What follows belongs to an exercise in optimizing a design on an open flow for small area; a production flow would make more cautious choices. At most, simulation tests tie the RTL to the original design; equivalence was not proved. The series may have gaps, and a smaller design here may also do less where the tests do not look. The RTL of runs 2, 3 and 9 was laid out without a check of its function. Power and IR drop assume default switching activity.

`flow/config.mk`:
```
export PLATFORM = sky130hd
export DESIGN_NAME = vga_top
export DESIGN_NICKNAME = vga_top
export VERILOG_FILES = /design/flow/design.v
export SDC_FILE = /design/flow/constraint.sdc
export NUM_CORES = 4
export LEC_CHECK = 0
export CAP_MARGIN = 20
export CORE_MARGIN = 2
export CORE_UTILIZATION = 40
export SLEW_MARGIN = 20
```
`flow/constraint.sdc`:
```
create_clock -name core_clock -period 10.0 [get_ports {clk}]
set_input_delay 2.0000 -clock core_clock [delete_from_list [all_inputs] [get_ports {clk}]]
set_output_delay 2.0000 -clock core_clock [all_outputs]
set_load 0.01 [all_outputs]
```
`flow/design.v`:
```
`timescale 1ns / 1ps
module vga_top(clk, ACL_MISO, ACL_MOSI, ACL_SCLK, ACL_CSN, reset, en, del, switch_input, vga_r, vga_g, vga_b, h_sync, v_sync, LED);
    input clk, reset, en, del;
    input [5:0] switch_input;
    input ACL_MISO;
    output ACL_MOSI, ACL_SCLK, ACL_CSN;
    output [1:0] LED;
    output [3:0] vga_r, vga_g, vga_b;
    output h_sync, v_sync;
    wire ce, ce_fall, ledOn, char, moved;
    wire clean_en, clean_del, en_press, del_press;
    wire [4:0] letter1, letter2, letter3;
    wire [1:0] acl_data;
    clk_divider clkDiv (clk, reset, ce, ce_fall);
    accelerometer_SPI acl(
        .clk(clk),
        .rst(reset),
        .ce(ce),
        .ce_fall(ce_fall),
        .miso(ACL_MISO),
        .sclk(ACL_SCLK),
        .mosi(ACL_MOSI),
        .cs(ACL_CSN),
        .acl_data(acl_data),
        .moved(moved)
    );
    debouncer debEN(clk, reset, en, clean_en, en_press);
    debouncer debDEL(clk, reset, del, clean_del, del_press);
    letter_decoder ltrd(
        .clk(clk),
        .rst(reset),
        .en(en_press),
        .del(del_press),
        .switch_input(switch_input),
        .tilt_input(acl_data),
        .moved(moved),
        .letter1(letter1),
        .letter2(letter2),
        .letter3(letter3)
    );
    vga_controller vga_con(clk, reset, ce, letter1, letter2, letter3, h_sync, v_sync, ledOn, char);
    reg lit_r, lit_b;
    always @(posedge clk)
        if (reset) begin
            lit_r <= 1'b0;
            lit_b <= 1'b0;
        end
        else if (ce) begin
            lit_r <= char;
            lit_b <= ledOn & ~char;
        end
    assign vga_r = {4{lit_r}};
    assign vga_g = {4{lit_r}};
    assign vga_b = {4{lit_b}};
    assign LED[1:0] = acl_data[1:0];
endmodule
`timescale 1ns / 1ps
module clk_divider(clk, reset, ce, ce_fall);
    input clk, reset;
    output ce, ce_fall;
    reg cnt;
    reg tog;
    assign ce      = cnt & ~tog;
    assign ce_fall = cnt &  tog;
    always @(posedge clk)
        if (reset) begin
            cnt <= 1'b0;
            tog <= 1'b0;
        end
        else begin
            cnt <= ~cnt;
            if (cnt)
                tog <= ~tog;
        end
endmodule
`timescale 1ns / 1ps
module debouncer(
    input clk,
    input rst,
    input trigger,
    output reg button,
    output pulse
    );
    reg [19:0] lfsr;
    wire at_max = (lfsr == 20'h7FE00);
    wire fb = ~(lfsr[19] ^ lfsr[16]);
    assign pulse = button & at_max;
    always @(posedge clk)
        if (rst) begin
            button <= 1'b0;
            lfsr <= 20'd0;
        end
        else if (trigger) begin
            if (button)
                lfsr <= 20'd0;
            else if (at_max)
                button <= 1'b1;
            else
                lfsr <= {lfsr[18:0], fb};
        end
        else
            button <= 1'b0;
endmodule
`timescale 1ns / 1ps
module letter_decoder (
    input clk,
    input rst,
    input en,                   
    input del,                  
    input [5:0] switch_input,
    input [1:0] tilt_input,
    input moved,
    output reg [4:0] letter1,
    output reg [4:0] letter2,
    output reg [4:0] letter3
    );
    reg [1:0] current_position;
    wire [4:0] letter_buffer = (switch_input < 6'd26) ? switch_input[4:0] : 5'd31;
    always @(posedge clk)
        if (rst) begin
            letter1 <= 5'd31;
            letter2 <= 5'd31;
            letter3 <= 5'd31;
            current_position <= 2'd0;
        end
        else begin
            if (del) begin
                case (current_position)
                    2'd0: letter1 <= 5'd31;
                    2'd1: letter2 <= 5'd31;
                    2'd2: letter3 <= 5'd31;
                    default: ;
                endcase
            end
            else if (en) begin
                case (current_position)
                    2'd0: letter1 <= letter_buffer;
                    2'd1: letter2 <= letter_buffer;
                    2'd2: letter3 <= letter_buffer;
                    default: ;
                endcase
            end
            if (moved) begin
                if (tilt_input == 2'b01) begin
                    if (current_position != 2'd0)
                        current_position <= current_position - 2'd1;
                end
                else if (tilt_input == 2'b10) begin
                    if (current_position[1] == 1'b0)
                        current_position <= current_position + 2'd1;
                end
            end
        end
endmodule
`timescale 1ns / 1ps
module vga_controller(clk, rst, ce, letter_sel_ONE, letter_sel_TWO, letter_sel_THREE, h_sync, v_sync, led_on, char);
    input clk;
    input rst;
    input ce;
    input wire [4:0] letter_sel_ONE;
    input wire [4:0] letter_sel_TWO;
    input wire [4:0] letter_sel_THREE;
    output h_sync, v_sync, led_on;
    output reg char;
    reg [3:0] wu;    
    reg [3:0] wt;    
    reg [2:0] wh;    
    reg [3:0] hu;    
    reg [5:0] ht;    
    wire wu9  = wu[3] & wu[0];
    wire wt9  = wt[3] & wt[0];
    wire wend = wu9 & wt9 & (&wh);                       
    wire hu9  = hu[3] & hu[0];
    wire hend = ht[5] & ht[4] & ht[2] & hu[2] & ~hu[1] & ~hu[0];    
    always @(posedge clk)
        if (rst) begin
            wu <= 4'd0;
            wt <= 4'd0;
            wh <= 3'd0;
            hu <= 4'd0;
            ht <= 6'd0;
        end
        else if (ce) begin
            wu <= wu9 ? 4'd0 : wu + 4'd1;
            if (wu9) begin
                wt <= wt9 ? 4'd0 : wt + 4'd1;
                if (wt9)
                    wh <= wh + 3'd1;
            end
            if (wend) begin
                if (hend) begin
                    hu <= 4'd0;
                    ht <= 6'd0;
                end
                else begin
                    hu <= hu9 ? 4'd0 : hu + 4'd1;
                    if (hu9)
                        ht <= ht + 6'd1;
                end
            end
        end
    wire hin   = (ht[5:4] == 2'b01);
    wire wtin  = wt[3] | wt[2] | wt[1];                  
    wire one   = hin & wtin & (wh == 3'd2);
    wire two   = hin & wtin & (wh == 3'd3);
    wire three = hin & wtin & (wh == 3'd4);
    wire [4:0] sel = one ? letter_sel_ONE : (two ? letter_sel_TWO : letter_sel_THREE);
    wire [2:0] x = wt[2:0] - 3'd2;
    wire [3:0] y = ht[3:0];
    reg [4:0] prev_sel;
    reg [7:0] row;
    always @(*) begin
        row = 8'b00000000;
        case ({prev_sel, y})
            9'd2: row = 8'b00010000;
            9'd3: row = 8'b00111000;
            9'd4: row = 8'b01101100;
            9'd5: row = 8'b11000110;
            9'd6: row = 8'b11000110;
            9'd7: row = 8'b11111110;
            9'd8: row = 8'b11111110;
            9'd9: row = 8'b11000110;
            9'd10: row = 8'b11000110;
            9'd11: row = 8'b11000110;
            9'd18: row = 8'b11111100;
            9'd19: row = 8'b11111110;
            9'd20: row = 8'b11000110;
            9'd21: row = 8'b11000110;
            9'd22: row = 8'b11111100;
            9'd23: row = 8'b11111100;
            9'd24: row = 8'b11000110;
            9'd25: row = 8'b11000110;
            9'd26: row = 8'b11111110;
            9'd27: row = 8'b11111100;
            9'd34: row = 8'b01111100;
            9'd35: row = 8'b11111110;
            9'd36: row = 8'b11000000;
            9'd37: row = 8'b11000000;
            9'd38: row = 8'b11000000;
            9'd39: row = 8'b11000000;
            9'd40: row = 8'b11000000;
            9'd41: row = 8'b11000000;
            9'd42: row = 8'b11111110;
            9'd43: row = 8'b01111100;
            9'd50: row = 8'b11111100;
            9'd51: row = 8'b11111110;
            9'd52: row = 8'b11000110;
            9'd53: row = 8'b11000110;
            9'd54: row = 8'b11000110;
            9'd55: row = 8'b11000110;
            9'd56: row = 8'b11000110;
            9'd57: row = 8'b11000110;
            9'd58: row = 8'b11111110;
            9'd59: row = 8'b11111100;
            9'd66: row = 8'b11111110;
            9'd67: row = 8'b11111110;
            9'd68: row = 8'b11000000;
            9'd69: row = 8'b11000000;
            9'd70: row = 8'b11111100;
            9'd71: row = 8'b11111100;
            9'd72: row = 8'b11000000;
            9'd73: row = 8'b11000000;
            9'd74: row = 8'b11111110;
            9'd75: row = 8'b11111110;
            9'd82: row = 8'b11111110;
            9'd83: row = 8'b11111110;
            9'd84: row = 8'b11000000;
            9'd85: row = 8'b11000000;
            9'd86: row = 8'b11111100;
            9'd87: row = 8'b11111100;
            9'd88: row = 8'b11000000;
            9'd89: row = 8'b11000000;
            9'd90: row = 8'b11000000;
            9'd91: row = 8'b11000000;
            9'd98: row = 8'b01111100;
            9'd99: row = 8'b11111110;
            9'd100: row = 8'b11000000;
            9'd101: row = 8'b11000000;
            9'd102: row = 8'b11111110;
            9'd103: row = 8'b11111110;
            9'd104: row = 8'b11000110;
            9'd105: row = 8'b11000110;
            9'd106: row = 8'b11111110;
            9'd107: row = 8'b01110110;
            9'd114: row = 8'b11000110;
            9'd115: row = 8'b11000110;
            9'd116: row = 8'b11000110;
            9'd117: row = 8'b11000110;
            9'd118: row = 8'b11111110;
            9'd119: row = 8'b11111110;
            9'd120: row = 8'b11000110;
            9'd121: row = 8'b11000110;
            9'd122: row = 8'b11000110;
            9'd123: row = 8'b11000110;
            9'd130: row = 8'b11111110;
            9'd131: row = 8'b11111110;
            9'd132: row = 8'b00110000;
            9'd133: row = 8'b00110000;
            9'd134: row = 8'b00110000;
            9'd135: row = 8'b00110000;
            9'd136: row = 8'b00110000;
            9'd137: row = 8'b00110000;
            9'd138: row = 8'b11111110;
            9'd139: row = 8'b11111110;
            9'd146: row = 8'b11111110;
            9'd147: row = 8'b11111110;
            9'd148: row = 8'b00011000;
            9'd149: row = 8'b00011000;
            9'd150: row = 8'b00011000;
            9'd151: row = 8'b00011000;
            9'd152: row = 8'b00011000;
            9'd153: row = 8'b00011000;
            9'd154: row = 8'b11111000;
            9'd155: row = 8'b01111000;
            9'd162: row = 8'b11000110;
            9'd163: row = 8'b11001100;
            9'd164: row = 8'b11011000;
            9'd165: row = 8'b11110000;
            9'd166: row = 8'b11100000;
            9'd167: row = 8'b11100000;
            9'd168: row = 8'b11110000;
            9'd169: row = 8'b11011000;
            9'd170: row = 8'b11001100;
            9'd171: row = 8'b11000110;
            9'd178: row = 8'b11000000;
            9'd179: row = 8'b11000000;
            9'd180: row = 8'b11000000;
            9'd181: row = 8'b11000000;
            9'd182: row = 8'b11000000;
            9'd183: row = 8'b11000000;
            9'd184: row = 8'b11000000;
            9'd185: row = 8'b11000000;
            9'd186: row = 8'b11111110;
            9'd187: row = 8'b11111110;
            9'd194: row = 8'b11000110;
            9'd195: row = 8'b11000110;
            9'd196: row = 8'b11101110;
            9'd197: row = 8'b11111110;
            9'd198: row = 8'b11010110;
            9'd199: row = 8'b11000110;
            9'd200: row = 8'b11000110;
            9'd201: row = 8'b11000110;
            9'd202: row = 8'b11000110;
            9'd203: row = 8'b11000110;
            9'd210: row = 8'b11000110;
            9'd211: row = 8'b11000110;
            9'd212: row = 8'b11100110;
            9'd213: row = 8'b11110110;
            9'd214: row = 8'b11111110;
            9'd215: row = 8'b11011110;
            9'd216: row = 8'b11001110;
            9'd217: row = 8'b11000110;
            9'd218: row = 8'b11000110;
            9'd219: row = 8'b11000110;
            9'd226: row = 8'b01111100;
            9'd227: row = 8'b11111110;
            9'd228: row = 8'b11000110;
            9'd229: row = 8'b11000110;
            9'd230: row = 8'b11000110;
            9'd231: row = 8'b11000110;
            9'd232: row = 8'b11000110;
            9'd233: row = 8'b11000110;
            9'd234: row = 8'b11111110;
            9'd235: row = 8'b01111100;
            9'd242: row = 8'b11111100;
            9'd243: row = 8'b11111110;
            9'd244: row = 8'b11000110;
            9'd245: row = 8'b11000110;
            9'd246: row = 8'b11111110;
            9'd247: row = 8'b11111100;
            9'd248: row = 8'b11000000;
            9'd249: row = 8'b11000000;
            9'd250: row = 8'b11000000;
            9'd251: row = 8'b11000000;
            9'd258: row = 8'b11111100;
            9'd259: row = 8'b11111110;
            9'd260: row = 8'b11000110;
            9'd261: row = 8'b11000110;
            9'd262: row = 8'b11000110;
            9'd263: row = 8'b11000110;
            9'd264: row = 8'b11010110;
            9'd265: row = 8'b11111110;
            9'd266: row = 8'b01101100;
            9'd267: row = 8'b00000110;
            9'd274: row = 8'b11111100;
            9'd275: row = 8'b11111110;
            9'd276: row = 8'b11000110;
            9'd277: row = 8'b11000110;
            9'd278: row = 8'b11111110;
            9'd279: row = 8'b11111100;
            9'd280: row = 8'b11011000;
            9'd281: row = 8'b11001100;
            9'd282: row = 8'b11000110;
            9'd283: row = 8'b11000110;
            9'd290: row = 8'b01111100;
            9'd291: row = 8'b11111110;
            9'd292: row = 8'b11000000;
            9'd293: row = 8'b11000000;
            9'd294: row = 8'b11111100;
            9'd295: row = 8'b01111110;
            9'd296: row = 8'b00000110;
            9'd297: row = 8'b00000110;
            9'd298: row = 8'b11111110;
            9'd299: row = 8'b01111100;
            9'd306: row = 8'b11111110;
            9'd307: row = 8'b11111110;
            9'd308: row = 8'b00110000;
            9'd309: row = 8'b00110000;
            9'd310: row = 8'b00110000;
            9'd311: row = 8'b00110000;
            9'd312: row = 8'b00110000;
            9'd313: row = 8'b00110000;
            9'd314: row = 8'b00110000;
            9'd315: row = 8'b00110000;
            9'd322: row = 8'b11000110;
            9'd323: row = 8'b11000110;
            9'd324: row = 8'b11000110;
            9'd325: row = 8'b11000110;
            9'd326: row = 8'b11000110;
            9'd327: row = 8'b11000110;
            9'd328: row = 8'b11000110;
            9'd329: row = 8'b11000110;
            9'd330: row = 8'b11111110;
            9'd331: row = 8'b01111100;
            9'd338: row = 8'b11000110;
            9'd339: row = 8'b11000110;
            9'd340: row = 8'b11000110;
            9'd341: row = 8'b11000110;
            9'd342: row = 8'b11000110;
            9'd343: row = 8'b11000110;
            9'd344: row = 8'b11000110;
            9'd345: row = 8'b01101100;
            9'd346: row = 8'b00111000;
            9'd347: row = 8'b00010000;
            9'd354: row = 8'b11000110;
            9'd355: row = 8'b11000110;
            9'd356: row = 8'b11000110;
            9'd357: row = 8'b11000110;
            9'd358: row = 8'b11000110;
            9'd359: row = 8'b11000110;
            9'd360: row = 8'b11010110;
            9'd361: row = 8'b11111110;
            9'd362: row = 8'b11101110;
            9'd363: row = 8'b11000110;
            9'd370: row = 8'b11000110;
            9'd371: row = 8'b11000110;
            9'd372: row = 8'b01101100;
            9'd373: row = 8'b00111000;
            9'd374: row = 8'b00111000;
            9'd375: row = 8'b00111000;
            9'd376: row = 8'b00111000;
            9'd377: row = 8'b01101100;
            9'd378: row = 8'b11000110;
            9'd379: row = 8'b11000110;
            9'd386: row = 8'b11000110;
            9'd387: row = 8'b11000110;
            9'd388: row = 8'b01101100;
            9'd389: row = 8'b00111000;
            9'd390: row = 8'b00011000;
            9'd391: row = 8'b00011000;
            9'd392: row = 8'b00011000;
            9'd393: row = 8'b00011000;
            9'd394: row = 8'b00011000;
            9'd395: row = 8'b00011000;
            9'd402: row = 8'b11111110;
            9'd403: row = 8'b11111110;
            9'd404: row = 8'b00000110;
            9'd405: row = 8'b00001100;
            9'd406: row = 8'b00011000;
            9'd407: row = 8'b00110000;
            9'd408: row = 8'b01100000;
            9'd409: row = 8'b11000000;
            9'd410: row = 8'b11111110;
            9'd411: row = 8'b11111110;
            default: row = 8'b00000000;
        endcase
    end
    wire bit_on = row[3'd7 - x];
    always @(posedge clk)
        if (ce)
            prev_sel <= sel;
    always @(posedge clk)
        if (rst)
            char <= 1'b0;
        else if (ce)
            char <= (one | two | three) & bit_on;
    wire w_zero = (wh == 3'd0) & (wt == 4'd0) & (wu == 4'd0);
    wire ge51   = (wh != 3'd0) | (wt > 4'd5) | ((wt == 4'd5) & (wu != 4'd0));
    wire le690  = (wh < 3'd6) | ((wh == 3'd6) & ((wt < 4'd9) | (wu == 4'd0)));
    wire ge33   = (ht > 6'd3) | ((ht == 6'd3) & (hu >= 4'd3));
    wire le512  = (ht < 6'd51) | ((ht == 6'd51) & (hu < 4'd3));
    assign led_on = ge51 & le690 & ge33 & le512;
    assign h_sync = ~w_zero & ((wh != 3'd7) | ((wt == 4'd0) & (wu <= 4'd4)));
    wire h_zero = (ht == 6'd0) & (hu == 4'd0);
    wire h_le522 = (ht != 6'd52) | (hu <= 4'd2);
    wire h_le523 = (ht != 6'd52) | (hu <= 4'd3);
    assign v_sync = w_zero ? (~h_zero & h_le523) : h_le522;
endmodule
`timescale 1ns / 1ps
module accelerometer_SPI(
    input clk,
    input rst,
    input ce,
    input ce_fall,
    input miso,
    output sclk,
    output mosi,
    output cs,
    output reg [1:0] acl_data,
    output reg moved            
    );
    localparam [17:0] CNT_RESET = 18'd217;       
    localparam [17:0] CNT_LAST  = 18'd224577;    
    localparam [17:0] CNT_LOOP  = 18'd184318;    
    reg [17:0] cnt;
    always @(posedge clk)
        if (rst)
            cnt <= CNT_RESET;
        else if (ce)
            cnt <= (cnt == CNT_LAST) ? CNT_LOOP : cnt + 18'd1;
    assign cs = ~((cnt >= 18'd24219 && cnt <= 18'd24314) ||
                  (cnt >= 18'd184320 && cnt <= 18'd184574));
    assign sclk = ~cs & (cnt[1] ^ cnt[0]);
    wire [15:0] slot = cnt[17:2];
    assign mosi = (slot == 16'd6059) | (slot == 16'd6061) | (slot == 16'd6065) |
                  (slot == 16'd6067) | (slot == 16'd6068) | (slot == 16'd6070) |
                  (slot == 16'd6077) |
                  (slot == 16'd46084) | (slot == 16'd46086) | (slot == 16'd46087) |
                  (slot == 16'd46092) | (slot == 16'd46093) | (slot == 16'd46094);
    reg y7, sgn, big;
    wire cap = ce && (cnt[17:8] == 10'd720) && (cnt[1:0] == 2'd2);
    wire [5:0] k = cnt[7:2];
    always @(posedge clk)
        if (cap) begin
            if (k == 6'd32) y7 <= miso;
            if (k == 6'd44) sgn <= miso;
            if (k == 6'd45) big <= miso ^ sgn;
            if (k == 6'd46) big <= big | (miso ^ sgn);
            if (k == 6'd47) big <= big | ((miso ^ sgn) & (y7 ^ sgn));
        end
    wire latch = ce_fall && (cnt == 18'd184576);
    wire [1:0] tilt = big ? (sgn ? 2'b10 : 2'b01) : 2'b00;
    always @(posedge clk)
        if (rst) begin
            acl_data <= 2'b00;
            moved <= 1'b0;
        end
        else begin
            moved <= latch && (tilt != acl_data);
            if (latch)
                acl_data <= tilt;
        end
endmodule
```
`flow/run.sh`:
```
#!/bin/bash
# synth_recipe.tcl (not shown) runs the flow's synth.tcl, then flattens the netlist and writes it again
# the make line also repeats each setting of config.mk as NAME=value (left out here)
make -C /OpenROAD-flow-scripts/flow DESIGN_CONFIG=/design/flow/config.mk WORK_HOME=/design/flow/orfs CLKGATE_MAP_FILE= SYNTH_SCRIPT=/design/flow/synth_recipe.tcl finish
```
Fig. 1: run 1, clock tree after CTS
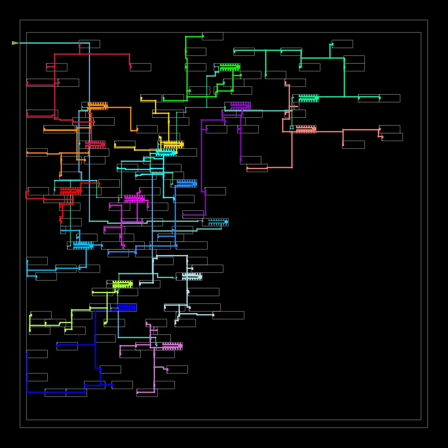
seq_cells: 114
clk root buf: clkbuf_16

Fig. 2: run 1, signal wires by layer
Bar = 50 um. Only two layers are drawn.
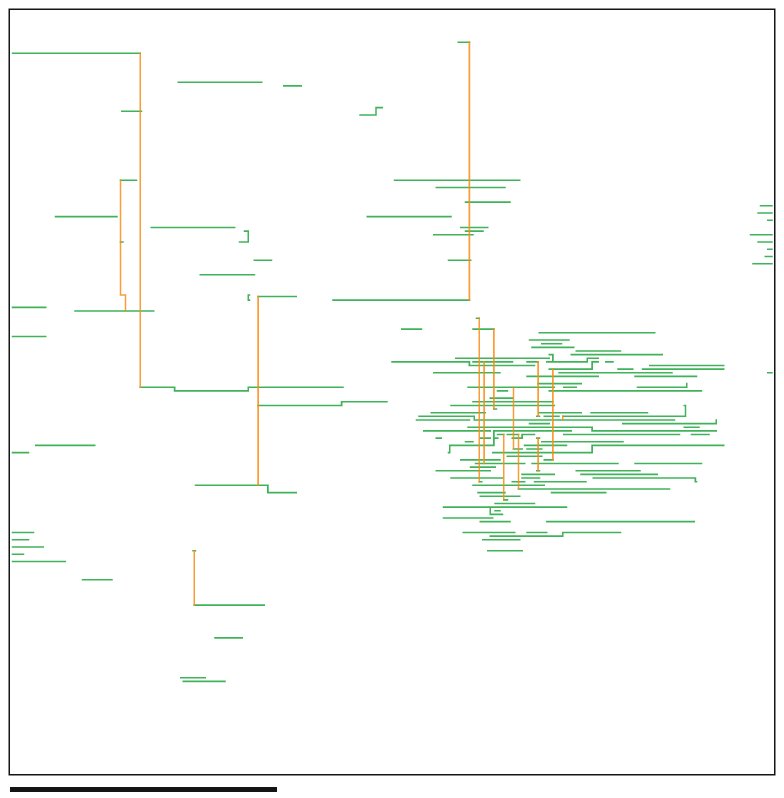
| layer | color | wire length |
|---|---|---|
| M3 | green | 1440 um |
| M4 | orange | 314 um |
WL per Instance: 16.6 um
routed wire length: 19900 um
DR vias: 6977
GRT Overall Usage: 0.196

==> qor.csv, run 1 <==
metric,value,unit
antenna_found_initial,1,
stdcell_area,8500,sq um
rows,50,
p_sw_frac,0.212,
port_buffers,29,
fin_crit,5230,ps
hold_slack,465,ps
busiest_layer,met2,
powerDensity,131,nW/um^2
multi_input_gates,732,
ios,30,
cts_buffers,17,
diodes,0,
dr.first_iter.drc_count,840,
ys_warn_count,6,
clock_sinks,114,
core_area,18800,sq um
cts_hold_buf,0,
area_delta_synth_final,9.90,%
synthAdderAreaFrac,0.0728,
critPathCapture,v_sync,
finalPower,1.11,mW
multi_input_area,4780,sq um
synthSimpleGateAreaFrac,0.249,
gr-usage-met1,0.281,
pg_seq,0.468,mW
critical_path.slowest_cell,clkdlybuf4s50_1,
start_kind,flop,
non_clock_buffer_count,35,
hold_path.startpoint,clkDiv.cnt,
drtAntennaViolNets,0,
clockBufferCount,25,
ys_seq_elements,114,
synth_top_area_share,0.274,
grt_pass1_vias,6182,
crit_path_end_kind,primary output,
synth-compound-area-share,0.240,
finClkSkew,11.9,ps
clk_latency,420,ps
cp.arrival,3230,ps
critPathKind,reg2out,
post-place-ws,5220,ps
rsz0062_at_grt,false,
routed.top_layer,met5,
grt_pass1_wl,32300,um
dp_hpwl,13400,um
drive_above_1_share,0.0530,
rr_worst_depth,9,
pwr-share-seq,0.422,
multi_input_area_share,0.562,
cts_tree,built,
fin_ws,4770,ps
pg_clk,0.599,mW
largest_class,multi-input gates,
pwr-share-clk,0.539,
slew_viol_final,0,
synth.net_count,1020,
route.detailed.drc,0,
worst_pin_slew,1080,ps
critPathRequiredTime,8000,ps
routed-wl-met2,8590,um
final_common_cell,dfxtp_1,
yosys.area.top_type,dfxtp_1,
synth_top_family_by_area,simple AND/OR/NAND/NOR gates,
max_slew_margin,0.283,
p_comb_frac,0.039,
cp_max_fo,14,
status,no timing/DRC/antenna violations,
synthArstFlopShare,0,
postCtsSetupBuffers,0,
min_path_type,reg2reg,
wl_met3,1440,um
synthCells,964,
grt_overflow,0,
synth-edff-count,8,
grt_use_met3,0.0520,
crit_chain,inv_1 -> ha_1 -> nor4b_1 -> inv_1 -> nor3_1 -> nor3_1 -> o311a_1 -> o21ai_0 -> clkdlybuf4s50_1,
globalplace.congestion,0.945,
drtPass1Iterations,5,
finalHoldViolations,0,
cts_resized,0,
drt-met1-wl,9570,um
start_util,0.411,
synthMuxAreaShare,0.0264,
synth_xor_area_frac,0.0283,
cts_buffer_depth,2,
reg2reg_slack,6440,ps
seqCellArea,2360,sq um
crit_start,vga_con.wt[0],
htreeDepth,4,
grt_max_degree,83,
r2r_start,vga_con.ht[1],
clk_share,0.0684,
buffer_area_frac,0.0391,
worst_r2r_endpoint,vga_con.char,
whs_endpoint,clkDiv.cnt,
finalNetCount,988,
synth_flop_cell,dfxtp_1,
layout_common_cells,"dfxtp_1 (105), nor2_1 (101), nand2_1 (66)",
yosys.cell_types.count,75,
n_all_inverters,32,
globalRouteMet2Util,0.283,
fin_cells,1203,
ys_seq_area_frac,0.305,
final.period_utilization,0.523,
synth_common_cells,"dfxtp_1 (106), nor2_1 (101), nand2_1 (66)",
fin_tns_setup,0,ps
avgSynthCellArea,8.03,sq um
reg_top3,"debDEL.lfsr x20, debEN.lfsr x20, acl.cnt x18",
hold_path_depth,1,
cap_violations,0,
top_power_group,clock,
fin_util,0.451,
finalSetupViolCount,0,
critical_path_depth,9,
critPathMaxStageDelay,600,ps
cp_num_buf_inv,3,
seq_share,0.278,
p_comb,0.0434,mW
leakage,3.11,nW
power.internal,0.876,mW
placedCellCount,1173,
nWellTaps,260,
critical-path-top-delay-family,buffers and inverters,
ys_top_cells_by_area,"dfxtp_1 (27%), ha_1 (7.3%), nor2_1 (4.9%)",
clkTransAtPathRegs,60,ps
vdd_ir_drop_max,123,uV
max_freq,191,MHz
synth_most_common_cell,dfxtp_1,
syn_area,7740,sq um
p_switching,0.235,mW
routed_via_density,5.80,
fillers,1886,
placed_cell_area,7920,sq um
Fig. 3: run 1, selected gate families
Bar = 50 um.
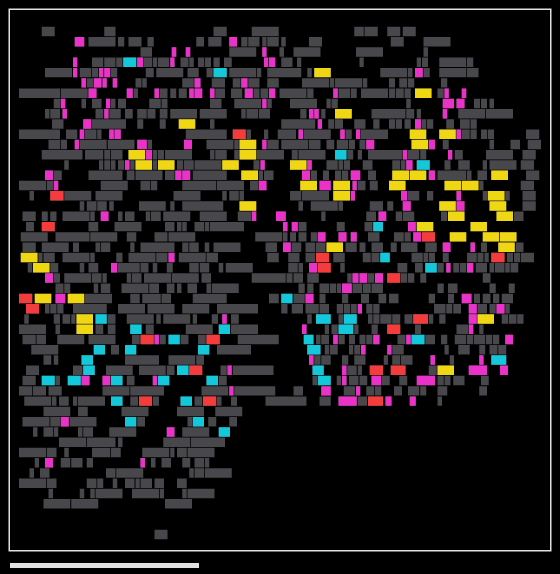
| family | color | cells | most used |
|---|---|---|---|
| fa/ha/maj cells | yellow | 45 | ha_1 |
| mux cells | red | 20 | mux2i_1 |
| non-inverting ao/oa cells | cyan | 37 | a211o_1 |
| nand cells | magenta | 143 | nand2_1 |

Fig. 4: run 1, full-chip view from the flow's report step
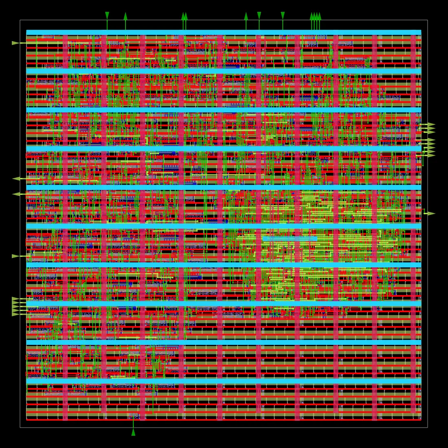
die width: 143 um
die area: 20500 sq um

==> inputs of run 2 (changes only) <==
--- a/flow/design.v
+++ b/flow/design.v
@@ -176,3 +176,3 @@
         if (rst) begin
-            wu <= 4'd0;
+            wu <= 4'd1;
             wt <= 4'd0;
@@ -203,9 +203,8 @@
     wire wtin  = wt[3] | wt[2] | wt[1];                  
-    wire one   = hin & wtin & (wh == 3'd2);
-    wire two   = hin & wtin & (wh == 3'd3);
-    wire three = hin & wtin & (wh == 3'd4);
-    wire [4:0] sel = one ? letter_sel_ONE : (two ? letter_sel_TWO : letter_sel_THREE);
+    wire inreg = hin & wtin & ((wh == 3'd2) | (wh == 3'd3) | (wh == 3'd4));
+    wire first = (wt == 4'd2) & (wu == 4'd0);
+    wire [4:0] sel = (wh == 3'd2 && !first) ? letter_sel_ONE :
+                     (wh == 3'd3 && !first) ? letter_sel_TWO : letter_sel_THREE;
     wire [2:0] x = wt[2:0] - 3'd2;
     wire [3:0] y = ht[3:0];
-    reg [4:0] prev_sel;
     reg [7:0] row;
@@ -213,3 +212,3 @@
         row = 8'b00000000;
-        case ({prev_sel, y})
+        case ({sel, y})
             9'd2: row = 8'b00010000;
@@ -477,22 +476,25 @@
     end
-    wire bit_on = row[3'd7 - x];
+    reg q;
     always @(posedge clk)
-        if (ce)
-            prev_sel <= sel;
-    always @(posedge clk)
-        if (rst)
+        if (rst) begin
+            q <= 1'b0;
             char <= 1'b0;
-        else if (ce)
-            char <= (one | two | three) & bit_on;
-    wire w_zero = (wh == 3'd0) & (wt == 4'd0) & (wu == 4'd0);
-    wire ge51   = (wh != 3'd0) | (wt > 4'd5) | ((wt == 4'd5) & (wu != 4'd0));
-    wire le690  = (wh < 3'd6) | ((wh == 3'd6) & ((wt < 4'd9) | (wu == 4'd0)));
-    wire ge33   = (ht > 6'd3) | ((ht == 6'd3) & (hu >= 4'd3));
-    wire le512  = (ht < 6'd51) | ((ht == 6'd51) & (hu < 4'd3));
-    assign led_on = ge51 & le690 & ge33 & le512;
-    assign h_sync = ~w_zero & ((wh != 3'd7) | ((wt == 4'd0) & (wu <= 4'd4)));
-    wire h_zero = (ht == 6'd0) & (hu == 4'd0);
-    wire h_le522 = (ht != 6'd52) | (hu <= 4'd2);
-    wire h_le523 = (ht != 6'd52) | (hu <= 4'd3);
-    assign v_sync = w_zero ? (~h_zero & h_le523) : h_le522;
+        end
+        else if (ce) begin
+            q <= inreg & row[3'd7 - x];
+            char <= q;
+        end
+    wire col_ge2   = (wh != 3'd0) | (wt != 4'd0) | (wu >= 4'd2);
+    wire col_le705 = (wh != 3'd7) | ((wt == 4'd0) & (wu <= 4'd5));
+    wire col_le1   = (wh == 3'd0) & (wt == 4'd0) & (wu <= 4'd1);
+    wire col_ge52  = (wh != 3'd0) | (wt >= 4'd6) | ((wt == 4'd5) & (wu >= 4'd2));
+    wire col_le691 = (wh <= 3'd5) | ((wh == 3'd6) & ((wt <= 4'd8) | (wu <= 4'd1)));
+    wire line_ge33  = (ht >= 6'd4) | ((ht == 6'd3) & (hu >= 4'd3));
+    wire line_le512 = (ht <= 6'd50) | ((ht == 6'd51) & (hu <= 4'd2));
+    wire line_ge1   = (ht != 6'd0) | (hu != 4'd0);
+    wire line_le522 = (ht != 6'd52) | (hu <= 4'd2);
+    wire line_le523 = (ht != 6'd52) | (hu <= 4'd3);
+    assign led_on = col_ge52 & col_le691 & line_ge33 & line_le512;
+    assign h_sync = col_ge2 & col_le705;
+    assign v_sync = col_le1 ? (line_ge1 & line_le523) : line_le522;
 endmodule
--- a/flow/config.mk
+++ b/flow/config.mk
@@ -10,2 +10,4 @@
 export CORE_UTILIZATION = 40
+export CTS_CLUSTER_DIAMETER = 500
+export CTS_CLUSTER_SIZE = 100
 export SLEW_MARGIN = 20
Fig. 5: run 2, sequential cells colored by netlist name
Other sequential cells in the stronger gray, the rest of the logic in the fainter gray.
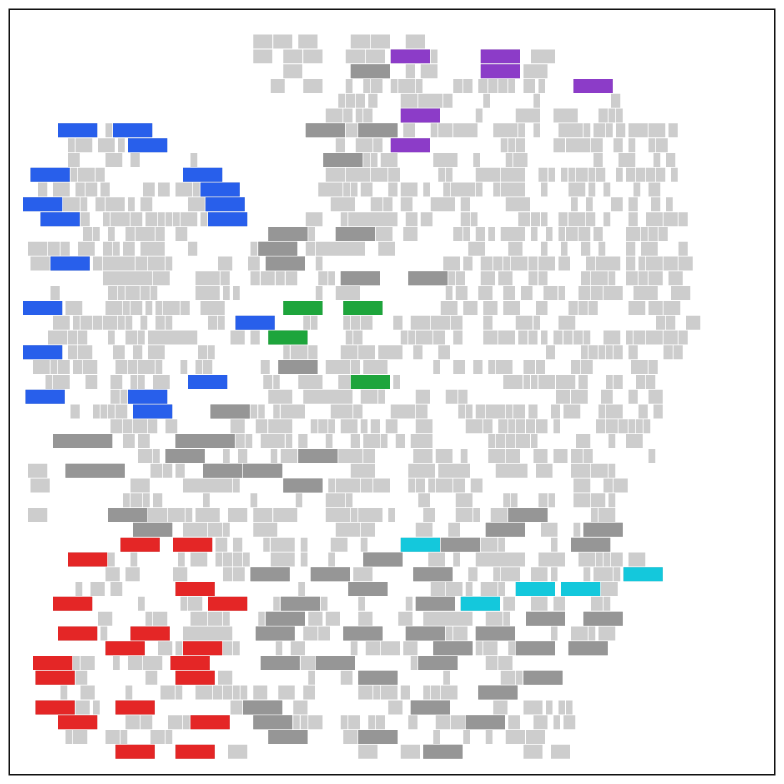
| netlist name | color | placed flops |
|---|---|---|
| vga_con.ht | purple | 6 |
| acl.cnt | blue | 18 |
| debEN.lfsr | red | 20 |
| vga_con.wt | green | 4 |
| ltrd.letter1 | cyan | 5 |
not colored: 57

Fig. 6: run 2, selected gate families
Bar = 50 um.
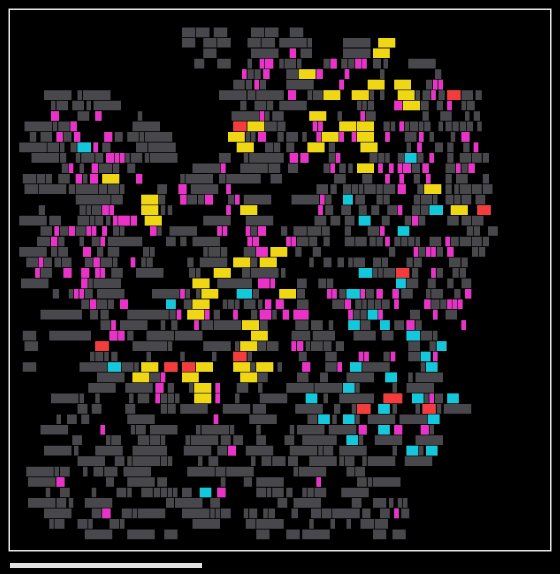
| family | color | cells | most used |
|---|---|---|---|
| mux cells | red | 11 | mux2i_1 |
| fa/ha/maj cells | yellow | 48 | ha_1 |
| nand cells | magenta | 175 | nand2_1 |
| non-inverting ao/oa cells | cyan | 34 | a211o_1 |
commonest non-fill, non-tap cell in the layout: nor2_1
fraction of area in multi-input gates: 0.595
Cell Count, Final, Fillers Out: 1179

==> qor.csv, run 2 <==
metric,value,unit,change
status,no timing/DRC/antenna violations,,unchanged
dp_hpwl,12900,um,was 13400 um
critPathCapture,v_sync,,unchanged
cp_num_buf_inv,2,,was 3
route.detailed.drc,0,,unchanged
synth_top_area_share,0.288,,was 0.274
vias,6969,,was 6977
grt_use_met3,0.0335,,was 0.0520
min_path_type,reg2reg,,unchanged
layout_common_cells,"nor2_1 (134), dfxtp_1 (107), nand2_1 (103)",,"was dfxtp_1 (105), nor2_1 (101), nand2_1 (66)"
antenna_found_initial,0,,was 1
hold_path_depth,1,,unchanged
critPathKind,reg2out,,unchanged
fin_tns_setup,0,ps,unchanged
crit_start,vga_con.ht[2],,was vga_con.wt[0]
seq_share,0.279,,was 0.278
p_sw_frac,0.250,,was 0.212
n_all_inverters,24,,was 32
dr.first_iter.drc_count,770,,was 840
synth_xor_area_frac,0.0329,,was 0.0283
synthAdderAreaFrac,0.0806,,was 0.0728
worst_r2r_endpoint,vga_con.q,,was vga_con.char
max_freq,193,MHz,was 191 MHz
powerDensity,106,nW/um^2,was 131 nW/um^2
pwr-share-clk,0.415,,was 0.539
p_comb_frac,0.054,,was 0.039
port_buffers,29,,unchanged
cts_tree,built,,unchanged
placed_cell_area,7700,sq um,was 7920 sq um
ys_seq_elements,110,,was 114
post_drt_wl_per_cell,15.9,um,was 16.6 um
rr_worst_depth,12,,was 9
cp.arrival,3180,ps,was 3230 ps
grt_overflow,0,,unchanged
cts_buffers,9,,was 17
finalNetCount,1004,,was 988
clockBufferCount,9,,was 25
critical_path_depth,5,,was 9
critPathMaxStageDelay,840,ps,was 600 ps
grt_usage,0.192,,was 0.196
drtAntennaViolNets,0,,unchanged
routed.top_layer,met4,,was met5
hold_slack,461,ps,was 465 ps
pg_clk,0.351,mW,was 0.599 mW
start_util,0.412,,was 0.411
clk_share,0.0362,,was 0.0684
critical_path.slowest_cell,dfxtp_1,,was clkdlybuf4s50_1
fin_crit,5180,ps,was 5230 ps
r2r_start,vga_con.wt[0],,was vga_con.ht[1]
postCtsSetupBuffers,0,,unchanged
routed_via_density,5.91,,was 5.80
non_clock_buffer_count,36,,was 35
synthArstFlopShare,0,,unchanged
placedCellCount,1163,,was 1173
cap_violations,0,,unchanged
max_slew_margin,0.311,,was 0.283
multi_input_gates,764,,was 732
rows,49,,was 50
synthMuxAreaShare,0.0153,,was 0.0264
busiest_layer,met2,,unchanged
yosys.cell_types.count,77,,was 75
synth.net_count,1034,,was 1020
globalplace.congestion,0.903,,was 0.945
critPathRequiredTime,8000,ps,about the same
ys_top_cells_by_area,"dfxtp_1 (29%), ha_1 (8.1%), nor2_1 (6.8%)",,"was dfxtp_1 (27%), ha_1 (7.3%), nor2_1 (4.9%)"
whs_endpoint,ltrd.letter2[1],,was clkDiv.cnt
largest_class,multi-input gates,,unchanged
htreeDepth,3,,was 4
drtPass1Iterations,6,,was 5
multi_input_area,4750,sq um,was 4780 sq um
leakage,2.89,nW,was 3.11 nW
core_area,18100,sq um,was 18800 sq um
syn_area,7450,sq um,was 7740 sq um
synth_common_cells,"nor2_1 (134), dfxtp_1 (107), nand2_1 (103)",,"was dfxtp_1 (106), nor2_1 (101), nand2_1 (66)"
synth-edff-count,3,,was 8
critical-path-top-delay-family,buffers and inverters,,unchanged
p_comb,0.0458,mW,was 0.0434 mW
synthSimpleGateAreaFrac,0.260,,was 0.249
cp_max_fo,23,,was 14
pwr-share-seq,0.531,,was 0.422
slew_viol_final,0,,unchanged
reg_top3,"debDEL.lfsr x20, debEN.lfsr x20, acl.cnt x18",,unchanged
yosys.area.top_type,dfxtp_1,,unchanged
ys_warn_count,6,,unchanged
synthCells,975,,was 964
finClkSkew,8.76,ps,was 11.9 ps
pg_seq,0.449,mW,was 0.468 mW
root_buffer,clkbuf_16,,unchanged
nWellTaps,229,,was 260
drive_above_1_share,0.0379,,was 0.0530
die_width,140,um,was 143 um
dieArea,19700,sq um,was 20500 sq um
cts_resized,0,,unchanged
buffer_area_frac,0.0426,,was 0.0391
grt_max_degree,98,,was 83
final.period_utilization,0.518,,was 0.523
power.internal,0.635,mW,was 0.876 mW
drt-met1-wl,8890,um,was 9570 um
top_power_group,registers,,was clock
synth_flop_cell,dfxtp_1,,unchanged
synth_most_common_cell,nor2_1,,was dfxtp_1
diodes,0,,unchanged
ios,30,,unchanged
finalSetupViolCount,0,,unchanged
finalHoldViolations,0,,unchanged
clk_latency,360,ps,was 420 ps
==> inputs of run 3 (changes only) <==
--- a/flow/config.mk
+++ b/flow/config.mk
@@ -10,4 +10,5 @@
 export CORE_UTILIZATION = 40
+export CTS_BUF_LIST = sky130_fd_sc_hd__clkbuf_4 sky130_fd_sc_hd__clkbuf_8
 export CTS_CLUSTER_DIAMETER = 500
-export CTS_CLUSTER_SIZE = 100
+export CTS_CLUSTER_SIZE = 60
 export SLEW_MARGIN = 20
Fig. 7: run 3, selected gate families
Bar = 50 um.
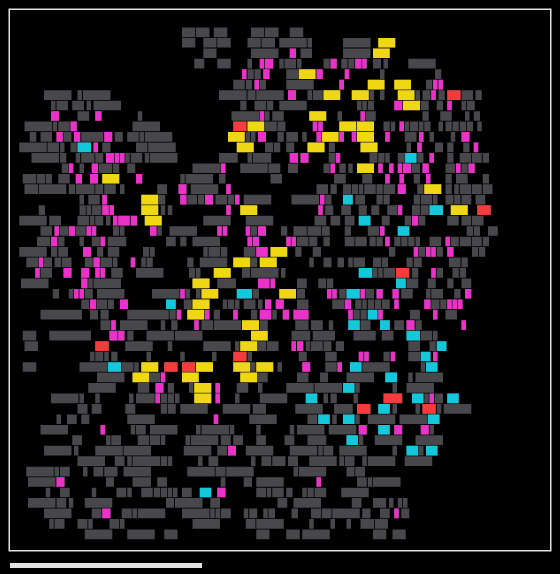
| family | color | cells | most used |
|---|---|---|---|
| non-inverting ao/oa cells | cyan | 34 | a211o_1 |
| mux cells | red | 11 | mux2i_1 |
| nand cells | magenta | 175 | nand2_1 |
| fa/ha/maj cells | yellow | 48 | ha_1 |

Fig. 8: run 3, sequential cells colored by netlist name
Other sequential cells in the stronger gray, the rest of the logic in the fainter gray.
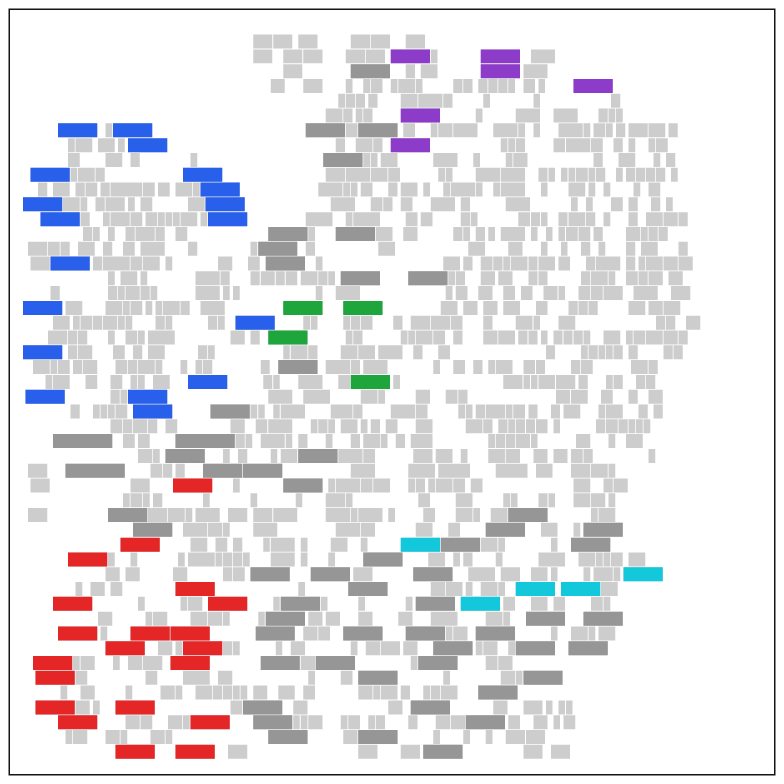
| netlist name | color | placed flops |
|---|---|---|
| vga_con.ht | purple | 6 |
| ltrd.letter1 | cyan | 5 |
| acl.cnt | blue | 18 |
| vga_con.wt | green | 4 |
| debEN.lfsr | red | 20 |
not colored: 57

==> qor.csv, run 3 <==
metric,value,unit,change
status,no timing/DRC/antenna violations,,unchanged
die_width,140,um,unchanged
hold_path_depth,1,,unchanged
p_comb,0.0457,mW,was 0.0458 mW
synthSimpleGateAreaFrac,0.260,,unchanged
ys_seq_area_frac,0.300,,unchanged
drt_wl_total,18600,um,was 18800 um
hold_path.startpoint,ltrd.letter2[0],,was ltrd.letter2[1]
clkTransAtPathRegs,110,ps,was 80 ps
worst_pin_slew,1030,ps,about the same
slew_viol_final,0,,unchanged
whs_endpoint,ltrd.letter2[0],,was ltrd.letter2[1]
critical-path-top-delay-family,buffers and inverters,,unchanged
rsz0062_at_grt,false,,unchanged
min_path_type,reg2reg,,unchanged
cp_max_fo,23,,unchanged
critPathCapture,v_sync,,unchanged
synth-edff-count,3,,unchanged
gr-usage-met1,0.272,,was 0.275
drtAntennaViolNets,0,,unchanged
start_kind,flop,,unchanged
htreeDepth,3,,unchanged
leakage,2.84,nW,was 2.89 nW
synthAdderAreaFrac,0.0806,,unchanged
seq_cells,110,,unchanged
clk_latency,390,ps,was 360 ps
fin_ws,4790,ps,was 4820 ps
routed_via_density,5.88,,was 5.91
multi_input_gates,764,,unchanged
vdd_ir_drop_max,77.2,uV,was 105 uV
max_freq,192,MHz,was 193 MHz
vias,6938,,was 6969
r2r_start,vga_con.wt[0],,unchanged
fin_crit,5210,ps,was 5180 ps
syn_area,7450,sq um,unchanged
rows,49,,unchanged
dp_hpwl,12900,um,unchanged
clockBufferCount,9,,unchanged
finalSetupViolCount,0,,unchanged
pwr-share-clk,0.346,,was 0.415
crit_chain,clkinv_1 -> ha_1 -> and3_1 -> a41oi_1 -> clkdlybuf4s50_1,,unchanged
yosys.cell_types.count,77,,unchanged
post_drt_wl_per_cell,15.8,um,was 15.9 um
fillers,1832,,was 1820
grt_pass1_vias,6225,,was 6204
pwr-share-seq,0.593,,was 0.531
clock_sinks,110,,unchanged
postCtsSetupBuffers,0,,unchanged
drtPass1Iterations,6,,unchanged
grt_pass1_wl,31500,um,was 31700 um
avgSynthCellArea,7.64,sq um,unchanged
area_delta_synth_final,5.91,%,was 7.27%
placed_cell_area,7700,sq um,unchanged
cap_violations,0,,unchanged
antenna_found_initial,0,,unchanged
diodes,0,,unchanged
finClkSkew,13.9,ps,was 8.76 ps
dr.first_iter.drc_count,775,,was 770
grt_use_met3,0.0376,,was 0.0335
critPathRequiredTime,8000,ps,about the same
pg_clk,0.262,mW,was 0.351 mW
critPathMaxStageDelay,850,ps,was 840 ps
synth_common_cells,"nor2_1 (134), dfxtp_1 (107), nand2_1 (103)",,unchanged
seq_share,0.283,,was 0.279
largest_class,multi-input gates,,unchanged
grt_overflow,0,,unchanged
pg_seq,0.449,mW,about the same
synth.net_count,1034,,unchanged
synthMuxAreaShare,0.0153,,unchanged
grt_max_degree,98,,unchanged
cp.arrival,3210,ps,was 3180 ps
critical_path_depth,5,,unchanged
cts_hold_buf,0,,unchanged
rr_worst_depth,12,,unchanged
synth_most_common_cell,nor2_1,,unchanged
crit_start,vga_con.ht[2],,unchanged
final_common_cell,nor2_1,,unchanged
ys_seq_elements,110,,unchanged
layout_common_cells,"nor2_1 (134), dfxtp_1 (107), nand2_1 (103)",,unchanged
drt-met1-wl,8810,um,was 8890 um
root_buffer,clkbuf_8,,was clkbuf_16
hold_slack,471,ps,was 461 ps
cts_buffer_depth,2,,unchanged
clk_share,0.0238,,was 0.0362
fin_util,0.436,,was 0.442
reg_top3,"debDEL.lfsr x20, debEN.lfsr x20, acl.cnt x18",,unchanged
stdcell_area,7890,sq um,was 7990 sq um
route.detailed.drc,0,,unchanged
max_slew_margin,0.315,,was 0.311
finalHoldViolations,0,,unchanged
fin_tns_setup,0,ps,unchanged
grt_usage,0.191,,was 0.192
routed.top_layer,met4,,unchanged
wl_met3,1180,um,was 1100 um
routed-wl-met2,8150,um,was 8220 um
ys_top_cells_by_area,"dfxtp_1 (29%), ha_1 (8.1%), nor2_1 (6.8%)",,unchanged
synth_top_area_share,0.288,,unchanged
==> inputs of run 4 (changes only) <==
--- a/flow/design.v
+++ b/flow/design.v
@@ -171,5 +171,8 @@
     wire wt9  = wt[3] & wt[0];
-    wire wend = wu9 & wt9 & (&wh);                       
     wire hu9  = hu[3] & hu[0];
     wire hend = ht[5] & ht[4] & ht[2] & hu[2] & ~hu[1] & ~hu[0];    
+    wire c_wt = ce & wu9;
+    wire c_wh = c_wt & wt9;
+    wire c_h  = c_wh & (&wh);                            
+    wire c_ht = c_h & hu9;
     always @(posedge clk)
@@ -182,19 +185,13 @@
         end
-        else if (ce) begin
-            wu <= wu9 ? 4'd0 : wu + 4'd1;
-            if (wu9) begin
-                wt <= wt9 ? 4'd0 : wt + 4'd1;
-                if (wt9)
-                    wh <= wh + 3'd1;
+        else begin
+            wu <= c_wt ? 4'd0 : wu + {3'd0, ce};
+            wt <= c_wh ? 4'd0 : wt + {3'd0, c_wt};
+            wh <= wh + {2'd0, c_wh};
+            if (c_h && hend) begin
+                hu <= 4'd0;
+                ht <= 6'd0;
             end
-            if (wend) begin
-                if (hend) begin
-                    hu <= 4'd0;
-                    ht <= 6'd0;
-                end
-                else begin
-                    hu <= hu9 ? 4'd0 : hu + 4'd1;
-                    if (hu9)
-                        ht <= ht + 6'd1;
-                end
+            else begin
+                hu <= c_ht ? 4'd0 : hu + {3'd0, c_h};
+                ht <= ht + {5'd0, c_ht};
             end
@@ -520,4 +517,6 @@
             cnt <= CNT_RESET;
-        else if (ce)
-            cnt <= (cnt == CNT_LAST) ? CNT_LOOP : cnt + 18'd1;
+        else if (ce && cnt == CNT_LAST)
+            cnt <= CNT_LOOP;
+        else
+            cnt <= cnt + {17'd0, ce};
     assign cs = ~((cnt >= 18'd24219 && cnt <= 18'd24314) ||
==> flow/flow/run.sh (new file) <==
#!/bin/bash
# Own layout flow: the standard synthesis; then the combinational logic
# of that netlist is synthesised again with a stronger ABC script (deepsyn),
# keeping every register cell as it is; then the standard layout from
# the new netlist. Each tool's output goes to a log of its own here.
set -euo pipefail
W=$(cd "$(dirname "$0")/.." && pwd)
F=$W/flow
cd "$W"
R=$W/orfs/results/${FLOW_PLATFORM:-sky130hd}/vga_top/base
YOSYS=$(command -v yosys || echo "$FLOW_HOME/../tools/install/yosys/bin/yosys")
LIB=$FLOW_HOME/platforms/sky130hd/lib/sky130_fd_sc_hd__tt_025C_1v80.lib
DEEP_S=${DEEP_S:-240}

bash standard.sh synth > "$W/synth.log" 2>&1
cp "$R/1_2_yosys.v" "$W/1_2_yosys.std.v"

ok=1
python3 "$F/mk_techmap.py" "$LIB" "$W/comb_map.v" > "$W/techmap.log" 2>&1 || ok=0
printf 'set_driving_cell sky130_fd_sc_hd__buf_1\nset_load 5\n' > "$W/abc.constr"
sed "s/@DEEP_S@/$DEEP_S/" "$F/resyn.abc" > "$W/resyn.abc"
if [[ $ok == 1 ]]; then
  "$YOSYS" -l "$W/resyn.log" -p "
    read_liberty -lib $LIB
    read_verilog $W/1_2_yosys.std.v
    hierarchy -top $FLOW_TOP
    techmap -map $W/comb_map.v
    techmap
    opt -purge
    abc -script $W/resyn.abc -liberty $LIB -dont_use *probe* -dont_use *lpflow* -constr $W/abc.constr -D 10000
    opt_clean -purge
    hilomap -singleton -hicell sky130_fd_sc_hd__conb_1 HI -locell sky130_fd_sc_hd__conb_1 LO
    insbuf -buf sky130_fd_sc_hd__buf_4 A X
    write_verilog -noattr -nohex -nodec $W/1_2_yosys.resyn.v
    stat -liberty $LIB
  " > /dev/null 2>&1 || ok=0
fi
# keep the new netlist only if it has the same register cells, by name and type
regs() { grep -oE '^\s*sky130_fd_sc_hd__[a-z]*df[a-z]*_[0-9]+\s+\S+' "$1" | awk '{print $1, $2}' | sort; }
if [[ $ok == 1 ]] && [[ -s $W/1_2_yosys.resyn.v ]] && diff <(regs "$W/1_2_yosys.std.v") <(regs "$W/1_2_yosys.resyn.v") > "$W/regs.diff" && [[ $(regs "$W/1_2_yosys.std.v" | wc -l) -gt 0 ]]; then
  cp "$W/1_2_yosys.resyn.v" "$R/1_2_yosys.v"
  echo "using the re-synthesised netlist" > "$W/resyn.choice"
else
  echo "using the standard netlist" > "$W/resyn.choice"
fi
rm -f "$R/1_synth.odb" "$R/1_synth.sdc"
bash standard.sh > "$W/layout.log" 2>&1
==> flow/flow/mk_techmap.py (new file) <==
# Writes a Yosys techmap file that replaces each combinational cell of a
# liberty file by its logic function: mk_techmap.py LIB OUT.v
import re,sys
lib=open(sys.argv[1]).read()
out=[]
for m in re.finditer(r'\n\s*cell\s*\(\s*"?(sky130_fd_sc_hd__\w+)"?\s*\)\s*\{',lib):
    name=m.group(1); start=m.end()
    # find cell body by brace matching
    d=1;i=start
    while d>0:
        if lib[i]=='{': d+=1
        elif lib[i]=='}': d-=1
        i+=1
    body=lib[start:i]
    if re.search(r'\b(ff|latch|statetable)\s*\(',body) or 'three_state' in body: continue
    pins=[]; funcs={}
    for pm in re.finditer(r'\n\s*pin\s*\(\s*"?(\w+)"?\s*\)\s*\{',body):
        pn=pm.group(1); s=pm.end(); dd=1; j=s
        while dd>0:
            if body[j]=='{': dd+=1
            elif body[j]=='}': dd-=1
            j+=1
        pb=body[s:j]
        dirm=re.search(r'direction\s*:\s*"?(\w+)"?',pb)
        fm=re.search(r'\bfunction\s*:\s*"([^"]*)"',pb)
        pins.append((pn,dirm.group(1) if dirm else None))
        if fm: funcs[pn]=fm.group(1)
    outs=[p for p,d in pins if d=='output']
    if not outs or any(o not in funcs for o in outs): continue
    ins=[p for p,d in pins if d=='input']
    L=[f"module {name}({', '.join(ins+outs)});"]
    for p in ins: L.append(f"  input {p};")
    for p in outs:
        f=funcs[p].replace('!','~')
        f=re.sub(r'\)\s*\(',') & (',f)
        L.append(f"  output {p};\n  assign {p} = {f};")
    L.append("endmodule")
    out.append("\n".join(L))
open(sys.argv[2],'w').write("\n\n".join(out)+"\n")
print(len(out), 'combinational cells mapped to logic')
==> flow/flow/resyn.abc (new file) <==
strash
&get -n
&deepsyn -T @DEEP_S@
&st
&dch
&nf -R 1000
&put
topo
stime -c
==> flow/standard.sh (new file) <==
#!/bin/bash
# synth_recipe.tcl (not shown) runs the flow's synth.tcl, then flattens the netlist and writes it again
# the make line also repeats each setting of config.mk as NAME=value (left out here)
make -C /OpenROAD-flow-scripts/flow DESIGN_CONFIG=/design/flow/config.mk WORK_HOME=/design/flow/orfs CLKGATE_MAP_FILE= SYNTH_SCRIPT=/design/flow/synth_recipe.tcl "${@:-finish}"
--- a/flow/config.mk
+++ b/flow/config.mk
@@ -10,5 +10,2 @@
 export CORE_UTILIZATION = 40
-export CTS_BUF_LIST = sky130_fd_sc_hd__clkbuf_4 sky130_fd_sc_hd__clkbuf_8
-export CTS_CLUSTER_DIAMETER = 500
-export CTS_CLUSTER_SIZE = 60
 export SLEW_MARGIN = 20
removed: flow/run.sh
Fig. 9: run 4, signal wires by layer
Bar = 20 um. Only two layers are drawn.
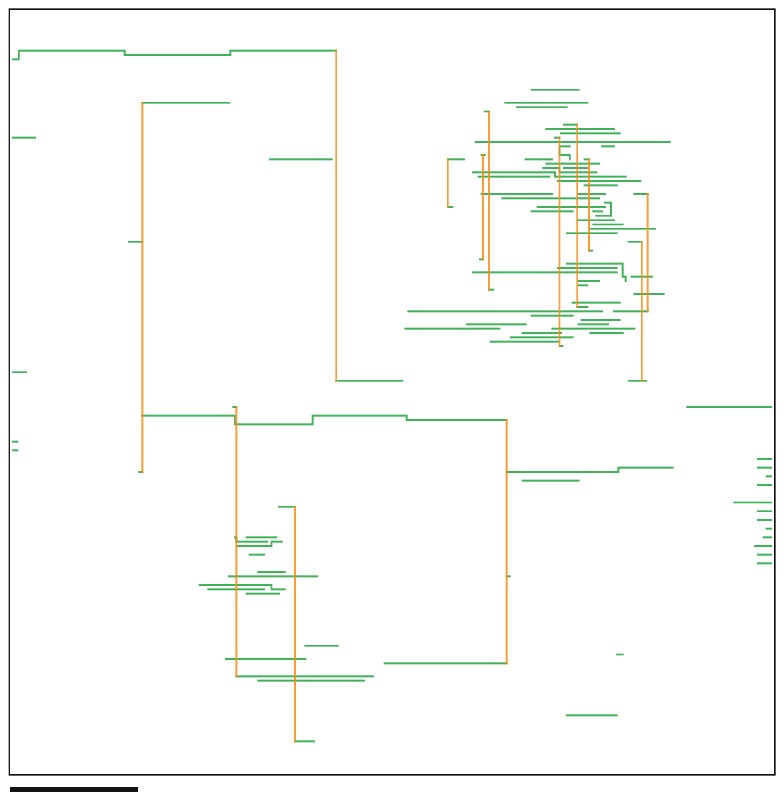
| layer | color | wire length |
|---|---|---|
| M4 | orange | 394 um |
| M3 | green | 833 um |
WL per Instance: 15.9 um
DR vias: 5086

Fig. 10: run 4, selected gate families
Bar = 20 um.
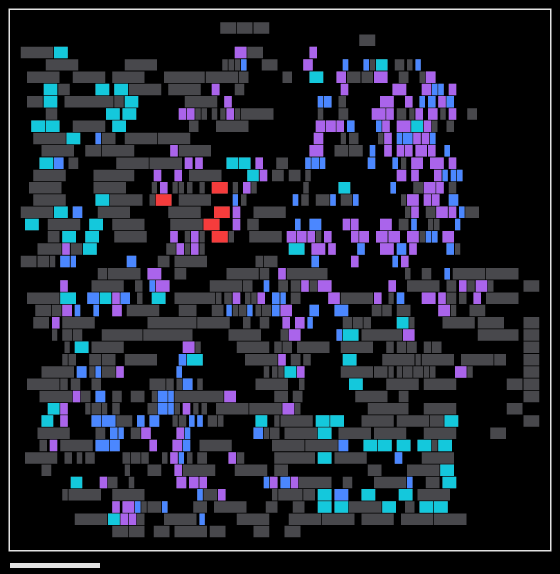
| family | color | cells | most used |
|---|---|---|---|
| non-inverting ao/oa cells | cyan | 63 | a22o_1 |
| aoi and oai cells | purple | 144 | a21oi_1 |
| nand cells | blue | 101 | nand2_1 |
| mux cells | red | 5 | mux2i_1 |
commonest non-fill, non-tap cell in the layout: dfxtp_1
fraction of area in multi-input gates: 0.486
Cell Count, Final, Fillers Out: 864

==> qor.csv, run 4 <==
metric,value,unit,change
status,no timing/DRC/antenna violations,,unchanged
post-place-ws,5630,ps,was 5220 ps
top_power_group,registers,,unchanged
cts_buffers,9,,unchanged
slew_viol_final,0,,unchanged
seq_share,0.361,,was 0.283
pwr-share-clk,0.435,,was 0.346
p_switching,0.203,mW,was 0.201 mW
pwr-share-seq,0.519,,was 0.593
p_sw_frac,0.235,,was 0.265
seqCellArea,2230,sq um,unchanged
max_freq,210,MHz,was 192 MHz
rr_worst_depth,19,,was 12
globalplace.congestion,0.945,,was 0.903
gr-usage-met1,0.266,,was 0.272
postCtsSetupBuffers,0,,unchanged
non_clock_buffer_count,41,,was 36
cts_buffer_depth,2,,unchanged
diodes,0,,unchanged
dp_hpwl,9990,um,was 12900 um
cap_violations,0,,unchanged
drt-met1-wl,6290,um,was 8810 um
reg_top3,"debDEL.lfsr x20, debEN.lfsr x20, acl.cnt x18",,unchanged
worst_pin_slew,792,ps,was 1030 ps
cpMostUsedCell,nor4_1,,
multi_input_area,3010,sq um,was 4750 sq um
ys_warn_count,6,,unchanged
r2r_start,vga_con.wu[1],,was vga_con.wt[0]
critPathKind,reg2out,,unchanged
fin_ws,5230,ps,was 4790 ps
buffer_area_frac,0.0615,,was 0.0431
routed_via_density,5.89,,was 5.88
critPathMaxStageDelay,490,ps,was 850 ps
port_buffers,29,,unchanged
clkTransAtPathRegs,80,ps,was 110 ps
routed.top_layer,met4,,unchanged
critical-path-top-delay-family,simple AND/OR/NAND/NOR gates,,was buffers and inverters
finalHoldViolations,0,,unchanged
n_all_inverters,8,,was 24
whs_endpoint,vga_con.q,,was ltrd.letter2[0]
power.internal,0.661,mW,was 0.557 mW
crit_path_end_kind,primary output,,unchanged
hold_path_depth,2,,was 1
clk_share,0.0514,,was 0.0238
die_h,120,um,was 140 um
fin_tns_setup,0,ps,unchanged
clk_latency,360,ps,was 390 ps
drt_wl_total,13700,um,was 18600 um
drtPass1Iterations,5,,was 6
syn_area,5350,sq um,was 7450 sq um
worst_r2r_endpoint,vga_con.q,,unchanged
drive_above_1_share,0.0436,,was 0.0379
grt_pass1_vias,4751,,was 6225
multi_input_gates,513,,was 764
die_width,120,um,was 140 um
pg_seq,0.449,mW,about the same
fin_crit,4770,ps,was 5210 ps
crit_chain,nor4_1 -> nand4_1 -> nor4_1 -> a21oi_1 -> or4_1 -> clkdlybuf4s50_1,,was clkinv_1 -> ha_1 -> and3_1 -> a41oi_1 -> clkdlybuf4s50_1
reg2reg_slack,5820,ps,was 5740 ps
min_path_type,reg2reg,,unchanged
critPathCapture,v_sync,,unchanged
critical_path.slowest_cell,clkdlybuf4s50_1,,was dfxtp_1
clock_sinks,110,,unchanged
finClkSkew,6.66,ps,was 13.9 ps
busiest_layer,met2,,unchanged
dieArea,14300,sq um,was 19700 sq um
start_kind,flop,,unchanged
p_comb,0.0398,mW,was 0.0457 mW
pg_clk,0.376,mW,was 0.262 mW
grt_usage,0.202,,was 0.191
cts_hold_buf,0,,unchanged
finalSetupViolCount,0,,unchanged
layout_common_cells,"dfxtp_1 (107), nor2_1 (82), a21oi_1 (59)",,"was nor2_1 (134), dfxtp_1 (107), nand2_1 (103)"
core_area,13100,sq um,was 18100 sq um
placed_cell_area,5870,sq um,was 7700 sq um
fillers,1303,,was 1832
area_delta_synth_final,15.7,%,was 5.91%
stdcell_area,6190,sq um,was 7890 sq um
routed-wl-met2,6200,um,was 8150 um
grt_max_degree,43,,was 98
cts_tree,built,,unchanged
p_comb_frac,0.046,,was 0.060
max_slew_margin,0.467,,was 0.315
placedCellCount,848,,was 1163
dr.first_iter.drc_count,541,,was 775
clockBufferCount,9,,unchanged
drtAntennaViolNets,0,,unchanged
hold_slack,478,ps,was 471 ps
critPathRequiredTime,8000,ps,about the same
antenna_found_initial,0,,unchanged
avgSynthCellArea,8.31,sq um,was 7.64 sq um
finalPower,0.865,mW,was 0.757 mW
seq_cells,110,,unchanged
root_buffer,clkbuf_16,,was clkbuf_8
htreeDepth,3,,unchanged
synth.net_count,654,,was 1034
cts_resized,0,,unchanged
vdd_ir_drop_max,110,uV,was 77.2 uV
ios,30,,unchanged
hold_path.startpoint,vga_con.q,,was ltrd.letter2[0]
final.period_utilization,0.477,,was 0.521
start_util,0.407,,was 0.412
cp.arrival,2770,ps,was 3210 ps
cp_max_fo,12,,was 23
largest_class,multi-input gates,,unchanged
finalNetCount,694,,was 1004
grt_pass1_wl,23600,um,was 31500 um
nWellTaps,176,,was 229
route.detailed.drc,0,,unchanged
synthCells,643,,was 975
cp_num_buf_inv,1,,was 2
powerDensity,140,nW/um^2,was 96.0 nW/um^2
rsz0062_at_grt,false,,unchanged
fin_util,0.471,,was 0.436
globalRouteMet2Util,0.325,,was 0.286
rows,42,,was 49
critical_path_depth,6,,was 5
wl_met3,833,um,was 1180 um
leakage,2.15,nW,was 2.84 nW
crit_start,vga_con.wh[0],,was vga_con.ht[2]
grt_use_met3,0.0437,,was 0.0376
grt_overflow,0,,unchanged
==> inputs of run 5 (changes only) <==
--- a/flow/design.v
+++ b/flow/design.v
@@ -41,12 +41,9 @@
     vga_controller vga_con(clk, reset, ce, letter1, letter2, letter3, h_sync, v_sync, ledOn, char);
-    reg lit_r, lit_b;
+    reg lit_r;
     always @(posedge clk)
-        if (reset) begin
+        if (reset)
             lit_r <= 1'b0;
-            lit_b <= 1'b0;
-        end
-        else if (ce) begin
+        else if (ce)
             lit_r <= char;
-            lit_b <= ledOn & ~char;
-        end
+    wire lit_b = ledOn & ~lit_r;
     assign vga_r = {4{lit_r}};
@@ -486,4 +483,4 @@
     wire col_le1   = (wh == 3'd0) & (wt == 4'd0) & (wu <= 4'd1);
-    wire col_ge52  = (wh != 3'd0) | (wt >= 4'd6) | ((wt == 4'd5) & (wu >= 4'd2));
-    wire col_le691 = (wh <= 3'd5) | ((wh == 3'd6) & ((wt <= 4'd8) | (wu <= 4'd1)));
+    wire col_ge53  = (wh != 3'd0) | (wt >= 4'd6) | ((wt == 4'd5) & (wu >= 4'd3));
+    wire col_le692 = (wh <= 3'd5) | ((wh == 3'd6) & ((wt <= 4'd8) | (wu <= 4'd2)));
     wire line_ge33  = (ht >= 6'd4) | ((ht == 6'd3) & (hu >= 4'd3));
@@ -493,3 +490,3 @@
     wire line_le523 = (ht != 6'd52) | (hu <= 4'd3);
-    assign led_on = col_ge52 & col_le691 & line_ge33 & line_le512;
+    assign led_on = col_ge53 & col_le692 & line_ge33 & line_le512;
     assign h_sync = col_ge2 & col_le705;
--- a/flow/flow/run.sh
+++ b/flow/flow/run.sh
@@ -4,3 +4,4 @@
 # keeping every register cell as it is; then the standard layout from
-# the new netlist. Each tool's output goes to a log of its own here.
+# the new netlist, with a lighter clock tree and port buffers. Each tool's
+# output goes to a log of its own here.
 set -euo pipefail
@@ -32,3 +33,3 @@
     hilomap -singleton -hicell sky130_fd_sc_hd__conb_1 HI -locell sky130_fd_sc_hd__conb_1 LO
-    insbuf -buf sky130_fd_sc_hd__buf_4 A X
+    insbuf -buf sky130_fd_sc_hd__buf_1 A X
     write_verilog -noattr -nohex -nodec $W/1_2_yosys.resyn.v
@@ -46,2 +47,6 @@
 rm -f "$R/1_synth.odb" "$R/1_synth.sdc"
-bash standard.sh > "$W/layout.log" 2>&1
+# clock tree of clkbuf_8 without dummy loads; port buffers of buf_1
+bash standard.sh \
+  "CTS_ARGS=-sink_clustering_enable -repair_clock_nets -dont_use_dummy_load -buf_list sky130_fd_sc_hd__clkbuf_8 -root_buf sky130_fd_sc_hd__clkbuf_8 -tree_buf sky130_fd_sc_hd__clkbuf_8 -sink_clustering_buffer sky130_fd_sc_hd__clkbuf_8" \
+  "BUFFER_PORTS_ARGS=-buffer_cell sky130_fd_sc_hd__buf_1" \
+  finish > "$W/layout.log" 2>&1
==> flow/flow/resyn.abc (replaced) <==
strash
&get -n
&deepsyn -T @DEEP_S@
&st
&dch
&nf -R 1000
&put
mfs3 -a
topo
stime -c
Fig. 11: run 5, full-chip view from the flow's report step
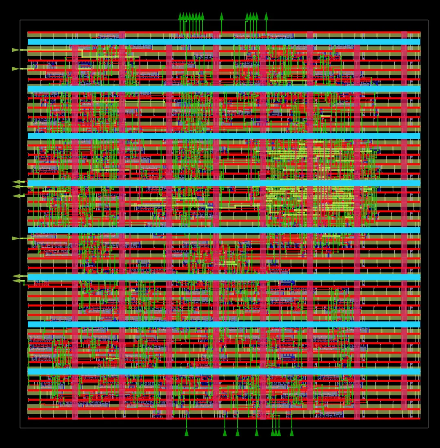
post-route design area: 5650 sq um
Core Util, Final: 0.448
Cell Count, Final, Fillers Out: 854
die area: 13900 sq um
Top-Level Pins: 30

Fig. 12: run 5, selected gate families
Bar = 20 um.
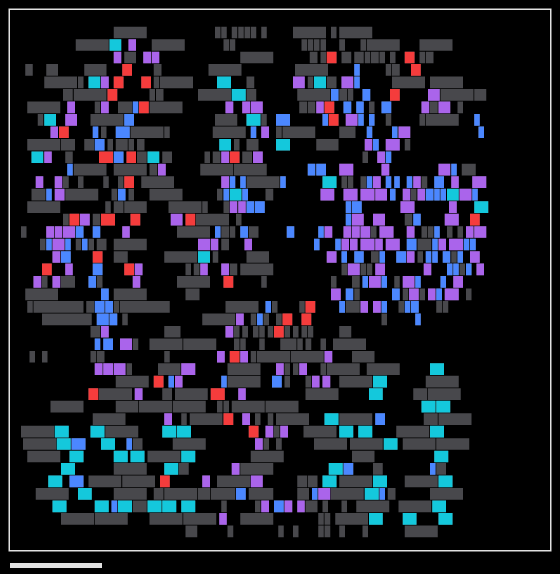
| family | color | cells | most used |
|---|---|---|---|
| and/or cells | red | 36 | and3_1 |
| aoi and oai cells | purple | 133 | a21oi_1 |
| nand cells | blue | 116 | nand2_1 |
| non-inverting ao/oa cells | cyan | 56 | a22o_1 |

==> qor.csv, run 5 <==
metric,value,unit,change
status,no timing/DRC/antenna violations,,unchanged
buffer_area_frac,0.0288,,was 0.0615
clk_latency,380,ps,was 360 ps
cts_buffers,9,,unchanged
finClkSkew,24.8,ps,was 6.66 ps
cp_max_fo,17,,was 12
grt_overflow,0,,unchanged
start_kind,flop,,unchanged
root_buffer,clkbuf_8,,was clkbuf_16
antenna_found_initial,0,,unchanged
globalplace.congestion,0.995,,was 0.945
die_h,118,um,was 120 um
htreeDepth,3,,unchanged
cts_tree,built,,unchanged
synthCells,649,,was 643
pwr-share-seq,0.640,,was 0.519
p_comb_frac,0.050,,was 0.046
placed_cell_area,5530,sq um,was 5870 sq um
wl_met3,564,um,was 833 um
drive_above_1_share,0.0293,,was 0.0436
cp.arrival,2270,ps,was 2770 ps
multi_input_gates,511,,was 513
routed_via_density,5.74,,was 5.89
powerDensity,123,nW/um^2,was 140 nW/um^2
p_comb,0.0351,mW,was 0.0398 mW
pg_clk,0.215,mW,was 0.376 mW
fin_crit,4270,ps,was 4770 ps
routed.top_layer,met4,,unchanged
pg_seq,0.444,mW,was 0.449 mW
crit_start,vga_con.ht[2],,was vga_con.wh[0]
whs_endpoint,clkDiv.cnt,,was vga_con.q
clkTransAtPathRegs,80,ps,about the same
p_sw_frac,0.233,,was 0.235
seq_share,0.391,,was 0.361
cts_buffer_depth,2,,unchanged
core_area,12600,sq um,was 13100 sq um
port_buffers,29,,unchanged
post-place-ws,5880,ps,was 5630 ps
critical_path_depth,6,,unchanged
cap_violations,0,,unchanged
gr-usage-met1,0.242,,was 0.266
fin_tns_setup,0,ps,unchanged
fillers,1312,,was 1303
vdd_ir_drop_max,79.1,uV,was 110 uV
critical_path.slowest_cell,nor2_1,,was clkdlybuf4s50_1
critical-path-top-delay-family,simple AND/OR/NAND/NOR gates,,unchanged
dp_hpwl,9060,um,was 9990 um
hold_path.startpoint,clkDiv.cnt,,was vga_con.q
seqCellArea,2210,sq um,was 2230 sq um
critPathKind,reg2out,,unchanged
layout_common_cells,"dfxtp_1 (106), nor2_1 (103), nand2_1 (70)",,"was dfxtp_1 (107), nor2_1 (82), a21oi_1 (59)"
diodes,0,,unchanged
rr_worst_depth,22,,was 19
syn_area,5180,sq um,was 5350 sq um
globalRouteMet2Util,0.290,,was 0.325
routed-wl-met2,5720,um,was 6200 um
postCtsSetupBuffers,0,,unchanged
clockBufferCount,9,,unchanged
critPathCapture,vga_b[0],,was v_sync
p_switching,0.162,mW,was 0.203 mW
grt_use_met3,0.0320,,was 0.0437
grt_pass1_vias,4436,,was 4751
vias,4898,,was 5086
slew_viol_final,0,,unchanged
==> inputs of run 6 (changes only) <==
--- a/flow/design.v
+++ b/flow/design.v
@@ -114,3 +114,3 @@
     reg [1:0] current_position;
-    wire [4:0] letter_buffer = (switch_input < 6'd26) ? switch_input[4:0] : 5'd31;
+    wire [4:0] letter_buffer = switch_input[5] ? 5'd31 : switch_input[4:0];
     always @(posedge clk)
==> flow/flow/run.sh (replaced) <==
#!/bin/bash
# Own layout flow: the standard synthesis; then the combinational logic
# of that netlist is synthesised again with stronger ABC scripts (deepsyn,
# a few seeds in parallel, the smallest result kept), keeping every register
# cell as it is; then the standard layout from the new netlist, with a
# lighter clock tree and port buffers. Each tool's output goes to a log of
# its own here.
set -euo pipefail
W=$(cd "$(dirname "$0")/.." && pwd)
F=$W/flow
cd "$W"
R=$W/orfs/results/${FLOW_PLATFORM:-sky130hd}/vga_top/base
YOSYS=$(command -v yosys || echo "$FLOW_HOME/../tools/install/yosys/bin/yosys")
LIB=$FLOW_HOME/platforms/sky130hd/lib/sky130_fd_sc_hd__tt_025C_1v80.lib
DEEP_S=${DEEP_S:-600}
SEEDS=${SEEDS:-"1 2 3 4"}

bash standard.sh synth > "$W/synth.log" 2>&1
cp "$R/1_2_yosys.v" "$W/1_2_yosys.std.v"

python3 "$F/mk_techmap.py" "$LIB" "$W/comb_map.v" > "$W/techmap.log" 2>&1 || true
printf 'set_driving_cell sky130_fd_sc_hd__buf_1\nset_load 5\n' > "$W/abc.constr"

# resyn SEED SCRIPT: writes $W/resyn_SEED.v and $W/resyn_SEED.area
resyn() {
  local s=$1 script=$2
  sed -e "s/@DEEP_S@/$DEEP_S/" -e "s/@SEED@/$s/" "$F/$script" > "$W/resyn_$s.abc"
  "$YOSYS" -l "$W/resyn_$s.log" -p "
    read_liberty -lib $LIB
    read_verilog $W/1_2_yosys.std.v
    hierarchy -top $FLOW_TOP
    techmap -map $W/comb_map.v
    techmap
    opt -purge
    abc -script $W/resyn_$s.abc -liberty $LIB -dont_use *probe* -dont_use *lpflow* -constr $W/abc.constr -D 10000
    opt_clean -purge
    hilomap -singleton -hicell sky130_fd_sc_hd__conb_1 HI -locell sky130_fd_sc_hd__conb_1 LO
    insbuf -buf sky130_fd_sc_hd__buf_1 A X
    write_verilog -noattr -nohex -nodec $W/resyn_$s.v
    tee -o $W/resyn_$s.stat stat -liberty $LIB
  " > /dev/null 2>&1 || return 0
  grep -E "Chip area" "$W/resyn_$s.stat" | awk '{print $NF}' > "$W/resyn_$s.area" || true
}
if [[ -s $W/comb_map.v ]]; then
  for s in $SEEDS; do
    ( resyn "$s" resyn.abc; [[ -s $W/resyn_$s.area ]] || resyn "$s" resyn_safe.abc ) &
  done
  wait
fi

# keep a new netlist only if it has the same register cells, by name and type
regs() { grep -oE '^\s*sky130_fd_sc_hd__[a-z]*df[a-z]*_[0-9]+\s+\S+' "$1" | awk '{print $1, $2}' | sort; }
regs "$W/1_2_yosys.std.v" > "$W/regs.std"
best=""; best_area=""
for s in $SEEDS; do
  [[ -s $W/resyn_$s.area && -s $W/resyn_$s.v ]] || continue
  regs "$W/resyn_$s.v" > "$W/regs.$s"
  if [[ -s $W/regs.std ]] && cmp -s "$W/regs.std" "$W/regs.$s"; then
    a=$(cat "$W/resyn_$s.area")
    if [[ -z $best ]] || python3 -c "import sys; sys.exit(0 if float('$a') < float('$best_area') else 1)"; then
      best=$s; best_area=$a
    fi
  fi
done
if [[ -n $best ]]; then
  cp "$W/resyn_$best.v" "$R/1_2_yosys.v"
  echo "using the re-synthesised netlist of seed $best (area $best_area)" > "$W/resyn.choice"
else
  echo "using the standard netlist" > "$W/resyn.choice"
fi
rm -f "$R/1_synth.odb" "$R/1_synth.sdc"

# clock tree of clkbuf_8 without dummy loads; port buffers of buf_1
bash standard.sh \
  "CTS_ARGS=-sink_clustering_enable -repair_clock_nets -dont_use_dummy_load -buf_list sky130_fd_sc_hd__clkbuf_8 -root_buf sky130_fd_sc_hd__clkbuf_8 -tree_buf sky130_fd_sc_hd__clkbuf_8 -sink_clustering_buffer sky130_fd_sc_hd__clkbuf_8" \
  "BUFFER_PORTS_ARGS=-buffer_cell sky130_fd_sc_hd__buf_1" \
  finish > "$W/layout.log" 2>&1
==> flow/flow/resyn.abc (replaced) <==
strash
&get -n
&deepsyn -T @DEEP_S@ -S @SEED@
&st
&dch
&nf -R 1000
&put
mfs3 -a
topo
stime -c
==> flow/flow/resyn_safe.abc (new file) <==
strash
&get -n
&deepsyn -T @DEEP_S@ -S @SEED@
&st
&dch
&nf -R 1000
&put
topo
stime -c
Fig. 13: run 6, cells colored by class
Bar = 20 um.
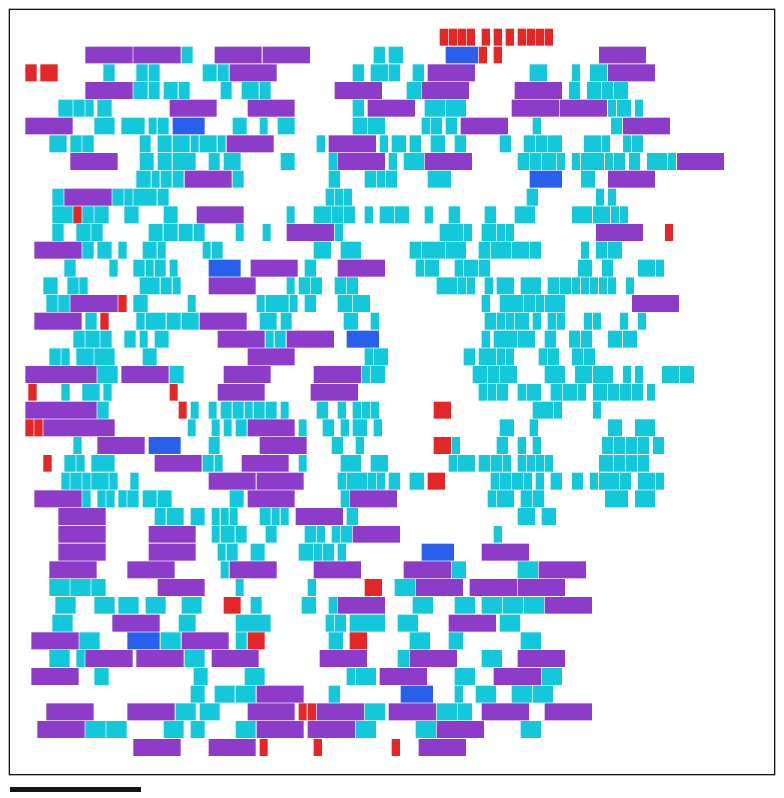
| class | color | cells | share of their area |
|---|---|---|---|
| remaining buffers and delay cells | red | 37 | 3.2% |
| remaining logic cells | cyan | 508 | 53% |
| clock-net drivers | blue | 9 | 2.3% |
| registers | purple | 109 | 41% |

Fig. 14: run 6, clock tree after CTS
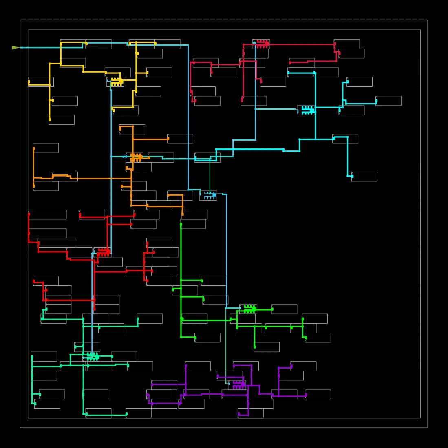
clk root buf: clkbuf_8
TritonCTS Buffers: 9

==> qor.csv, run 6 <==
metric,value,unit,change
die_h,117,um,was 118 um
clk_share,0.0222,,was 0.0219
fin_ws,5250,ps,was 5730 ps
finClkSkew,21.8,ps,was 24.8 ps
multi_input_area_share,0.503,,was 0.509
dp_hpwl,9180,um,was 9060 um
routed-wl-met2,5730,um,was 5720 um
cap_violations,0,,unchanged
pwr-share-clk,0.309,,was 0.310
critPathKind,reg2out,,unchanged
rsz0062_at_grt,false,,unchanged
clk_latency,390,ps,was 380 ps
cts_tree,built,,unchanged
power.internal,0.533,mW,about the same
p_switching,0.162,mW,about the same
gr-usage-met1,0.255,,was 0.242
final.period_utilization,0.475,,was 0.427
vias,4894,,was 4898
routed_via_density,5.86,,was 5.74
p_comb_frac,0.051,,was 0.050
crit_chain,clkinv_1 -> nand2_1 -> clkinv_1 -> o21ai_0 -> o21ai_0 -> nor3_1 -> buf_1,,was nor2_1 -> nand2_1 -> nand2_1 -> mux2i_1 -> nor3_1 -> buf_1
start_util,0.407,,was 0.410
cp_num_buf_inv,3,,was 1
grt_overflow,0,,unchanged
critPathRequiredTime,8000,ps,about the same
cts_hold_buf,0,,unchanged
post-place-ws,5640,ps,was 5880 ps
reg2reg_slack,5530,ps,was 5780 ps
seq_share,0.396,,was 0.391
final_common_cell,dfxtp_1,,unchanged
fillers,1273,,was 1312
fin_cells,835,,was 854
seqCellArea,2210,sq um,unchanged
cts_buffer_depth,2,,unchanged
start_kind,flop,,unchanged
hold_path_depth,1,,unchanged
hold_path.startpoint,clkDiv.tog,,was clkDiv.cnt
nWellTaps,172,,unchanged
die_width,117,um,was 118 um
grt_pass1_vias,4455,,was 4436
powerDensity,124,nW/um^2,was 123 nW/um^2
buffer_area_frac,0.0304,,was 0.0288
leakage,1.92,nW,was 2.01 nW
area_delta_synth_final,9.32,%,was 9.15%
finalHoldViolations,0,,unchanged
syn_area,5110,sq um,was 5180 sq um
slew_viol_final,0,,unchanged
htreeDepth,3,,unchanged
drive_above_1_share,0.0302,,was 0.0293
p_sw_frac,0.233,,about the same
min_path_type,reg2reg,,unchanged
multi_input_gates,493,,was 511
max_slew_margin,0.390,,was 0.426
layout_common_cells,"dfxtp_1 (106), nor2_1 (93), nand2_1 (56)",,"was dfxtp_1 (106), nor2_1 (103), nand2_1 (70)"
busiest_layer,met2,,unchanged
drtAntennaViolNets,0,,unchanged
placedCellCount,826,,was 845
synthCells,629,,was 649
post_drt_wl_per_cell,15.2,um,was 14.9 um
globalRouteMet2Util,0.307,,was 0.290
dieArea,13700,sq um,was 13900 sq um
drtPass1Iterations,6,,was 5
route.detailed.drc,0,,unchanged
fin_crit,4750,ps,was 4270 ps
non_clock_buffer_count,37,,was 36
finalPower,0.695,mW,about the same
fin_tns_setup,0,ps,unchanged
critical_path.slowest_cell,dfxtp_1,,was nor2_1
seq_cells,109,,unchanged
critPathMaxStageDelay,690,ps,was 560 ps
reg_top3,"debDEL.lfsr x20, debEN.lfsr x20, acl.cnt x18",,unchanged
crit_path_end_kind,primary output,,unchanged
finalNetCount,676,,was 695
pwr-share-seq,0.640,,about the same
top_power_group,registers,,unchanged
cp.arrival,2750,ps,was 2270 ps
postCtsSetupBuffers,0,,unchanged
clock_sinks,109,,unchanged
diodes,0,,unchanged
wl_met3,640,um,was 564 um
synth.net_count,640,,was 660
avgSynthCellArea,8.13,sq um,was 7.98 sq um
dr.first_iter.drc_count,407,,was 328
ys_warn_count,6,,unchanged
drt-met1-wl,6050,um,was 6090 um
fin_util,0.445,,was 0.448
cts_resized,0,,unchanged
clkTransAtPathRegs,80,ps,about the same
crit_start,vga_con.ht[2],,unchanged
globalplace.congestion,0.943,,was 0.995
rr_worst_depth,20,,was 22
p_comb,0.0355,mW,was 0.0351 mW
hold_slack,474,ps,was 460 ps
pg_seq,0.445,mW,was 0.444 mW
antenna_found_initial,0,,unchanged
core_area,12600,sq um,about the same
critPathCapture,vga_b[2],,was vga_b[0]
worst_pin_slew,906,ps,was 854 ps
multi_input_area,2810,sq um,was 2880 sq um
max_freq,211,MHz,was 234 MHz
grt_max_degree,42,,unchanged
ios,30,,unchanged
grt_usage,0.194,,was 0.183
finalSetupViolCount,0,,unchanged
routed.top_layer,met4,,unchanged
worst_r2r_endpoint,vga_con.q,,unchanged
n_all_inverters,15,,was 17
placed_cell_area,5470,sq um,was 5530 sq um
pg_clk,0.215,mW,about the same
status,no timing/DRC/antenna violations,,unchanged
vdd_ir_drop_max,94.3,uV,was 79.1 uV
clockBufferCount,9,,unchanged
critical_path_depth,7,,was 6
port_buffers,29,,unchanged
rows,41,,unchanged
drt_wl_total,12700,um,about the same
grt_use_met3,0.0371,,was 0.0320
grt_pass1_wl,21100,um,was 21200 um
stdcell_area,5590,sq um,was 5650 sq um
whs_endpoint,clkDiv.tog,,was clkDiv.cnt
critical-path-top-delay-family,buffers and inverters,,was simple AND/OR/NAND/NOR gates
cp_max_fo,17,,unchanged
largest_class,multi-input gates,,unchanged
r2r_start,vga_con.wt[2],,was vga_con.wt[0]
==> inputs of run 7 (changes only) <==
--- a/flow/flow/run.sh
+++ b/flow/flow/run.sh
@@ -2,4 +2,4 @@
 # Own layout flow: the standard synthesis; then the combinational logic
-# of that netlist is synthesised again with stronger ABC scripts (deepsyn,
-# a few seeds in parallel, the smallest result kept), keeping every register
+# of that netlist is synthesised again with stronger ABC scripts (deepsyn
+# with a dozen seeds, NUM_CORES at a time, the smallest result kept), keeping every register
 # cell as it is; then the standard layout from the new netlist, with a
@@ -14,4 +14,5 @@
 LIB=$FLOW_HOME/platforms/sky130hd/lib/sky130_fd_sc_hd__tt_025C_1v80.lib
-DEEP_S=${DEEP_S:-600}
-SEEDS=${SEEDS:-"1 2 3 4"}
+DEEP_S=${DEEP_S:-400}
+SEEDS=${SEEDS:-"1 2 3 4 5 6 7 8 9 10 11 12"}
+JOBS=${NUM_CORES:-4}
 
@@ -45,2 +46,3 @@
   for s in $SEEDS; do
+    while (( $(jobs -rp | wc -l) >= JOBS )); do wait -n || true; done
     ( resyn "$s" resyn.abc; [[ -s $W/resyn_$s.area ]] || resyn "$s" resyn_safe.abc ) &
Fig. 15: run 7, full-chip view from the flow's report step
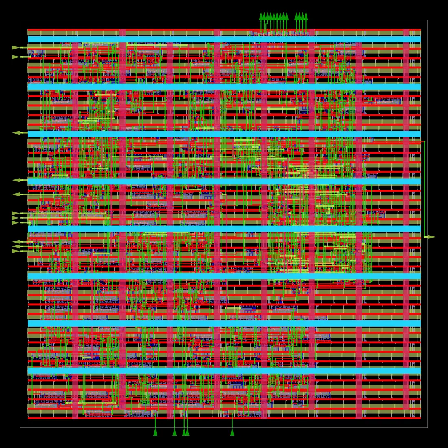
Cell Count, Final, Fillers Out: 835
die height: 117 um

Fig. 16: run 7, sequential cells colored by netlist name
Other sequential cells in the stronger gray, the rest of the logic in the fainter gray.
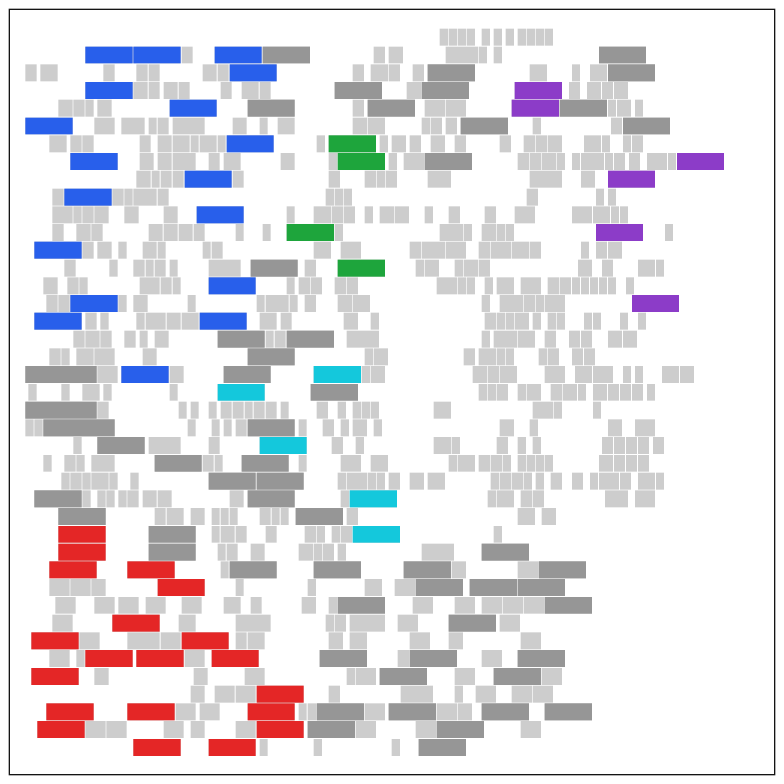
| netlist name | color | placed flops | where |
|---|---|---|---|
| acl.cnt | blue | 18 | upper left |
| debEN.lfsr | red | 20 | lower left |
| ltrd.letter1 | cyan | 5 | center |
| vga_con.ht | purple | 6 | upper right |
| vga_con.wt | green | 4 | top center |
not colored: 56

==> qor.csv, run 7 <==
metric,value,unit,change
dr.first_iter.drc_count,407,,unchanged
pwr-share-clk,0.309,,about the same
dp_hpwl,9180,um,unchanged
grt_overflow,0,,unchanged
buffer_area_frac,0.0304,,unchanged
min_path_type,reg2reg,,unchanged
seq_cells,109,,unchanged
p_sw_frac,0.233,,unchanged
pg_seq,0.445,mW,about the same
max_slew_margin,0.390,,unchanged
globalplace.congestion,0.943,,unchanged
cp.arrival,2750,ps,about the same
syn_area,5110,sq um,unchanged
pwr-share-seq,0.640,,about the same
critical_path.slowest_cell,dfxtp_1,,unchanged
crit_path_end_kind,primary output,,unchanged
power.internal,0.533,mW,unchanged
crit_start,vga_con.ht[2],,unchanged
die_width,117,um,unchanged
clock_sinks,109,,unchanged
drt_wl_total,12700,um,unchanged
cts_hold_buf,0,,unchanged
ios,30,,unchanged
area_delta_synth_final,9.32,%,unchanged
max_freq,211,MHz,unchanged
cp_max_fo,17,,unchanged
reg_top3,"debDEL.lfsr x20, debEN.lfsr x20, acl.cnt x18",,unchanged
hold_slack,474,ps,unchanged
critical_path_depth,7,,unchanged
drt-met1-wl,6050,um,unchanged
clk_latency,390,ps,about the same
rr_worst_depth,20,,unchanged
final.period_utilization,0.475,,unchanged
cts_buffers,9,,unchanged
critPathMaxStageDelay,690,ps,about the same
core_area,12600,sq um,unchanged
seqCellArea,2210,sq um,unchanged
post-place-ws,5640,ps,unchanged
cp_num_buf_inv,3,,unchanged
gr-usage-met1,0.255,,unchanged
ys_warn_count,6,,unchanged
finalNetCount,676,,unchanged
dieArea,13700,sq um,unchanged
root_buffer,clkbuf_8,,unchanged
seq_share,0.396,,unchanged
cts_tree,built,,unchanged
p_switching,0.162,mW,unchanged
r2r_start,vga_con.wt[2],,unchanged
fin_tns_setup,0,ps,unchanged
busiest_layer,met2,,unchanged
grt_pass1_vias,4455,,unchanged
top_power_group,registers,,unchanged
multi_input_gates,493,,unchanged
routed.top_layer,met4,,unchanged
pg_clk,0.215,mW,about the same
worst_pin_slew,906,ps,unchanged
avgSynthCellArea,8.13,sq um,unchanged
p_comb,0.0355,mW,about the same
cts_buffer_depth,2,,unchanged
hold_path.startpoint,clkDiv.tog,,unchanged
finalPower,0.695,mW,unchanged
critPathKind,reg2out,,unchanged
grt_max_degree,42,,unchanged
powerDensity,124,nW/um^2,unchanged
fin_ws,5250,ps,unchanged
fillers,1273,,unchanged
crit_chain,clkinv_1 -> nand2_1 -> clkinv_1 -> o21ai_0 -> o21ai_0 -> nor3_1 -> buf_1,,unchanged
status,no timing/DRC/antenna violations,,unchanged
globalRouteMet2Util,0.307,,unchanged
postCtsSetupBuffers,0,,unchanged
vdd_ir_drop_max,94.3,uV,unchanged
worst_r2r_endpoint,vga_con.q,,unchanged
diodes,0,,unchanged
reg2reg_slack,5530,ps,about the same
grt_usage,0.194,,unchanged
p_comb_frac,0.051,,about the same
route.detailed.drc,0,,unchanged
nWellTaps,172,,unchanged
hold_path_depth,1,,unchanged
n_all_inverters,15,,unchanged
routed-wl-met2,5730,um,unchanged
rows,41,,unchanged
largest_class,multi-input gates,,unchanged
rsz0062_at_grt,false,,unchanged
leakage,1.92,nW,unchanged
clkTransAtPathRegs,80,ps,about the same
multi_input_area_share,0.503,,unchanged
htreeDepth,3,,unchanged
clockBufferCount,9,,unchanged
synthCells,629,,unchanged
antenna_found_initial,0,,unchanged
cts_resized,0,,unchanged
placedCellCount,826,,unchanged
finClkSkew,21.8,ps,unchanged
cap_violations,0,,unchanged
drive_above_1_share,0.0302,,unchanged
multi_input_area,2810,sq um,unchanged
finalSetupViolCount,0,,unchanged
stdcell_area,5590,sq um,unchanged
synth.net_count,640,,unchanged
vias,4894,,unchanged
post_drt_wl_per_cell,15.2,um,unchanged
layout_common_cells,"dfxtp_1 (106), nor2_1 (93), nand2_1 (56)",,unchanged
critical-path-top-delay-family,buffers and inverters,,unchanged
clk_share,0.0222,,unchanged
critPathRequiredTime,8000,ps,about the same
fin_crit,4750,ps,unchanged
non_clock_buffer_count,37,,unchanged
drtAntennaViolNets,0,,unchanged
critPathCapture,vga_b[2],,unchanged
whs_endpoint,clkDiv.tog,,unchanged
wl_met3,640,um,unchanged
grt_use_met3,0.0371,,unchanged
fin_util,0.445,,unchanged
final_common_cell,dfxtp_1,,unchanged
slew_viol_final,0,,unchanged
port_buffers,29,,unchanged
start_util,0.407,,unchanged
routed_via_density,5.86,,unchanged
start_kind,flop,,unchanged
finalHoldViolations,0,,unchanged
drtPass1Iterations,6,,unchanged
placed_cell_area,5470,sq um,unchanged
grt_pass1_wl,21100,um,unchanged
==> inputs of run 8 (changes only) <==
--- a/flow/design.v
+++ b/flow/design.v
@@ -198,3 +198,3 @@
     wire inreg = hin & wtin & ((wh == 3'd2) | (wh == 3'd3) | (wh == 3'd4));
-    wire first = (wt == 4'd2) & (wu == 4'd0);
+    wire first = wt[1] & ~wt[0] & ~wt[2] & ~(wu[3] | wu[2] | wu[1] | wu[0]);    
     wire [4:0] sel = (wh == 3'd2 && !first) ? letter_sel_ONE :
@@ -480,12 +480,19 @@
         end
-    wire col_ge2   = (wh != 3'd0) | (wt != 4'd0) | (wu >= 4'd2);
-    wire col_le705 = (wh != 3'd7) | ((wt == 4'd0) & (wu <= 4'd5));
-    wire col_le1   = (wh == 3'd0) & (wt == 4'd0) & (wu <= 4'd1);
-    wire col_ge53  = (wh != 3'd0) | (wt >= 4'd6) | ((wt == 4'd5) & (wu >= 4'd3));
-    wire col_le692 = (wh <= 3'd5) | ((wh == 3'd6) & ((wt <= 4'd8) | (wu <= 4'd2)));
-    wire line_ge33  = (ht >= 6'd4) | ((ht == 6'd3) & (hu >= 4'd3));
-    wire line_le512 = (ht <= 6'd50) | ((ht == 6'd51) & (hu <= 4'd2));
-    wire line_ge1   = (ht != 6'd0) | (hu != 4'd0);
-    wire line_le522 = (ht != 6'd52) | (hu <= 4'd2);
-    wire line_le523 = (ht != 6'd52) | (hu <= 4'd3);
+    wire wh0 = ~(wh[2] | wh[1] | wh[0]);
+    wire wt0 = ~(wt[3] | wt[2] | wt[1] | wt[0]);
+    wire col_ge2   = ~wh0 | ~wt0 | wu[3] | wu[2] | wu[1];
+    wire col_le705 = ~(&wh) | (wt0 & ~(wu[3] | (wu[2] & wu[1])));
+    wire col_le1   = wh0 & wt0 & ~(wu[3] | wu[2] | wu[1]);
+    wire col_ge53  = ~wh0 | wt[3] | (wt[2] & wt[1]) |
+                     (wt[2] & ~wt[1] & wt[0] & (wu[3] | wu[2] | (wu[1] & wu[0])));
+    wire col_le692 = ~(wh[2] & wh[1]) | (~wh[0] & (~(wt[3] & wt[0]) | ~(wu[3] | wu[2] | (wu[1] & wu[0]))));
+    wire ht_ge4 = ht[5] | ht[4] | ht[3] | ht[2];
+    wire ht_3   = ~ht_ge4 & ht[1] & ht[0];
+    wire ht_52  = ht[5] & ht[4] & ht[2];
+    wire ht_51  = ht[5] & ht[4] & ht[1] & ht[0];
+    wire line_ge33  = ht_ge4 | (ht_3 & (hu[3] | hu[2] | (hu[1] & hu[0])));
+    wire line_le512 = ~(ht_52 | ht_51) | (ht_51 & ~(hu[3] | hu[2] | (hu[1] & hu[0])));
+    wire line_ge1   = ht[5] | ht[4] | ht[3] | ht[2] | ht[1] | ht[0] | hu[3] | hu[2] | hu[1] | hu[0];
+    wire line_le522 = ~ht_52 | ~(hu[3] | hu[2] | (hu[1] & hu[0]));
+    wire line_le523 = ~ht_52 | ~(hu[3] | hu[2]);
     assign led_on = col_ge53 & col_le692 & line_ge33 & line_le512;
Fig. 17: run 8, cells colored by class
Bar = 20 um.
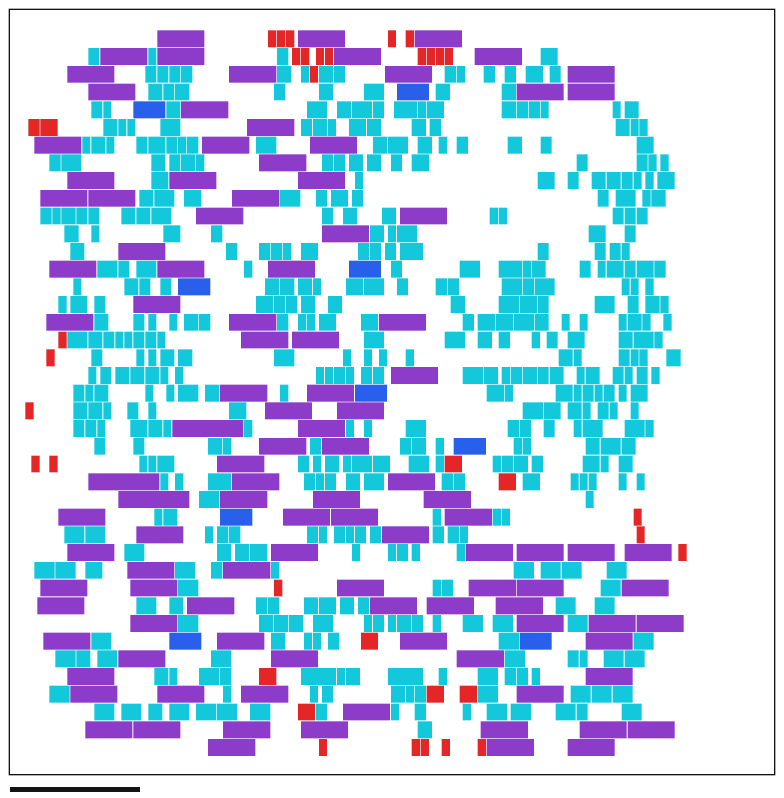
| class | color | cells | share of their area |
|---|---|---|---|
| remaining logic cells | cyan | 500 | 54% |
| registers | purple | 109 | 41% |
| remaining buffers and delay cells | red | 37 | 3.2% |
| clock-net drivers | blue | 9 | 2.3% |

Fig. 18: run 8, selected gate families
Bar = 20 um.
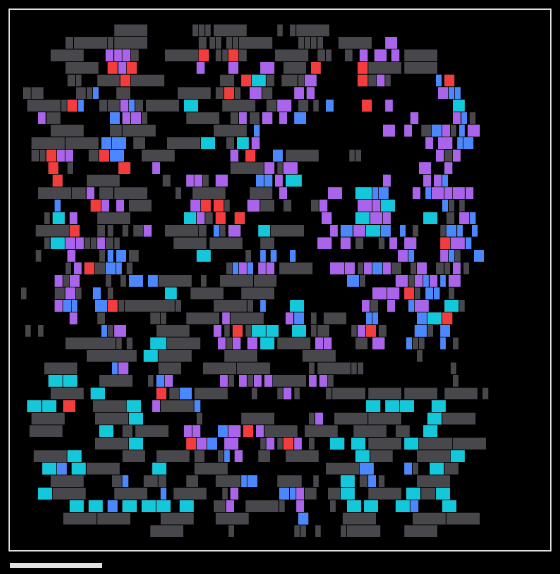
| family | color | cells | most used |
|---|---|---|---|
| non-inverting ao/oa cells | cyan | 66 | a22o_1 |
| and/or cells | red | 37 | and3_1 |
| aoi and oai cells | purple | 147 | a21oi_1 |
| nand cells | blue | 91 | nand2_1 |

==> qor.csv, run 8 <==
metric,value,unit,change
status,no timing/DRC/antenna violations,,unchanged
hold_path.startpoint,clkDiv.cnt,,was clkDiv.tog
n_all_inverters,15,,unchanged
syn_area,5140,sq um,was 5110 sq um
fillers,1261,,was 1273
cts_tree,built,,unchanged
leakage,1.89,nW,was 1.92 nW
finClkSkew,29.7,ps,was 21.8 ps
rr_worst_depth,20,,unchanged
seq_share,0.394,,was 0.396
whs_endpoint,clkDiv.cnt,,was clkDiv.tog
slew_viol_final,0,,unchanged
area_delta_synth_final,9.28,%,was 9.32%
cap_violations,0,,unchanged
grt_usage,0.198,,was 0.194
pwr-share-seq,0.638,,was 0.640
finalNetCount,668,,was 676
top_power_group,registers,,unchanged
start_kind,flop,,unchanged
routed-wl-met2,6310,um,was 5730 um
crit_start,vga_con.wu[1],,was vga_con.ht[2]
critPathCapture,vga_con.q,,was vga_b[2]
cpMostUsedCell,nor2_1,,
post-place-ws,4820,ps,was 5640 ps
reg_top3,"debDEL.lfsr x20, debEN.lfsr x20, acl.cnt x18",,unchanged
clock_sinks,109,,unchanged
final_common_cell,dfxtp_1,,unchanged
pwr-share-clk,0.310,,was 0.309
grt_max_degree,42,,unchanged
busiest_layer,met2,,unchanged
multi_input_area_share,0.505,,was 0.503
fin_crit,5270,ps,was 4750 ps
pg_clk,0.219,mW,was 0.215 mW
routed_via_density,5.91,,was 5.86
max_slew_margin,0.464,,was 0.390
stdcell_area,5610,sq um,was 5590 sq um
fin_tns_setup,0,ps,unchanged
ios,30,,unchanged
htreeDepth,3,,unchanged
port_buffers,29,,unchanged
finalPower,0.705,mW,was 0.695 mW
p_comb,0.0366,mW,was 0.0355 mW
p_switching,0.169,mW,was 0.162 mW
clockBufferCount,9,,unchanged
hold_slack,482,ps,was 474 ps
worst_pin_slew,796,ps,was 906 ps
cts_buffer_depth,2,,unchanged
nWellTaps,172,,unchanged
crit_chain,or2_0 -> nor2_1 -> a21boi_0 -> nand2b_1 -> o22a_1 -> o21a_1 -> clkinv_1 -> nor2_1 -> a221oi_1 -> and3_1 -> nor2_1 -> nor2_1 -> o31ai_1 -> a21oi_1 -> a21oi_1 -> a311o_1 -> a311oi_1 -> nor3_1 -> a2111oi_0 -> a32o_1,,was clkinv_1 -> nand2_1 -> clkinv_1 -> o21ai_0 -> o21ai_0 -> nor3_1 -> buf_1
buffer_area_frac,0.0303,,was 0.0304
critical_path.slowest_cell,a21boi_0,,was dfxtp_1
largest_class,multi-input gates,,unchanged
grt_pass1_vias,4553,,was 4455
wl_met3,689,um,was 640 um
gr-usage-met1,0.256,,was 0.255
cp_max_fo,14,,was 17
max_freq,190,MHz,was 211 MHz
cp.arrival,5570,ps,was 2750 ps
multi_input_area,2840,sq um,was 2810 sq um
antenna_found_initial,0,,unchanged
routed.top_layer,met4,,unchanged
diodes,0,,unchanged
drive_above_1_share,0.0305,,was 0.0302
placedCellCount,818,,was 826
min_path_type,reg2reg,,unchanged
clk_latency,390,ps,about the same
core_area,12600,sq um,unchanged
dieArea,13800,sq um,was 13700 sq um
synthCells,621,,was 629
clk_share,0.0221,,was 0.0222
reg2reg_slack,4730,ps,was 5530 ps
globalplace.congestion,0.985,,was 0.943
cts_hold_buf,0,,unchanged
hold_path_depth,1,,unchanged
vias,4890,,was 4894
layout_common_cells,"dfxtp_1 (106), nor2_1 (79), a21oi_1 (59)",,"was dfxtp_1 (106), nor2_1 (93), nand2_1 (56)"
post_drt_wl_per_cell,16.4,um,was 15.2 um
fin_util,0.447,,was 0.445
dr.first_iter.drc_count,365,,was 407
seq_cells,109,,unchanged
seqCellArea,2210,sq um,unchanged
drt_wl_total,13600,um,was 12700 um
grt_use_met3,0.0491,,was 0.0371
clkTransAtPathRegs,100,ps,was 80 ps
rows,41,,unchanged
cts_buffers,9,,unchanged
globalRouteMet2Util,0.315,,was 0.307
final.period_utilization,0.527,,was 0.475
r2r_start,vga_con.wu[1],,was vga_con.wt[2]
vdd_ir_drop_max,69.5,uV,was 94.3 uV
die_width,117,um,about the same
critical_path_depth,20,,was 7
p_sw_frac,0.240,,was 0.233
drtPass1Iterations,5,,was 6
grt_pass1_wl,22400,um,was 21100 um
power.internal,0.536,mW,was 0.533 mW
worst_r2r_endpoint,vga_con.q,,unchanged
root_buffer,clkbuf_8,,unchanged
avgSynthCellArea,8.27,sq um,was 8.13 sq um
die_h,117,um,about the same
critPathRequiredTime,10310,ps,was 8000 ps
critPathKind,reg2reg,,was reg2out
start_util,0.409,,was 0.407
finalHoldViolations,0,,unchanged
cp_num_buf_inv,1,,was 3
drt-met1-wl,6160,um,was 6050 um
postCtsSetupBuffers,0,,unchanged
finalSetupViolCount,0,,unchanged
## Run 9: large edit since run 8, in outline
flow/design.v: 558 -> 1471 lines; modules unchanged: 0
  vga_top: edited, 52 -> 52 lines
  clk_divider: edited, 18 -> 23 lines
  debouncer: edited, 27 -> 37 lines
  letter_decoder: edited, 50 -> 68 lines
  vga_controller: edited, 349 -> 642 lines
  accelerometer_SPI: edited, 56 -> 642 lines
==> module debouncer as of run 9 <==
module debouncer(
    input clk,
    input rst,
    input trigger,
    output reg button  
    );
    reg [20:0]counter;
    localparam [20:0] max_num = 20'b10000000000000000000;
    always @(posedge clk) begin
    if (rst)
    begin
        button <= 1'b0;
        counter <= 0;
    end
    else if (trigger)
    begin
        if (button == 1) 
            begin
            counter <= 0;
            end
        else begin
            if (counter == max_num) 
                begin
                button <= 1'b1;
                end
            else 
                begin
                counter <= counter + 1'b1;
                end
        end
    end
    else
        begin
            button <= 0;
        end
    end
endmodule
==> module letter_decoder as of run 9 <==
 module letter_decoder (
    input clk, 
    input rst, 
    input en, 
    input del, 
    input [5:0] switch_input, 
    input [1:0] tilt_input,   
    output reg [5:0]letter1, 
    output reg [5:0]letter2, 
    output reg [5:0]letter3 
    );
    reg [5:0]letter_buffer;  
    reg [1:0] current_position;  
    reg flagDel, flagEN;
    reg [1:0] prev_tilt_input; 
    always @(*) begin
        case (switch_input)
            6'b000000, 6'b000001, 6'b000010, 6'b000011, 
            6'b000100, 6'b000101, 6'b000110, 6'b000111, 
            6'b001000, 6'b001001, 6'b001010, 6'b001011, 
            6'b001100, 6'b001101, 6'b001110, 6'b001111, 
            6'b010000, 6'b010001, 6'b010010, 6'b010011, 
            6'b010100, 6'b010101, 6'b010110, 6'b010111, 
            6'b011000, 6'b011001                            
                    : letter_buffer = switch_input; 
            default: letter_buffer = 6'b111111;    
        endcase
    end 
    always @(posedge clk) begin
        if (rst) begin
            letter1 <= 6'b111111;
            letter2 <= 6'b111111;
            letter3 <= 6'b111111;
            current_position <= 2'b00;
            flagEN <= 0;
            flagDel <= 0;
            prev_tilt_input <= 2'b00;  
        end
        else begin
        if (en & ~flagEN) begin
            case (current_position)
                2'b00: letter1 <= letter_buffer;
                2'b01: letter2 <= letter_buffer;
                2'b10: letter3 <= letter_buffer;
            endcase
            flagEN <= 1;
        end else if (~en) flagEN <= 0;
        if (del & !flagDel) begin
            case (current_position)
                2'b00: 
letter1 <= 6'b111111;  
                2'b01: letter2 <= 6'b111111;  
                2'b10: letter3 <= 6'b111111;  
            endcase
            flagDel <= 1;  
        end else if (!del) flagDel <= 0;  
        if (tilt_input == 2'b01 && prev_tilt_input != 2'b01) begin
            if (current_position > 2'b00)
                current_position <= current_position - 1;
        end
        else if (tilt_input == 2'b10 && prev_tilt_input != 2'b10) begin
            if (current_position < 2'b10)
                current_position <= current_position + 1;
        end
        prev_tilt_input <= tilt_input;
        end
    end
endmodule
==> module vga_top as of run 9 <==
module vga_top(clk, ACL_MISO, ACL_MOSI, ACL_SCLK, ACL_CSN, reset, en, del, switch_input, vga_r, vga_g, vga_b, h_sync, v_sync, LED);
    input clk, reset, en, del;
    input [5:0] switch_input;
    input ACL_MISO; 
    output ACL_MOSI, ACL_SCLK, ACL_CSN;
    output [1:0] LED;
    output reg [3:0] vga_r, vga_g, vga_b;
    output h_sync, v_sync;
    wire ce, ce_fall, ledOn, char, clean_en, clean_del;
    wire [5:0] letter1; 
    wire [5:0] letter2;
    wire [5:0] letter3;
    wire [1:0] acl_data; 
    clk_divider clkDiv (clk, reset, ce, ce_fall);
    accelerometer_SPI acl(
        .clk(clk),
        .rst(reset),
        .ce(ce),
        .ce_fall(ce_fall),
        .miso(ACL_MISO), 
        .sclk(ACL_SCLK), 
        .mosi(ACL_MOSI), 
        .cs(ACL_CSN), 
        .acl_data(acl_data) 
    ); 
    debouncer debEN(clk, reset, en, clean_en);
    debouncer debDEL(clk, reset, del, clean_del);
    letter_decoder ltrd(
        .clk(clk), 
        .rst(reset), 
        .en(clean_en), 
        .del(clean_del), 
        .switch_input(switch_input), 
        .tilt_input(acl_data),   
        .letter1(letter1), 
        .letter2(letter2), 
        .letter3(letter3)
    );
    vga_controller vga_con(clk, reset, ce, letter1, letter2, letter3, h_sync, v_sync, ledOn, char);
    always@(posedge clk)
    if (reset) begin
        vga_r <= 0;
        vga_g <= 0;
        vga_b <= 0;
    end
    else if (ce) begin
        vga_r <= (ledOn) ? (char ? 255: 0) : 0; 
        vga_g <= (ledOn) ? (char ? 255: 0) : 0;
        vga_b <= (ledOn) ? (char ? 0: 255) : 0;
    end    
    assign LED[1:0] = acl_data[1:0];
endmodule
==> module clk_divider as of run 9 <==
module clk_divider(clk, reset, ce, ce_fall);
    input clk, reset;
    output ce, ce_fall;
    reg [1:0] cnt;
    localparam toggleVal = 1;
    reg tempClk;
    assign ce      = ~reset & ~(cnt < toggleVal) & ~tempClk;
    assign ce_fall = ~reset & ~(cnt < toggleVal) &  tempClk;
    always@(posedge clk) begin        
        if (reset) begin
            cnt <=0;
            tempClk <= 0;
        end
        else begin
            if(cnt < toggleVal)
                cnt <= cnt + 1;
            else begin
                cnt <= 0;
                tempClk <= ~tempClk;
            end  
       end
    end
endmodule
==> flow/run.sh (new file) <==
#!/bin/bash
# synth_recipe.tcl (not shown) runs the flow's synth.tcl, then flattens the netlist and writes it again
# the make line also repeats each setting of config.mk as NAME=value (left out here)
make -C /OpenROAD-flow-scripts/flow DESIGN_CONFIG=/design/flow/config.mk WORK_HOME=/design/flow/orfs CLKGATE_MAP_FILE= SYNTH_SCRIPT=/design/flow/synth_recipe.tcl finish
removed: flow/flow/run.sh
removed: flow/flow/mk_techmap.py
removed: flow/flow/resyn.abc
removed: flow/flow/resyn_safe.abc
removed: flow/standard.sh
Fig. 19: run 9, signal wires by layer
Bar = 50 um. Only two layers are drawn.
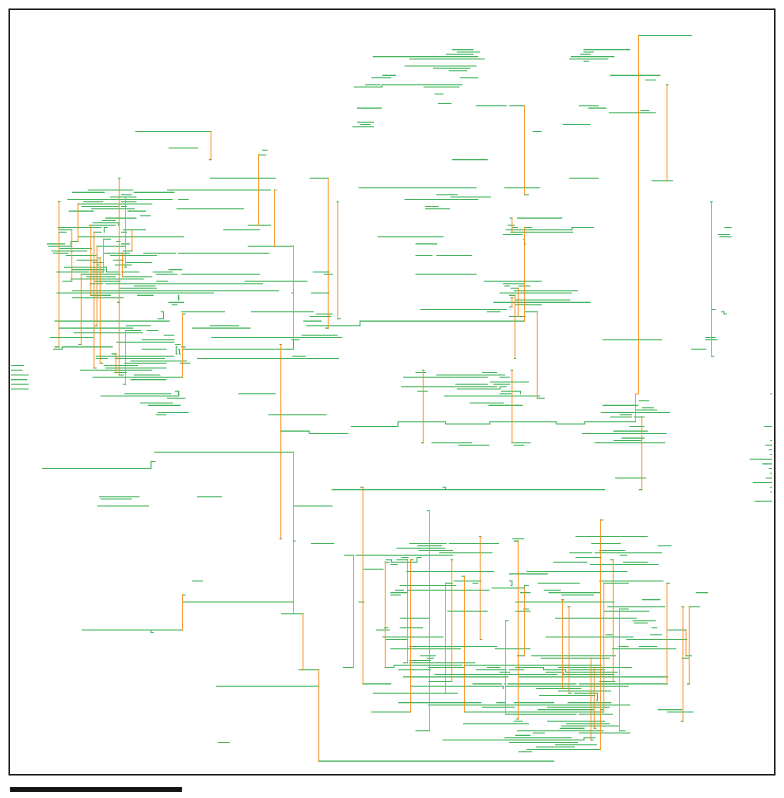
| layer | color | wire length |
|---|---|---|
| M4 | orange | 1860 um |
| M3 | green | 5130 um |

Fig. 20: run 9, selected gate families
Bar = 50 um.
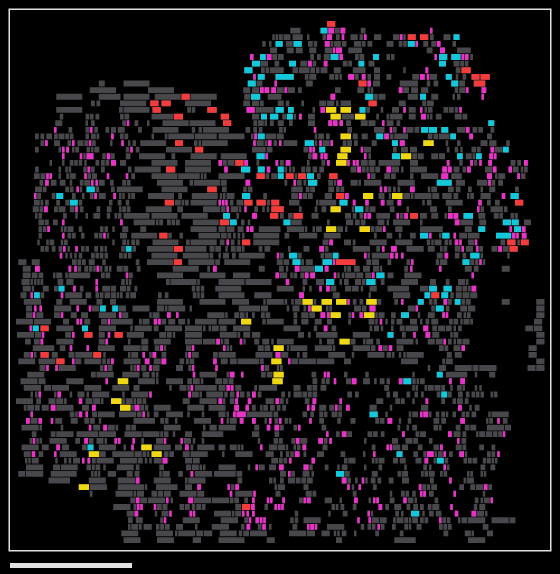
| family | color | cells | most used |
|---|---|---|---|
| mux cells | red | 53 | mux2i_1 |
| non-inverting ao/oa cells | cyan | 104 | o21a_1 |
| fa/ha/maj cells | yellow | 35 | ha_1 |
| nand cells | magenta | 460 | nand2_1 |
fraction of area in multi-input gates: 0.637
commonest non-fill, non-tap cell in the layout: nor2_1
Cell Count, Final, Fillers Out: 3133

==> qor.csv, run 9 <==
metric,value,unit,change
grt_pass1_vias,18043,,was 4553
non_clock_buffer_count,69,,was 37
placedCellCount,3083,,was 818
r2r_start,vga_con.widthPos[2],,was vga_con.wu[1]
pg_clk,1.01,mW,was 0.219 mW
ys_warn_count,7,,was 6
yosys.cell_types.count,122,,
drtAntennaViolNets,0,,unchanged
fin_tns_setup,0,ps,unchanged
largest_class,multi-input gates,,unchanged
ios,30,,unchanged
status,no timing/DRC/antenna violations,,unchanged
grt_max_degree,50,,was 42
p_sw_frac,0.279,,was 0.240
layout_common_cells,"nor2_1 (351), nand2_1 (278), a21oi_1 (210)",,"was dfxtp_1 (106), nor2_1 (79), a21oi_1 (59)"
avgSynthCellArea,7.32,sq um,was 8.27 sq um
fin_ws,2840,ps,was 4730 ps
dieArea,49300,sq um,was 13800 sq um
clk_share,0.0452,,was 0.0221
buffer_area_frac,0.0289,,was 0.0303
synthAdderAreaFrac,0.0230,,
finClkSkew,22.9,ps,was 29.7 ps
root_buffer,clkbuf_16,,was clkbuf_8
finalHoldViolations,0,,unchanged
clock_sinks,216,,was 109
crit_path_end_kind,flop,,unchanged
grt_use_met3,0.0314,,was 0.0491
clk_latency,570,ps,was 390 ps
cts_resized,0,,unchanged
cap_violations,0,,unchanged
antenna_found_initial,1,,was 0
synth_xor_area_frac,0.0629,,
min_path_type,reg2reg,,unchanged
grt_overflow,0,,unchanged
fin_crit,7160,ps,was 5270 ps
synth.net_count,2642,,was 632
critical_path.slowest_cell,dfxtp_1,,was a21boi_0
globalplace.congestion,0.956,,was 0.985
nWellTaps,607,,was 172
critPathMaxStageDelay,840,ps,was 640 ps
critPathCapture,vga_con.char,,was vga_con.q
critPathRequiredTime,10490,ps,was 10310 ps
yosys.area.top_type,dfxtp_1,,
cp_num_buf_inv,1,,unchanged
finalNetCount,2551,,was 668
p_comb_frac,0.123,,was 0.052
postCtsSetupBuffers,0,,unchanged
leakage,7.15,nW,was 1.89 nW
diodes,0,,unchanged
p_switching,0.639,mW,was 0.169 mW
ys_seq_elements,216,,
gr-usage-met1,0.366,,was 0.256
seq_share,0.242,,was 0.394
p_comb,0.281,mW,was 0.0366 mW
pwr-share-clk,0.442,,was 0.310
critical-path-top-delay-family,simple AND/OR/NAND/NOR gates,,was compound AO/OA/AOI/OAI gates
final.period_utilization,0.716,,was 0.527
seqCellArea,4970,sq um,was 2210 sq um
drt_wl_total,63400,um,was 13600 um
post-place-ws,3050,ps,was 4820 ps
max_freq,140,MHz,was 190 MHz
start_util,0.406,,was 0.409
synth_most_common_cell,nor2_1,,
area_delta_synth_final,7.83,%,was 9.28%
ys_top_cells_by_area,"dfxtp_1 (16%), edfxtp_1 (10%), nor2_1 (6.9%)",,
seq_cells,216,,was 109
routed.top_layer,met5,,was met4
stdcell_area,20500,sq um,was 5610 sq um
grt_pass1_wl,101000,um,was 22400 um
rr_worst_depth,19,,was 20
cts_buffer_depth,3,,was 2
cp.arrival,7650,ps,was 5570 ps
htreeDepth,1,,was 3
synth_flop_cell,dfxtp_1,,
synthMuxAreaShare,0.0298,,
power.internal,1.65,mW,was 0.536 mW
multi_input_gates,2138,,was 485
dr.first_iter.drc_count,2151,,was 365
synthArstFlopShare,0,,
drt-met1-wl,29400,um,was 6160 um
multi_input_area,13000,sq um,was 2840 sq um
synth_common_cells,"nor2_1 (351), nand2_1 (278), a21oi_1 (210)",,
post_drt_wl_per_cell,20.2,um,was 16.4 um
drive_above_1_share,0.0732,,was 0.0305
rows,79,,was 41
start_kind,flop,,unchanged
port_buffers,29,,unchanged
crit_chain,clkinv_1 -> ha_1 -> nand2b_1 -> a31o_2 -> a221oi_2 -> xnor2_1 -> nor4_1 -> a211oi_1 -> nor3_1 -> nor2_1 -> mux2i_1 -> o21ai_1 -> or3_1 -> o2111a_1 -> o21ai_0 -> or4b_4 -> mux2_4 -> a211oi_2 -> a22o_1,,was or2_0 -> nor2_1 -> a21boi_0 -> nand2b_1 -> o22a_1 -> o21a_1 -> clkinv_1 -> nor2_1 -> a221oi_1 -> and3_1 -> nor2_1 -> nor2_1 -> o31ai_1 -> a21oi_1 -> a21oi_1 -> a311o_1 -> a311oi_1 -> nor3_1 -> a2111oi_0 -> a32o_1
vdd_ir_drop_max,105,uV,was 69.5 uV
powerDensity,112,nW/um^2,was 126 nW/um^2
synth-edff-count,64,,
route.detailed.drc,0,,unchanged
fin_util,0.438,,was 0.447
hold_path.startpoint,acl.cs,,was clkDiv.cnt
wl_met3,5130,um,was 689 um
slew_viol_final,0,,unchanged
vias,19910,,was 4890
dp_hpwl,44700,um,was 9780 um
whs_endpoint,acl.cs,,was clkDiv.cnt
busiest_layer,met2,,unchanged
pwr-share-seq,0.436,,was 0.638
finalSetupViolCount,0,,unchanged
grt_usage,0.247,,was 0.198
top_power_group,clock,,was registers
clkTransAtPathRegs,60,ps,was 100 ps
synth_top_family_by_area,compound AO/OA/AOI/OAI gates,,
routed_via_density,6.35,,was 5.91
max_slew_margin,0.263,,was 0.464
reg2reg_slack,2840,ps,was 4730 ps
pg_seq,1.00,mW,was 0.450 mW
syn_area,19000,sq um,was 5140 sq um
synth-compound-area-share,0.292,,
hold_slack,446,ps,was 482 ps
rsz0062_at_grt,false,,unchanged
drtPass1Iterations,8,,was 5
routed-wl-met2,27000,um,was 6310 um
fillers,4819,,was 1261
synthSimpleGateAreaFrac,0.276,,
ys_seq_area_frac,0.261,,
placed_cell_area,19600,sq um,was 5490 sq um
synthCells,2596,,was 621

## afterwards: timing with drivers on the ports
In the flow no input, the clock included, has a driving cell. The finished layouts below were timed again as built, in two steps. Step 1 assumes that a clkbuf_16 drives the clock port and a buf_2 every other input. Step 2 also shifts input and output timing later by t, the mid clock arrival at the registers, as if the neighbouring blocks saw the same clock. Slacks: ideal / step 1 / step 2; pairs: ideal / step 1.
| run | t (ns) | setup WS [ns] | worst register clock-pin slew, ns | worst data-port slew with drivers (ns) |
|---|---|---|---|---|
| run 1 | 0.454 | 4.772 / 4.728 / 5.182 | 0.06 / 0.06 | 0.08 |
| run 2 | 0.394 | 4.823 / 4.783 / 5.177 | 0.08 / 0.08 | 0.03 |
| run 3 | 0.416 | 4.791 / 4.757 / 5.173 | 0.12 / 0.12 | 0.03 |
| run 4 | 0.393 | 5.232 / 5.191 / 5.583 | 0.08 / 0.08 | 0.03 |
| run 5 | 0.405 | 5.734 / 5.701 / 5.785 | 0.11 / 0.11 | 0.03 |
| run 6 | 0.407 | 5.254 / 5.220 / 5.535 | 0.11 / 0.11 | 0.04 |
| run 7 | 0.407 | 5.254 / 5.220 / 5.535 | 0.11 / 0.11 | 0.04 |
| run 8 | 0.412 | 4.734 / 4.734 / 4.734 | 0.11 / 0.11 | 0.03 |
| run 9 | 0.621 | 2.838 / 2.838 / 2.838 | 0.07 / 0.07 | 0.07 |
After both steps every run listed still meets setup and hold.
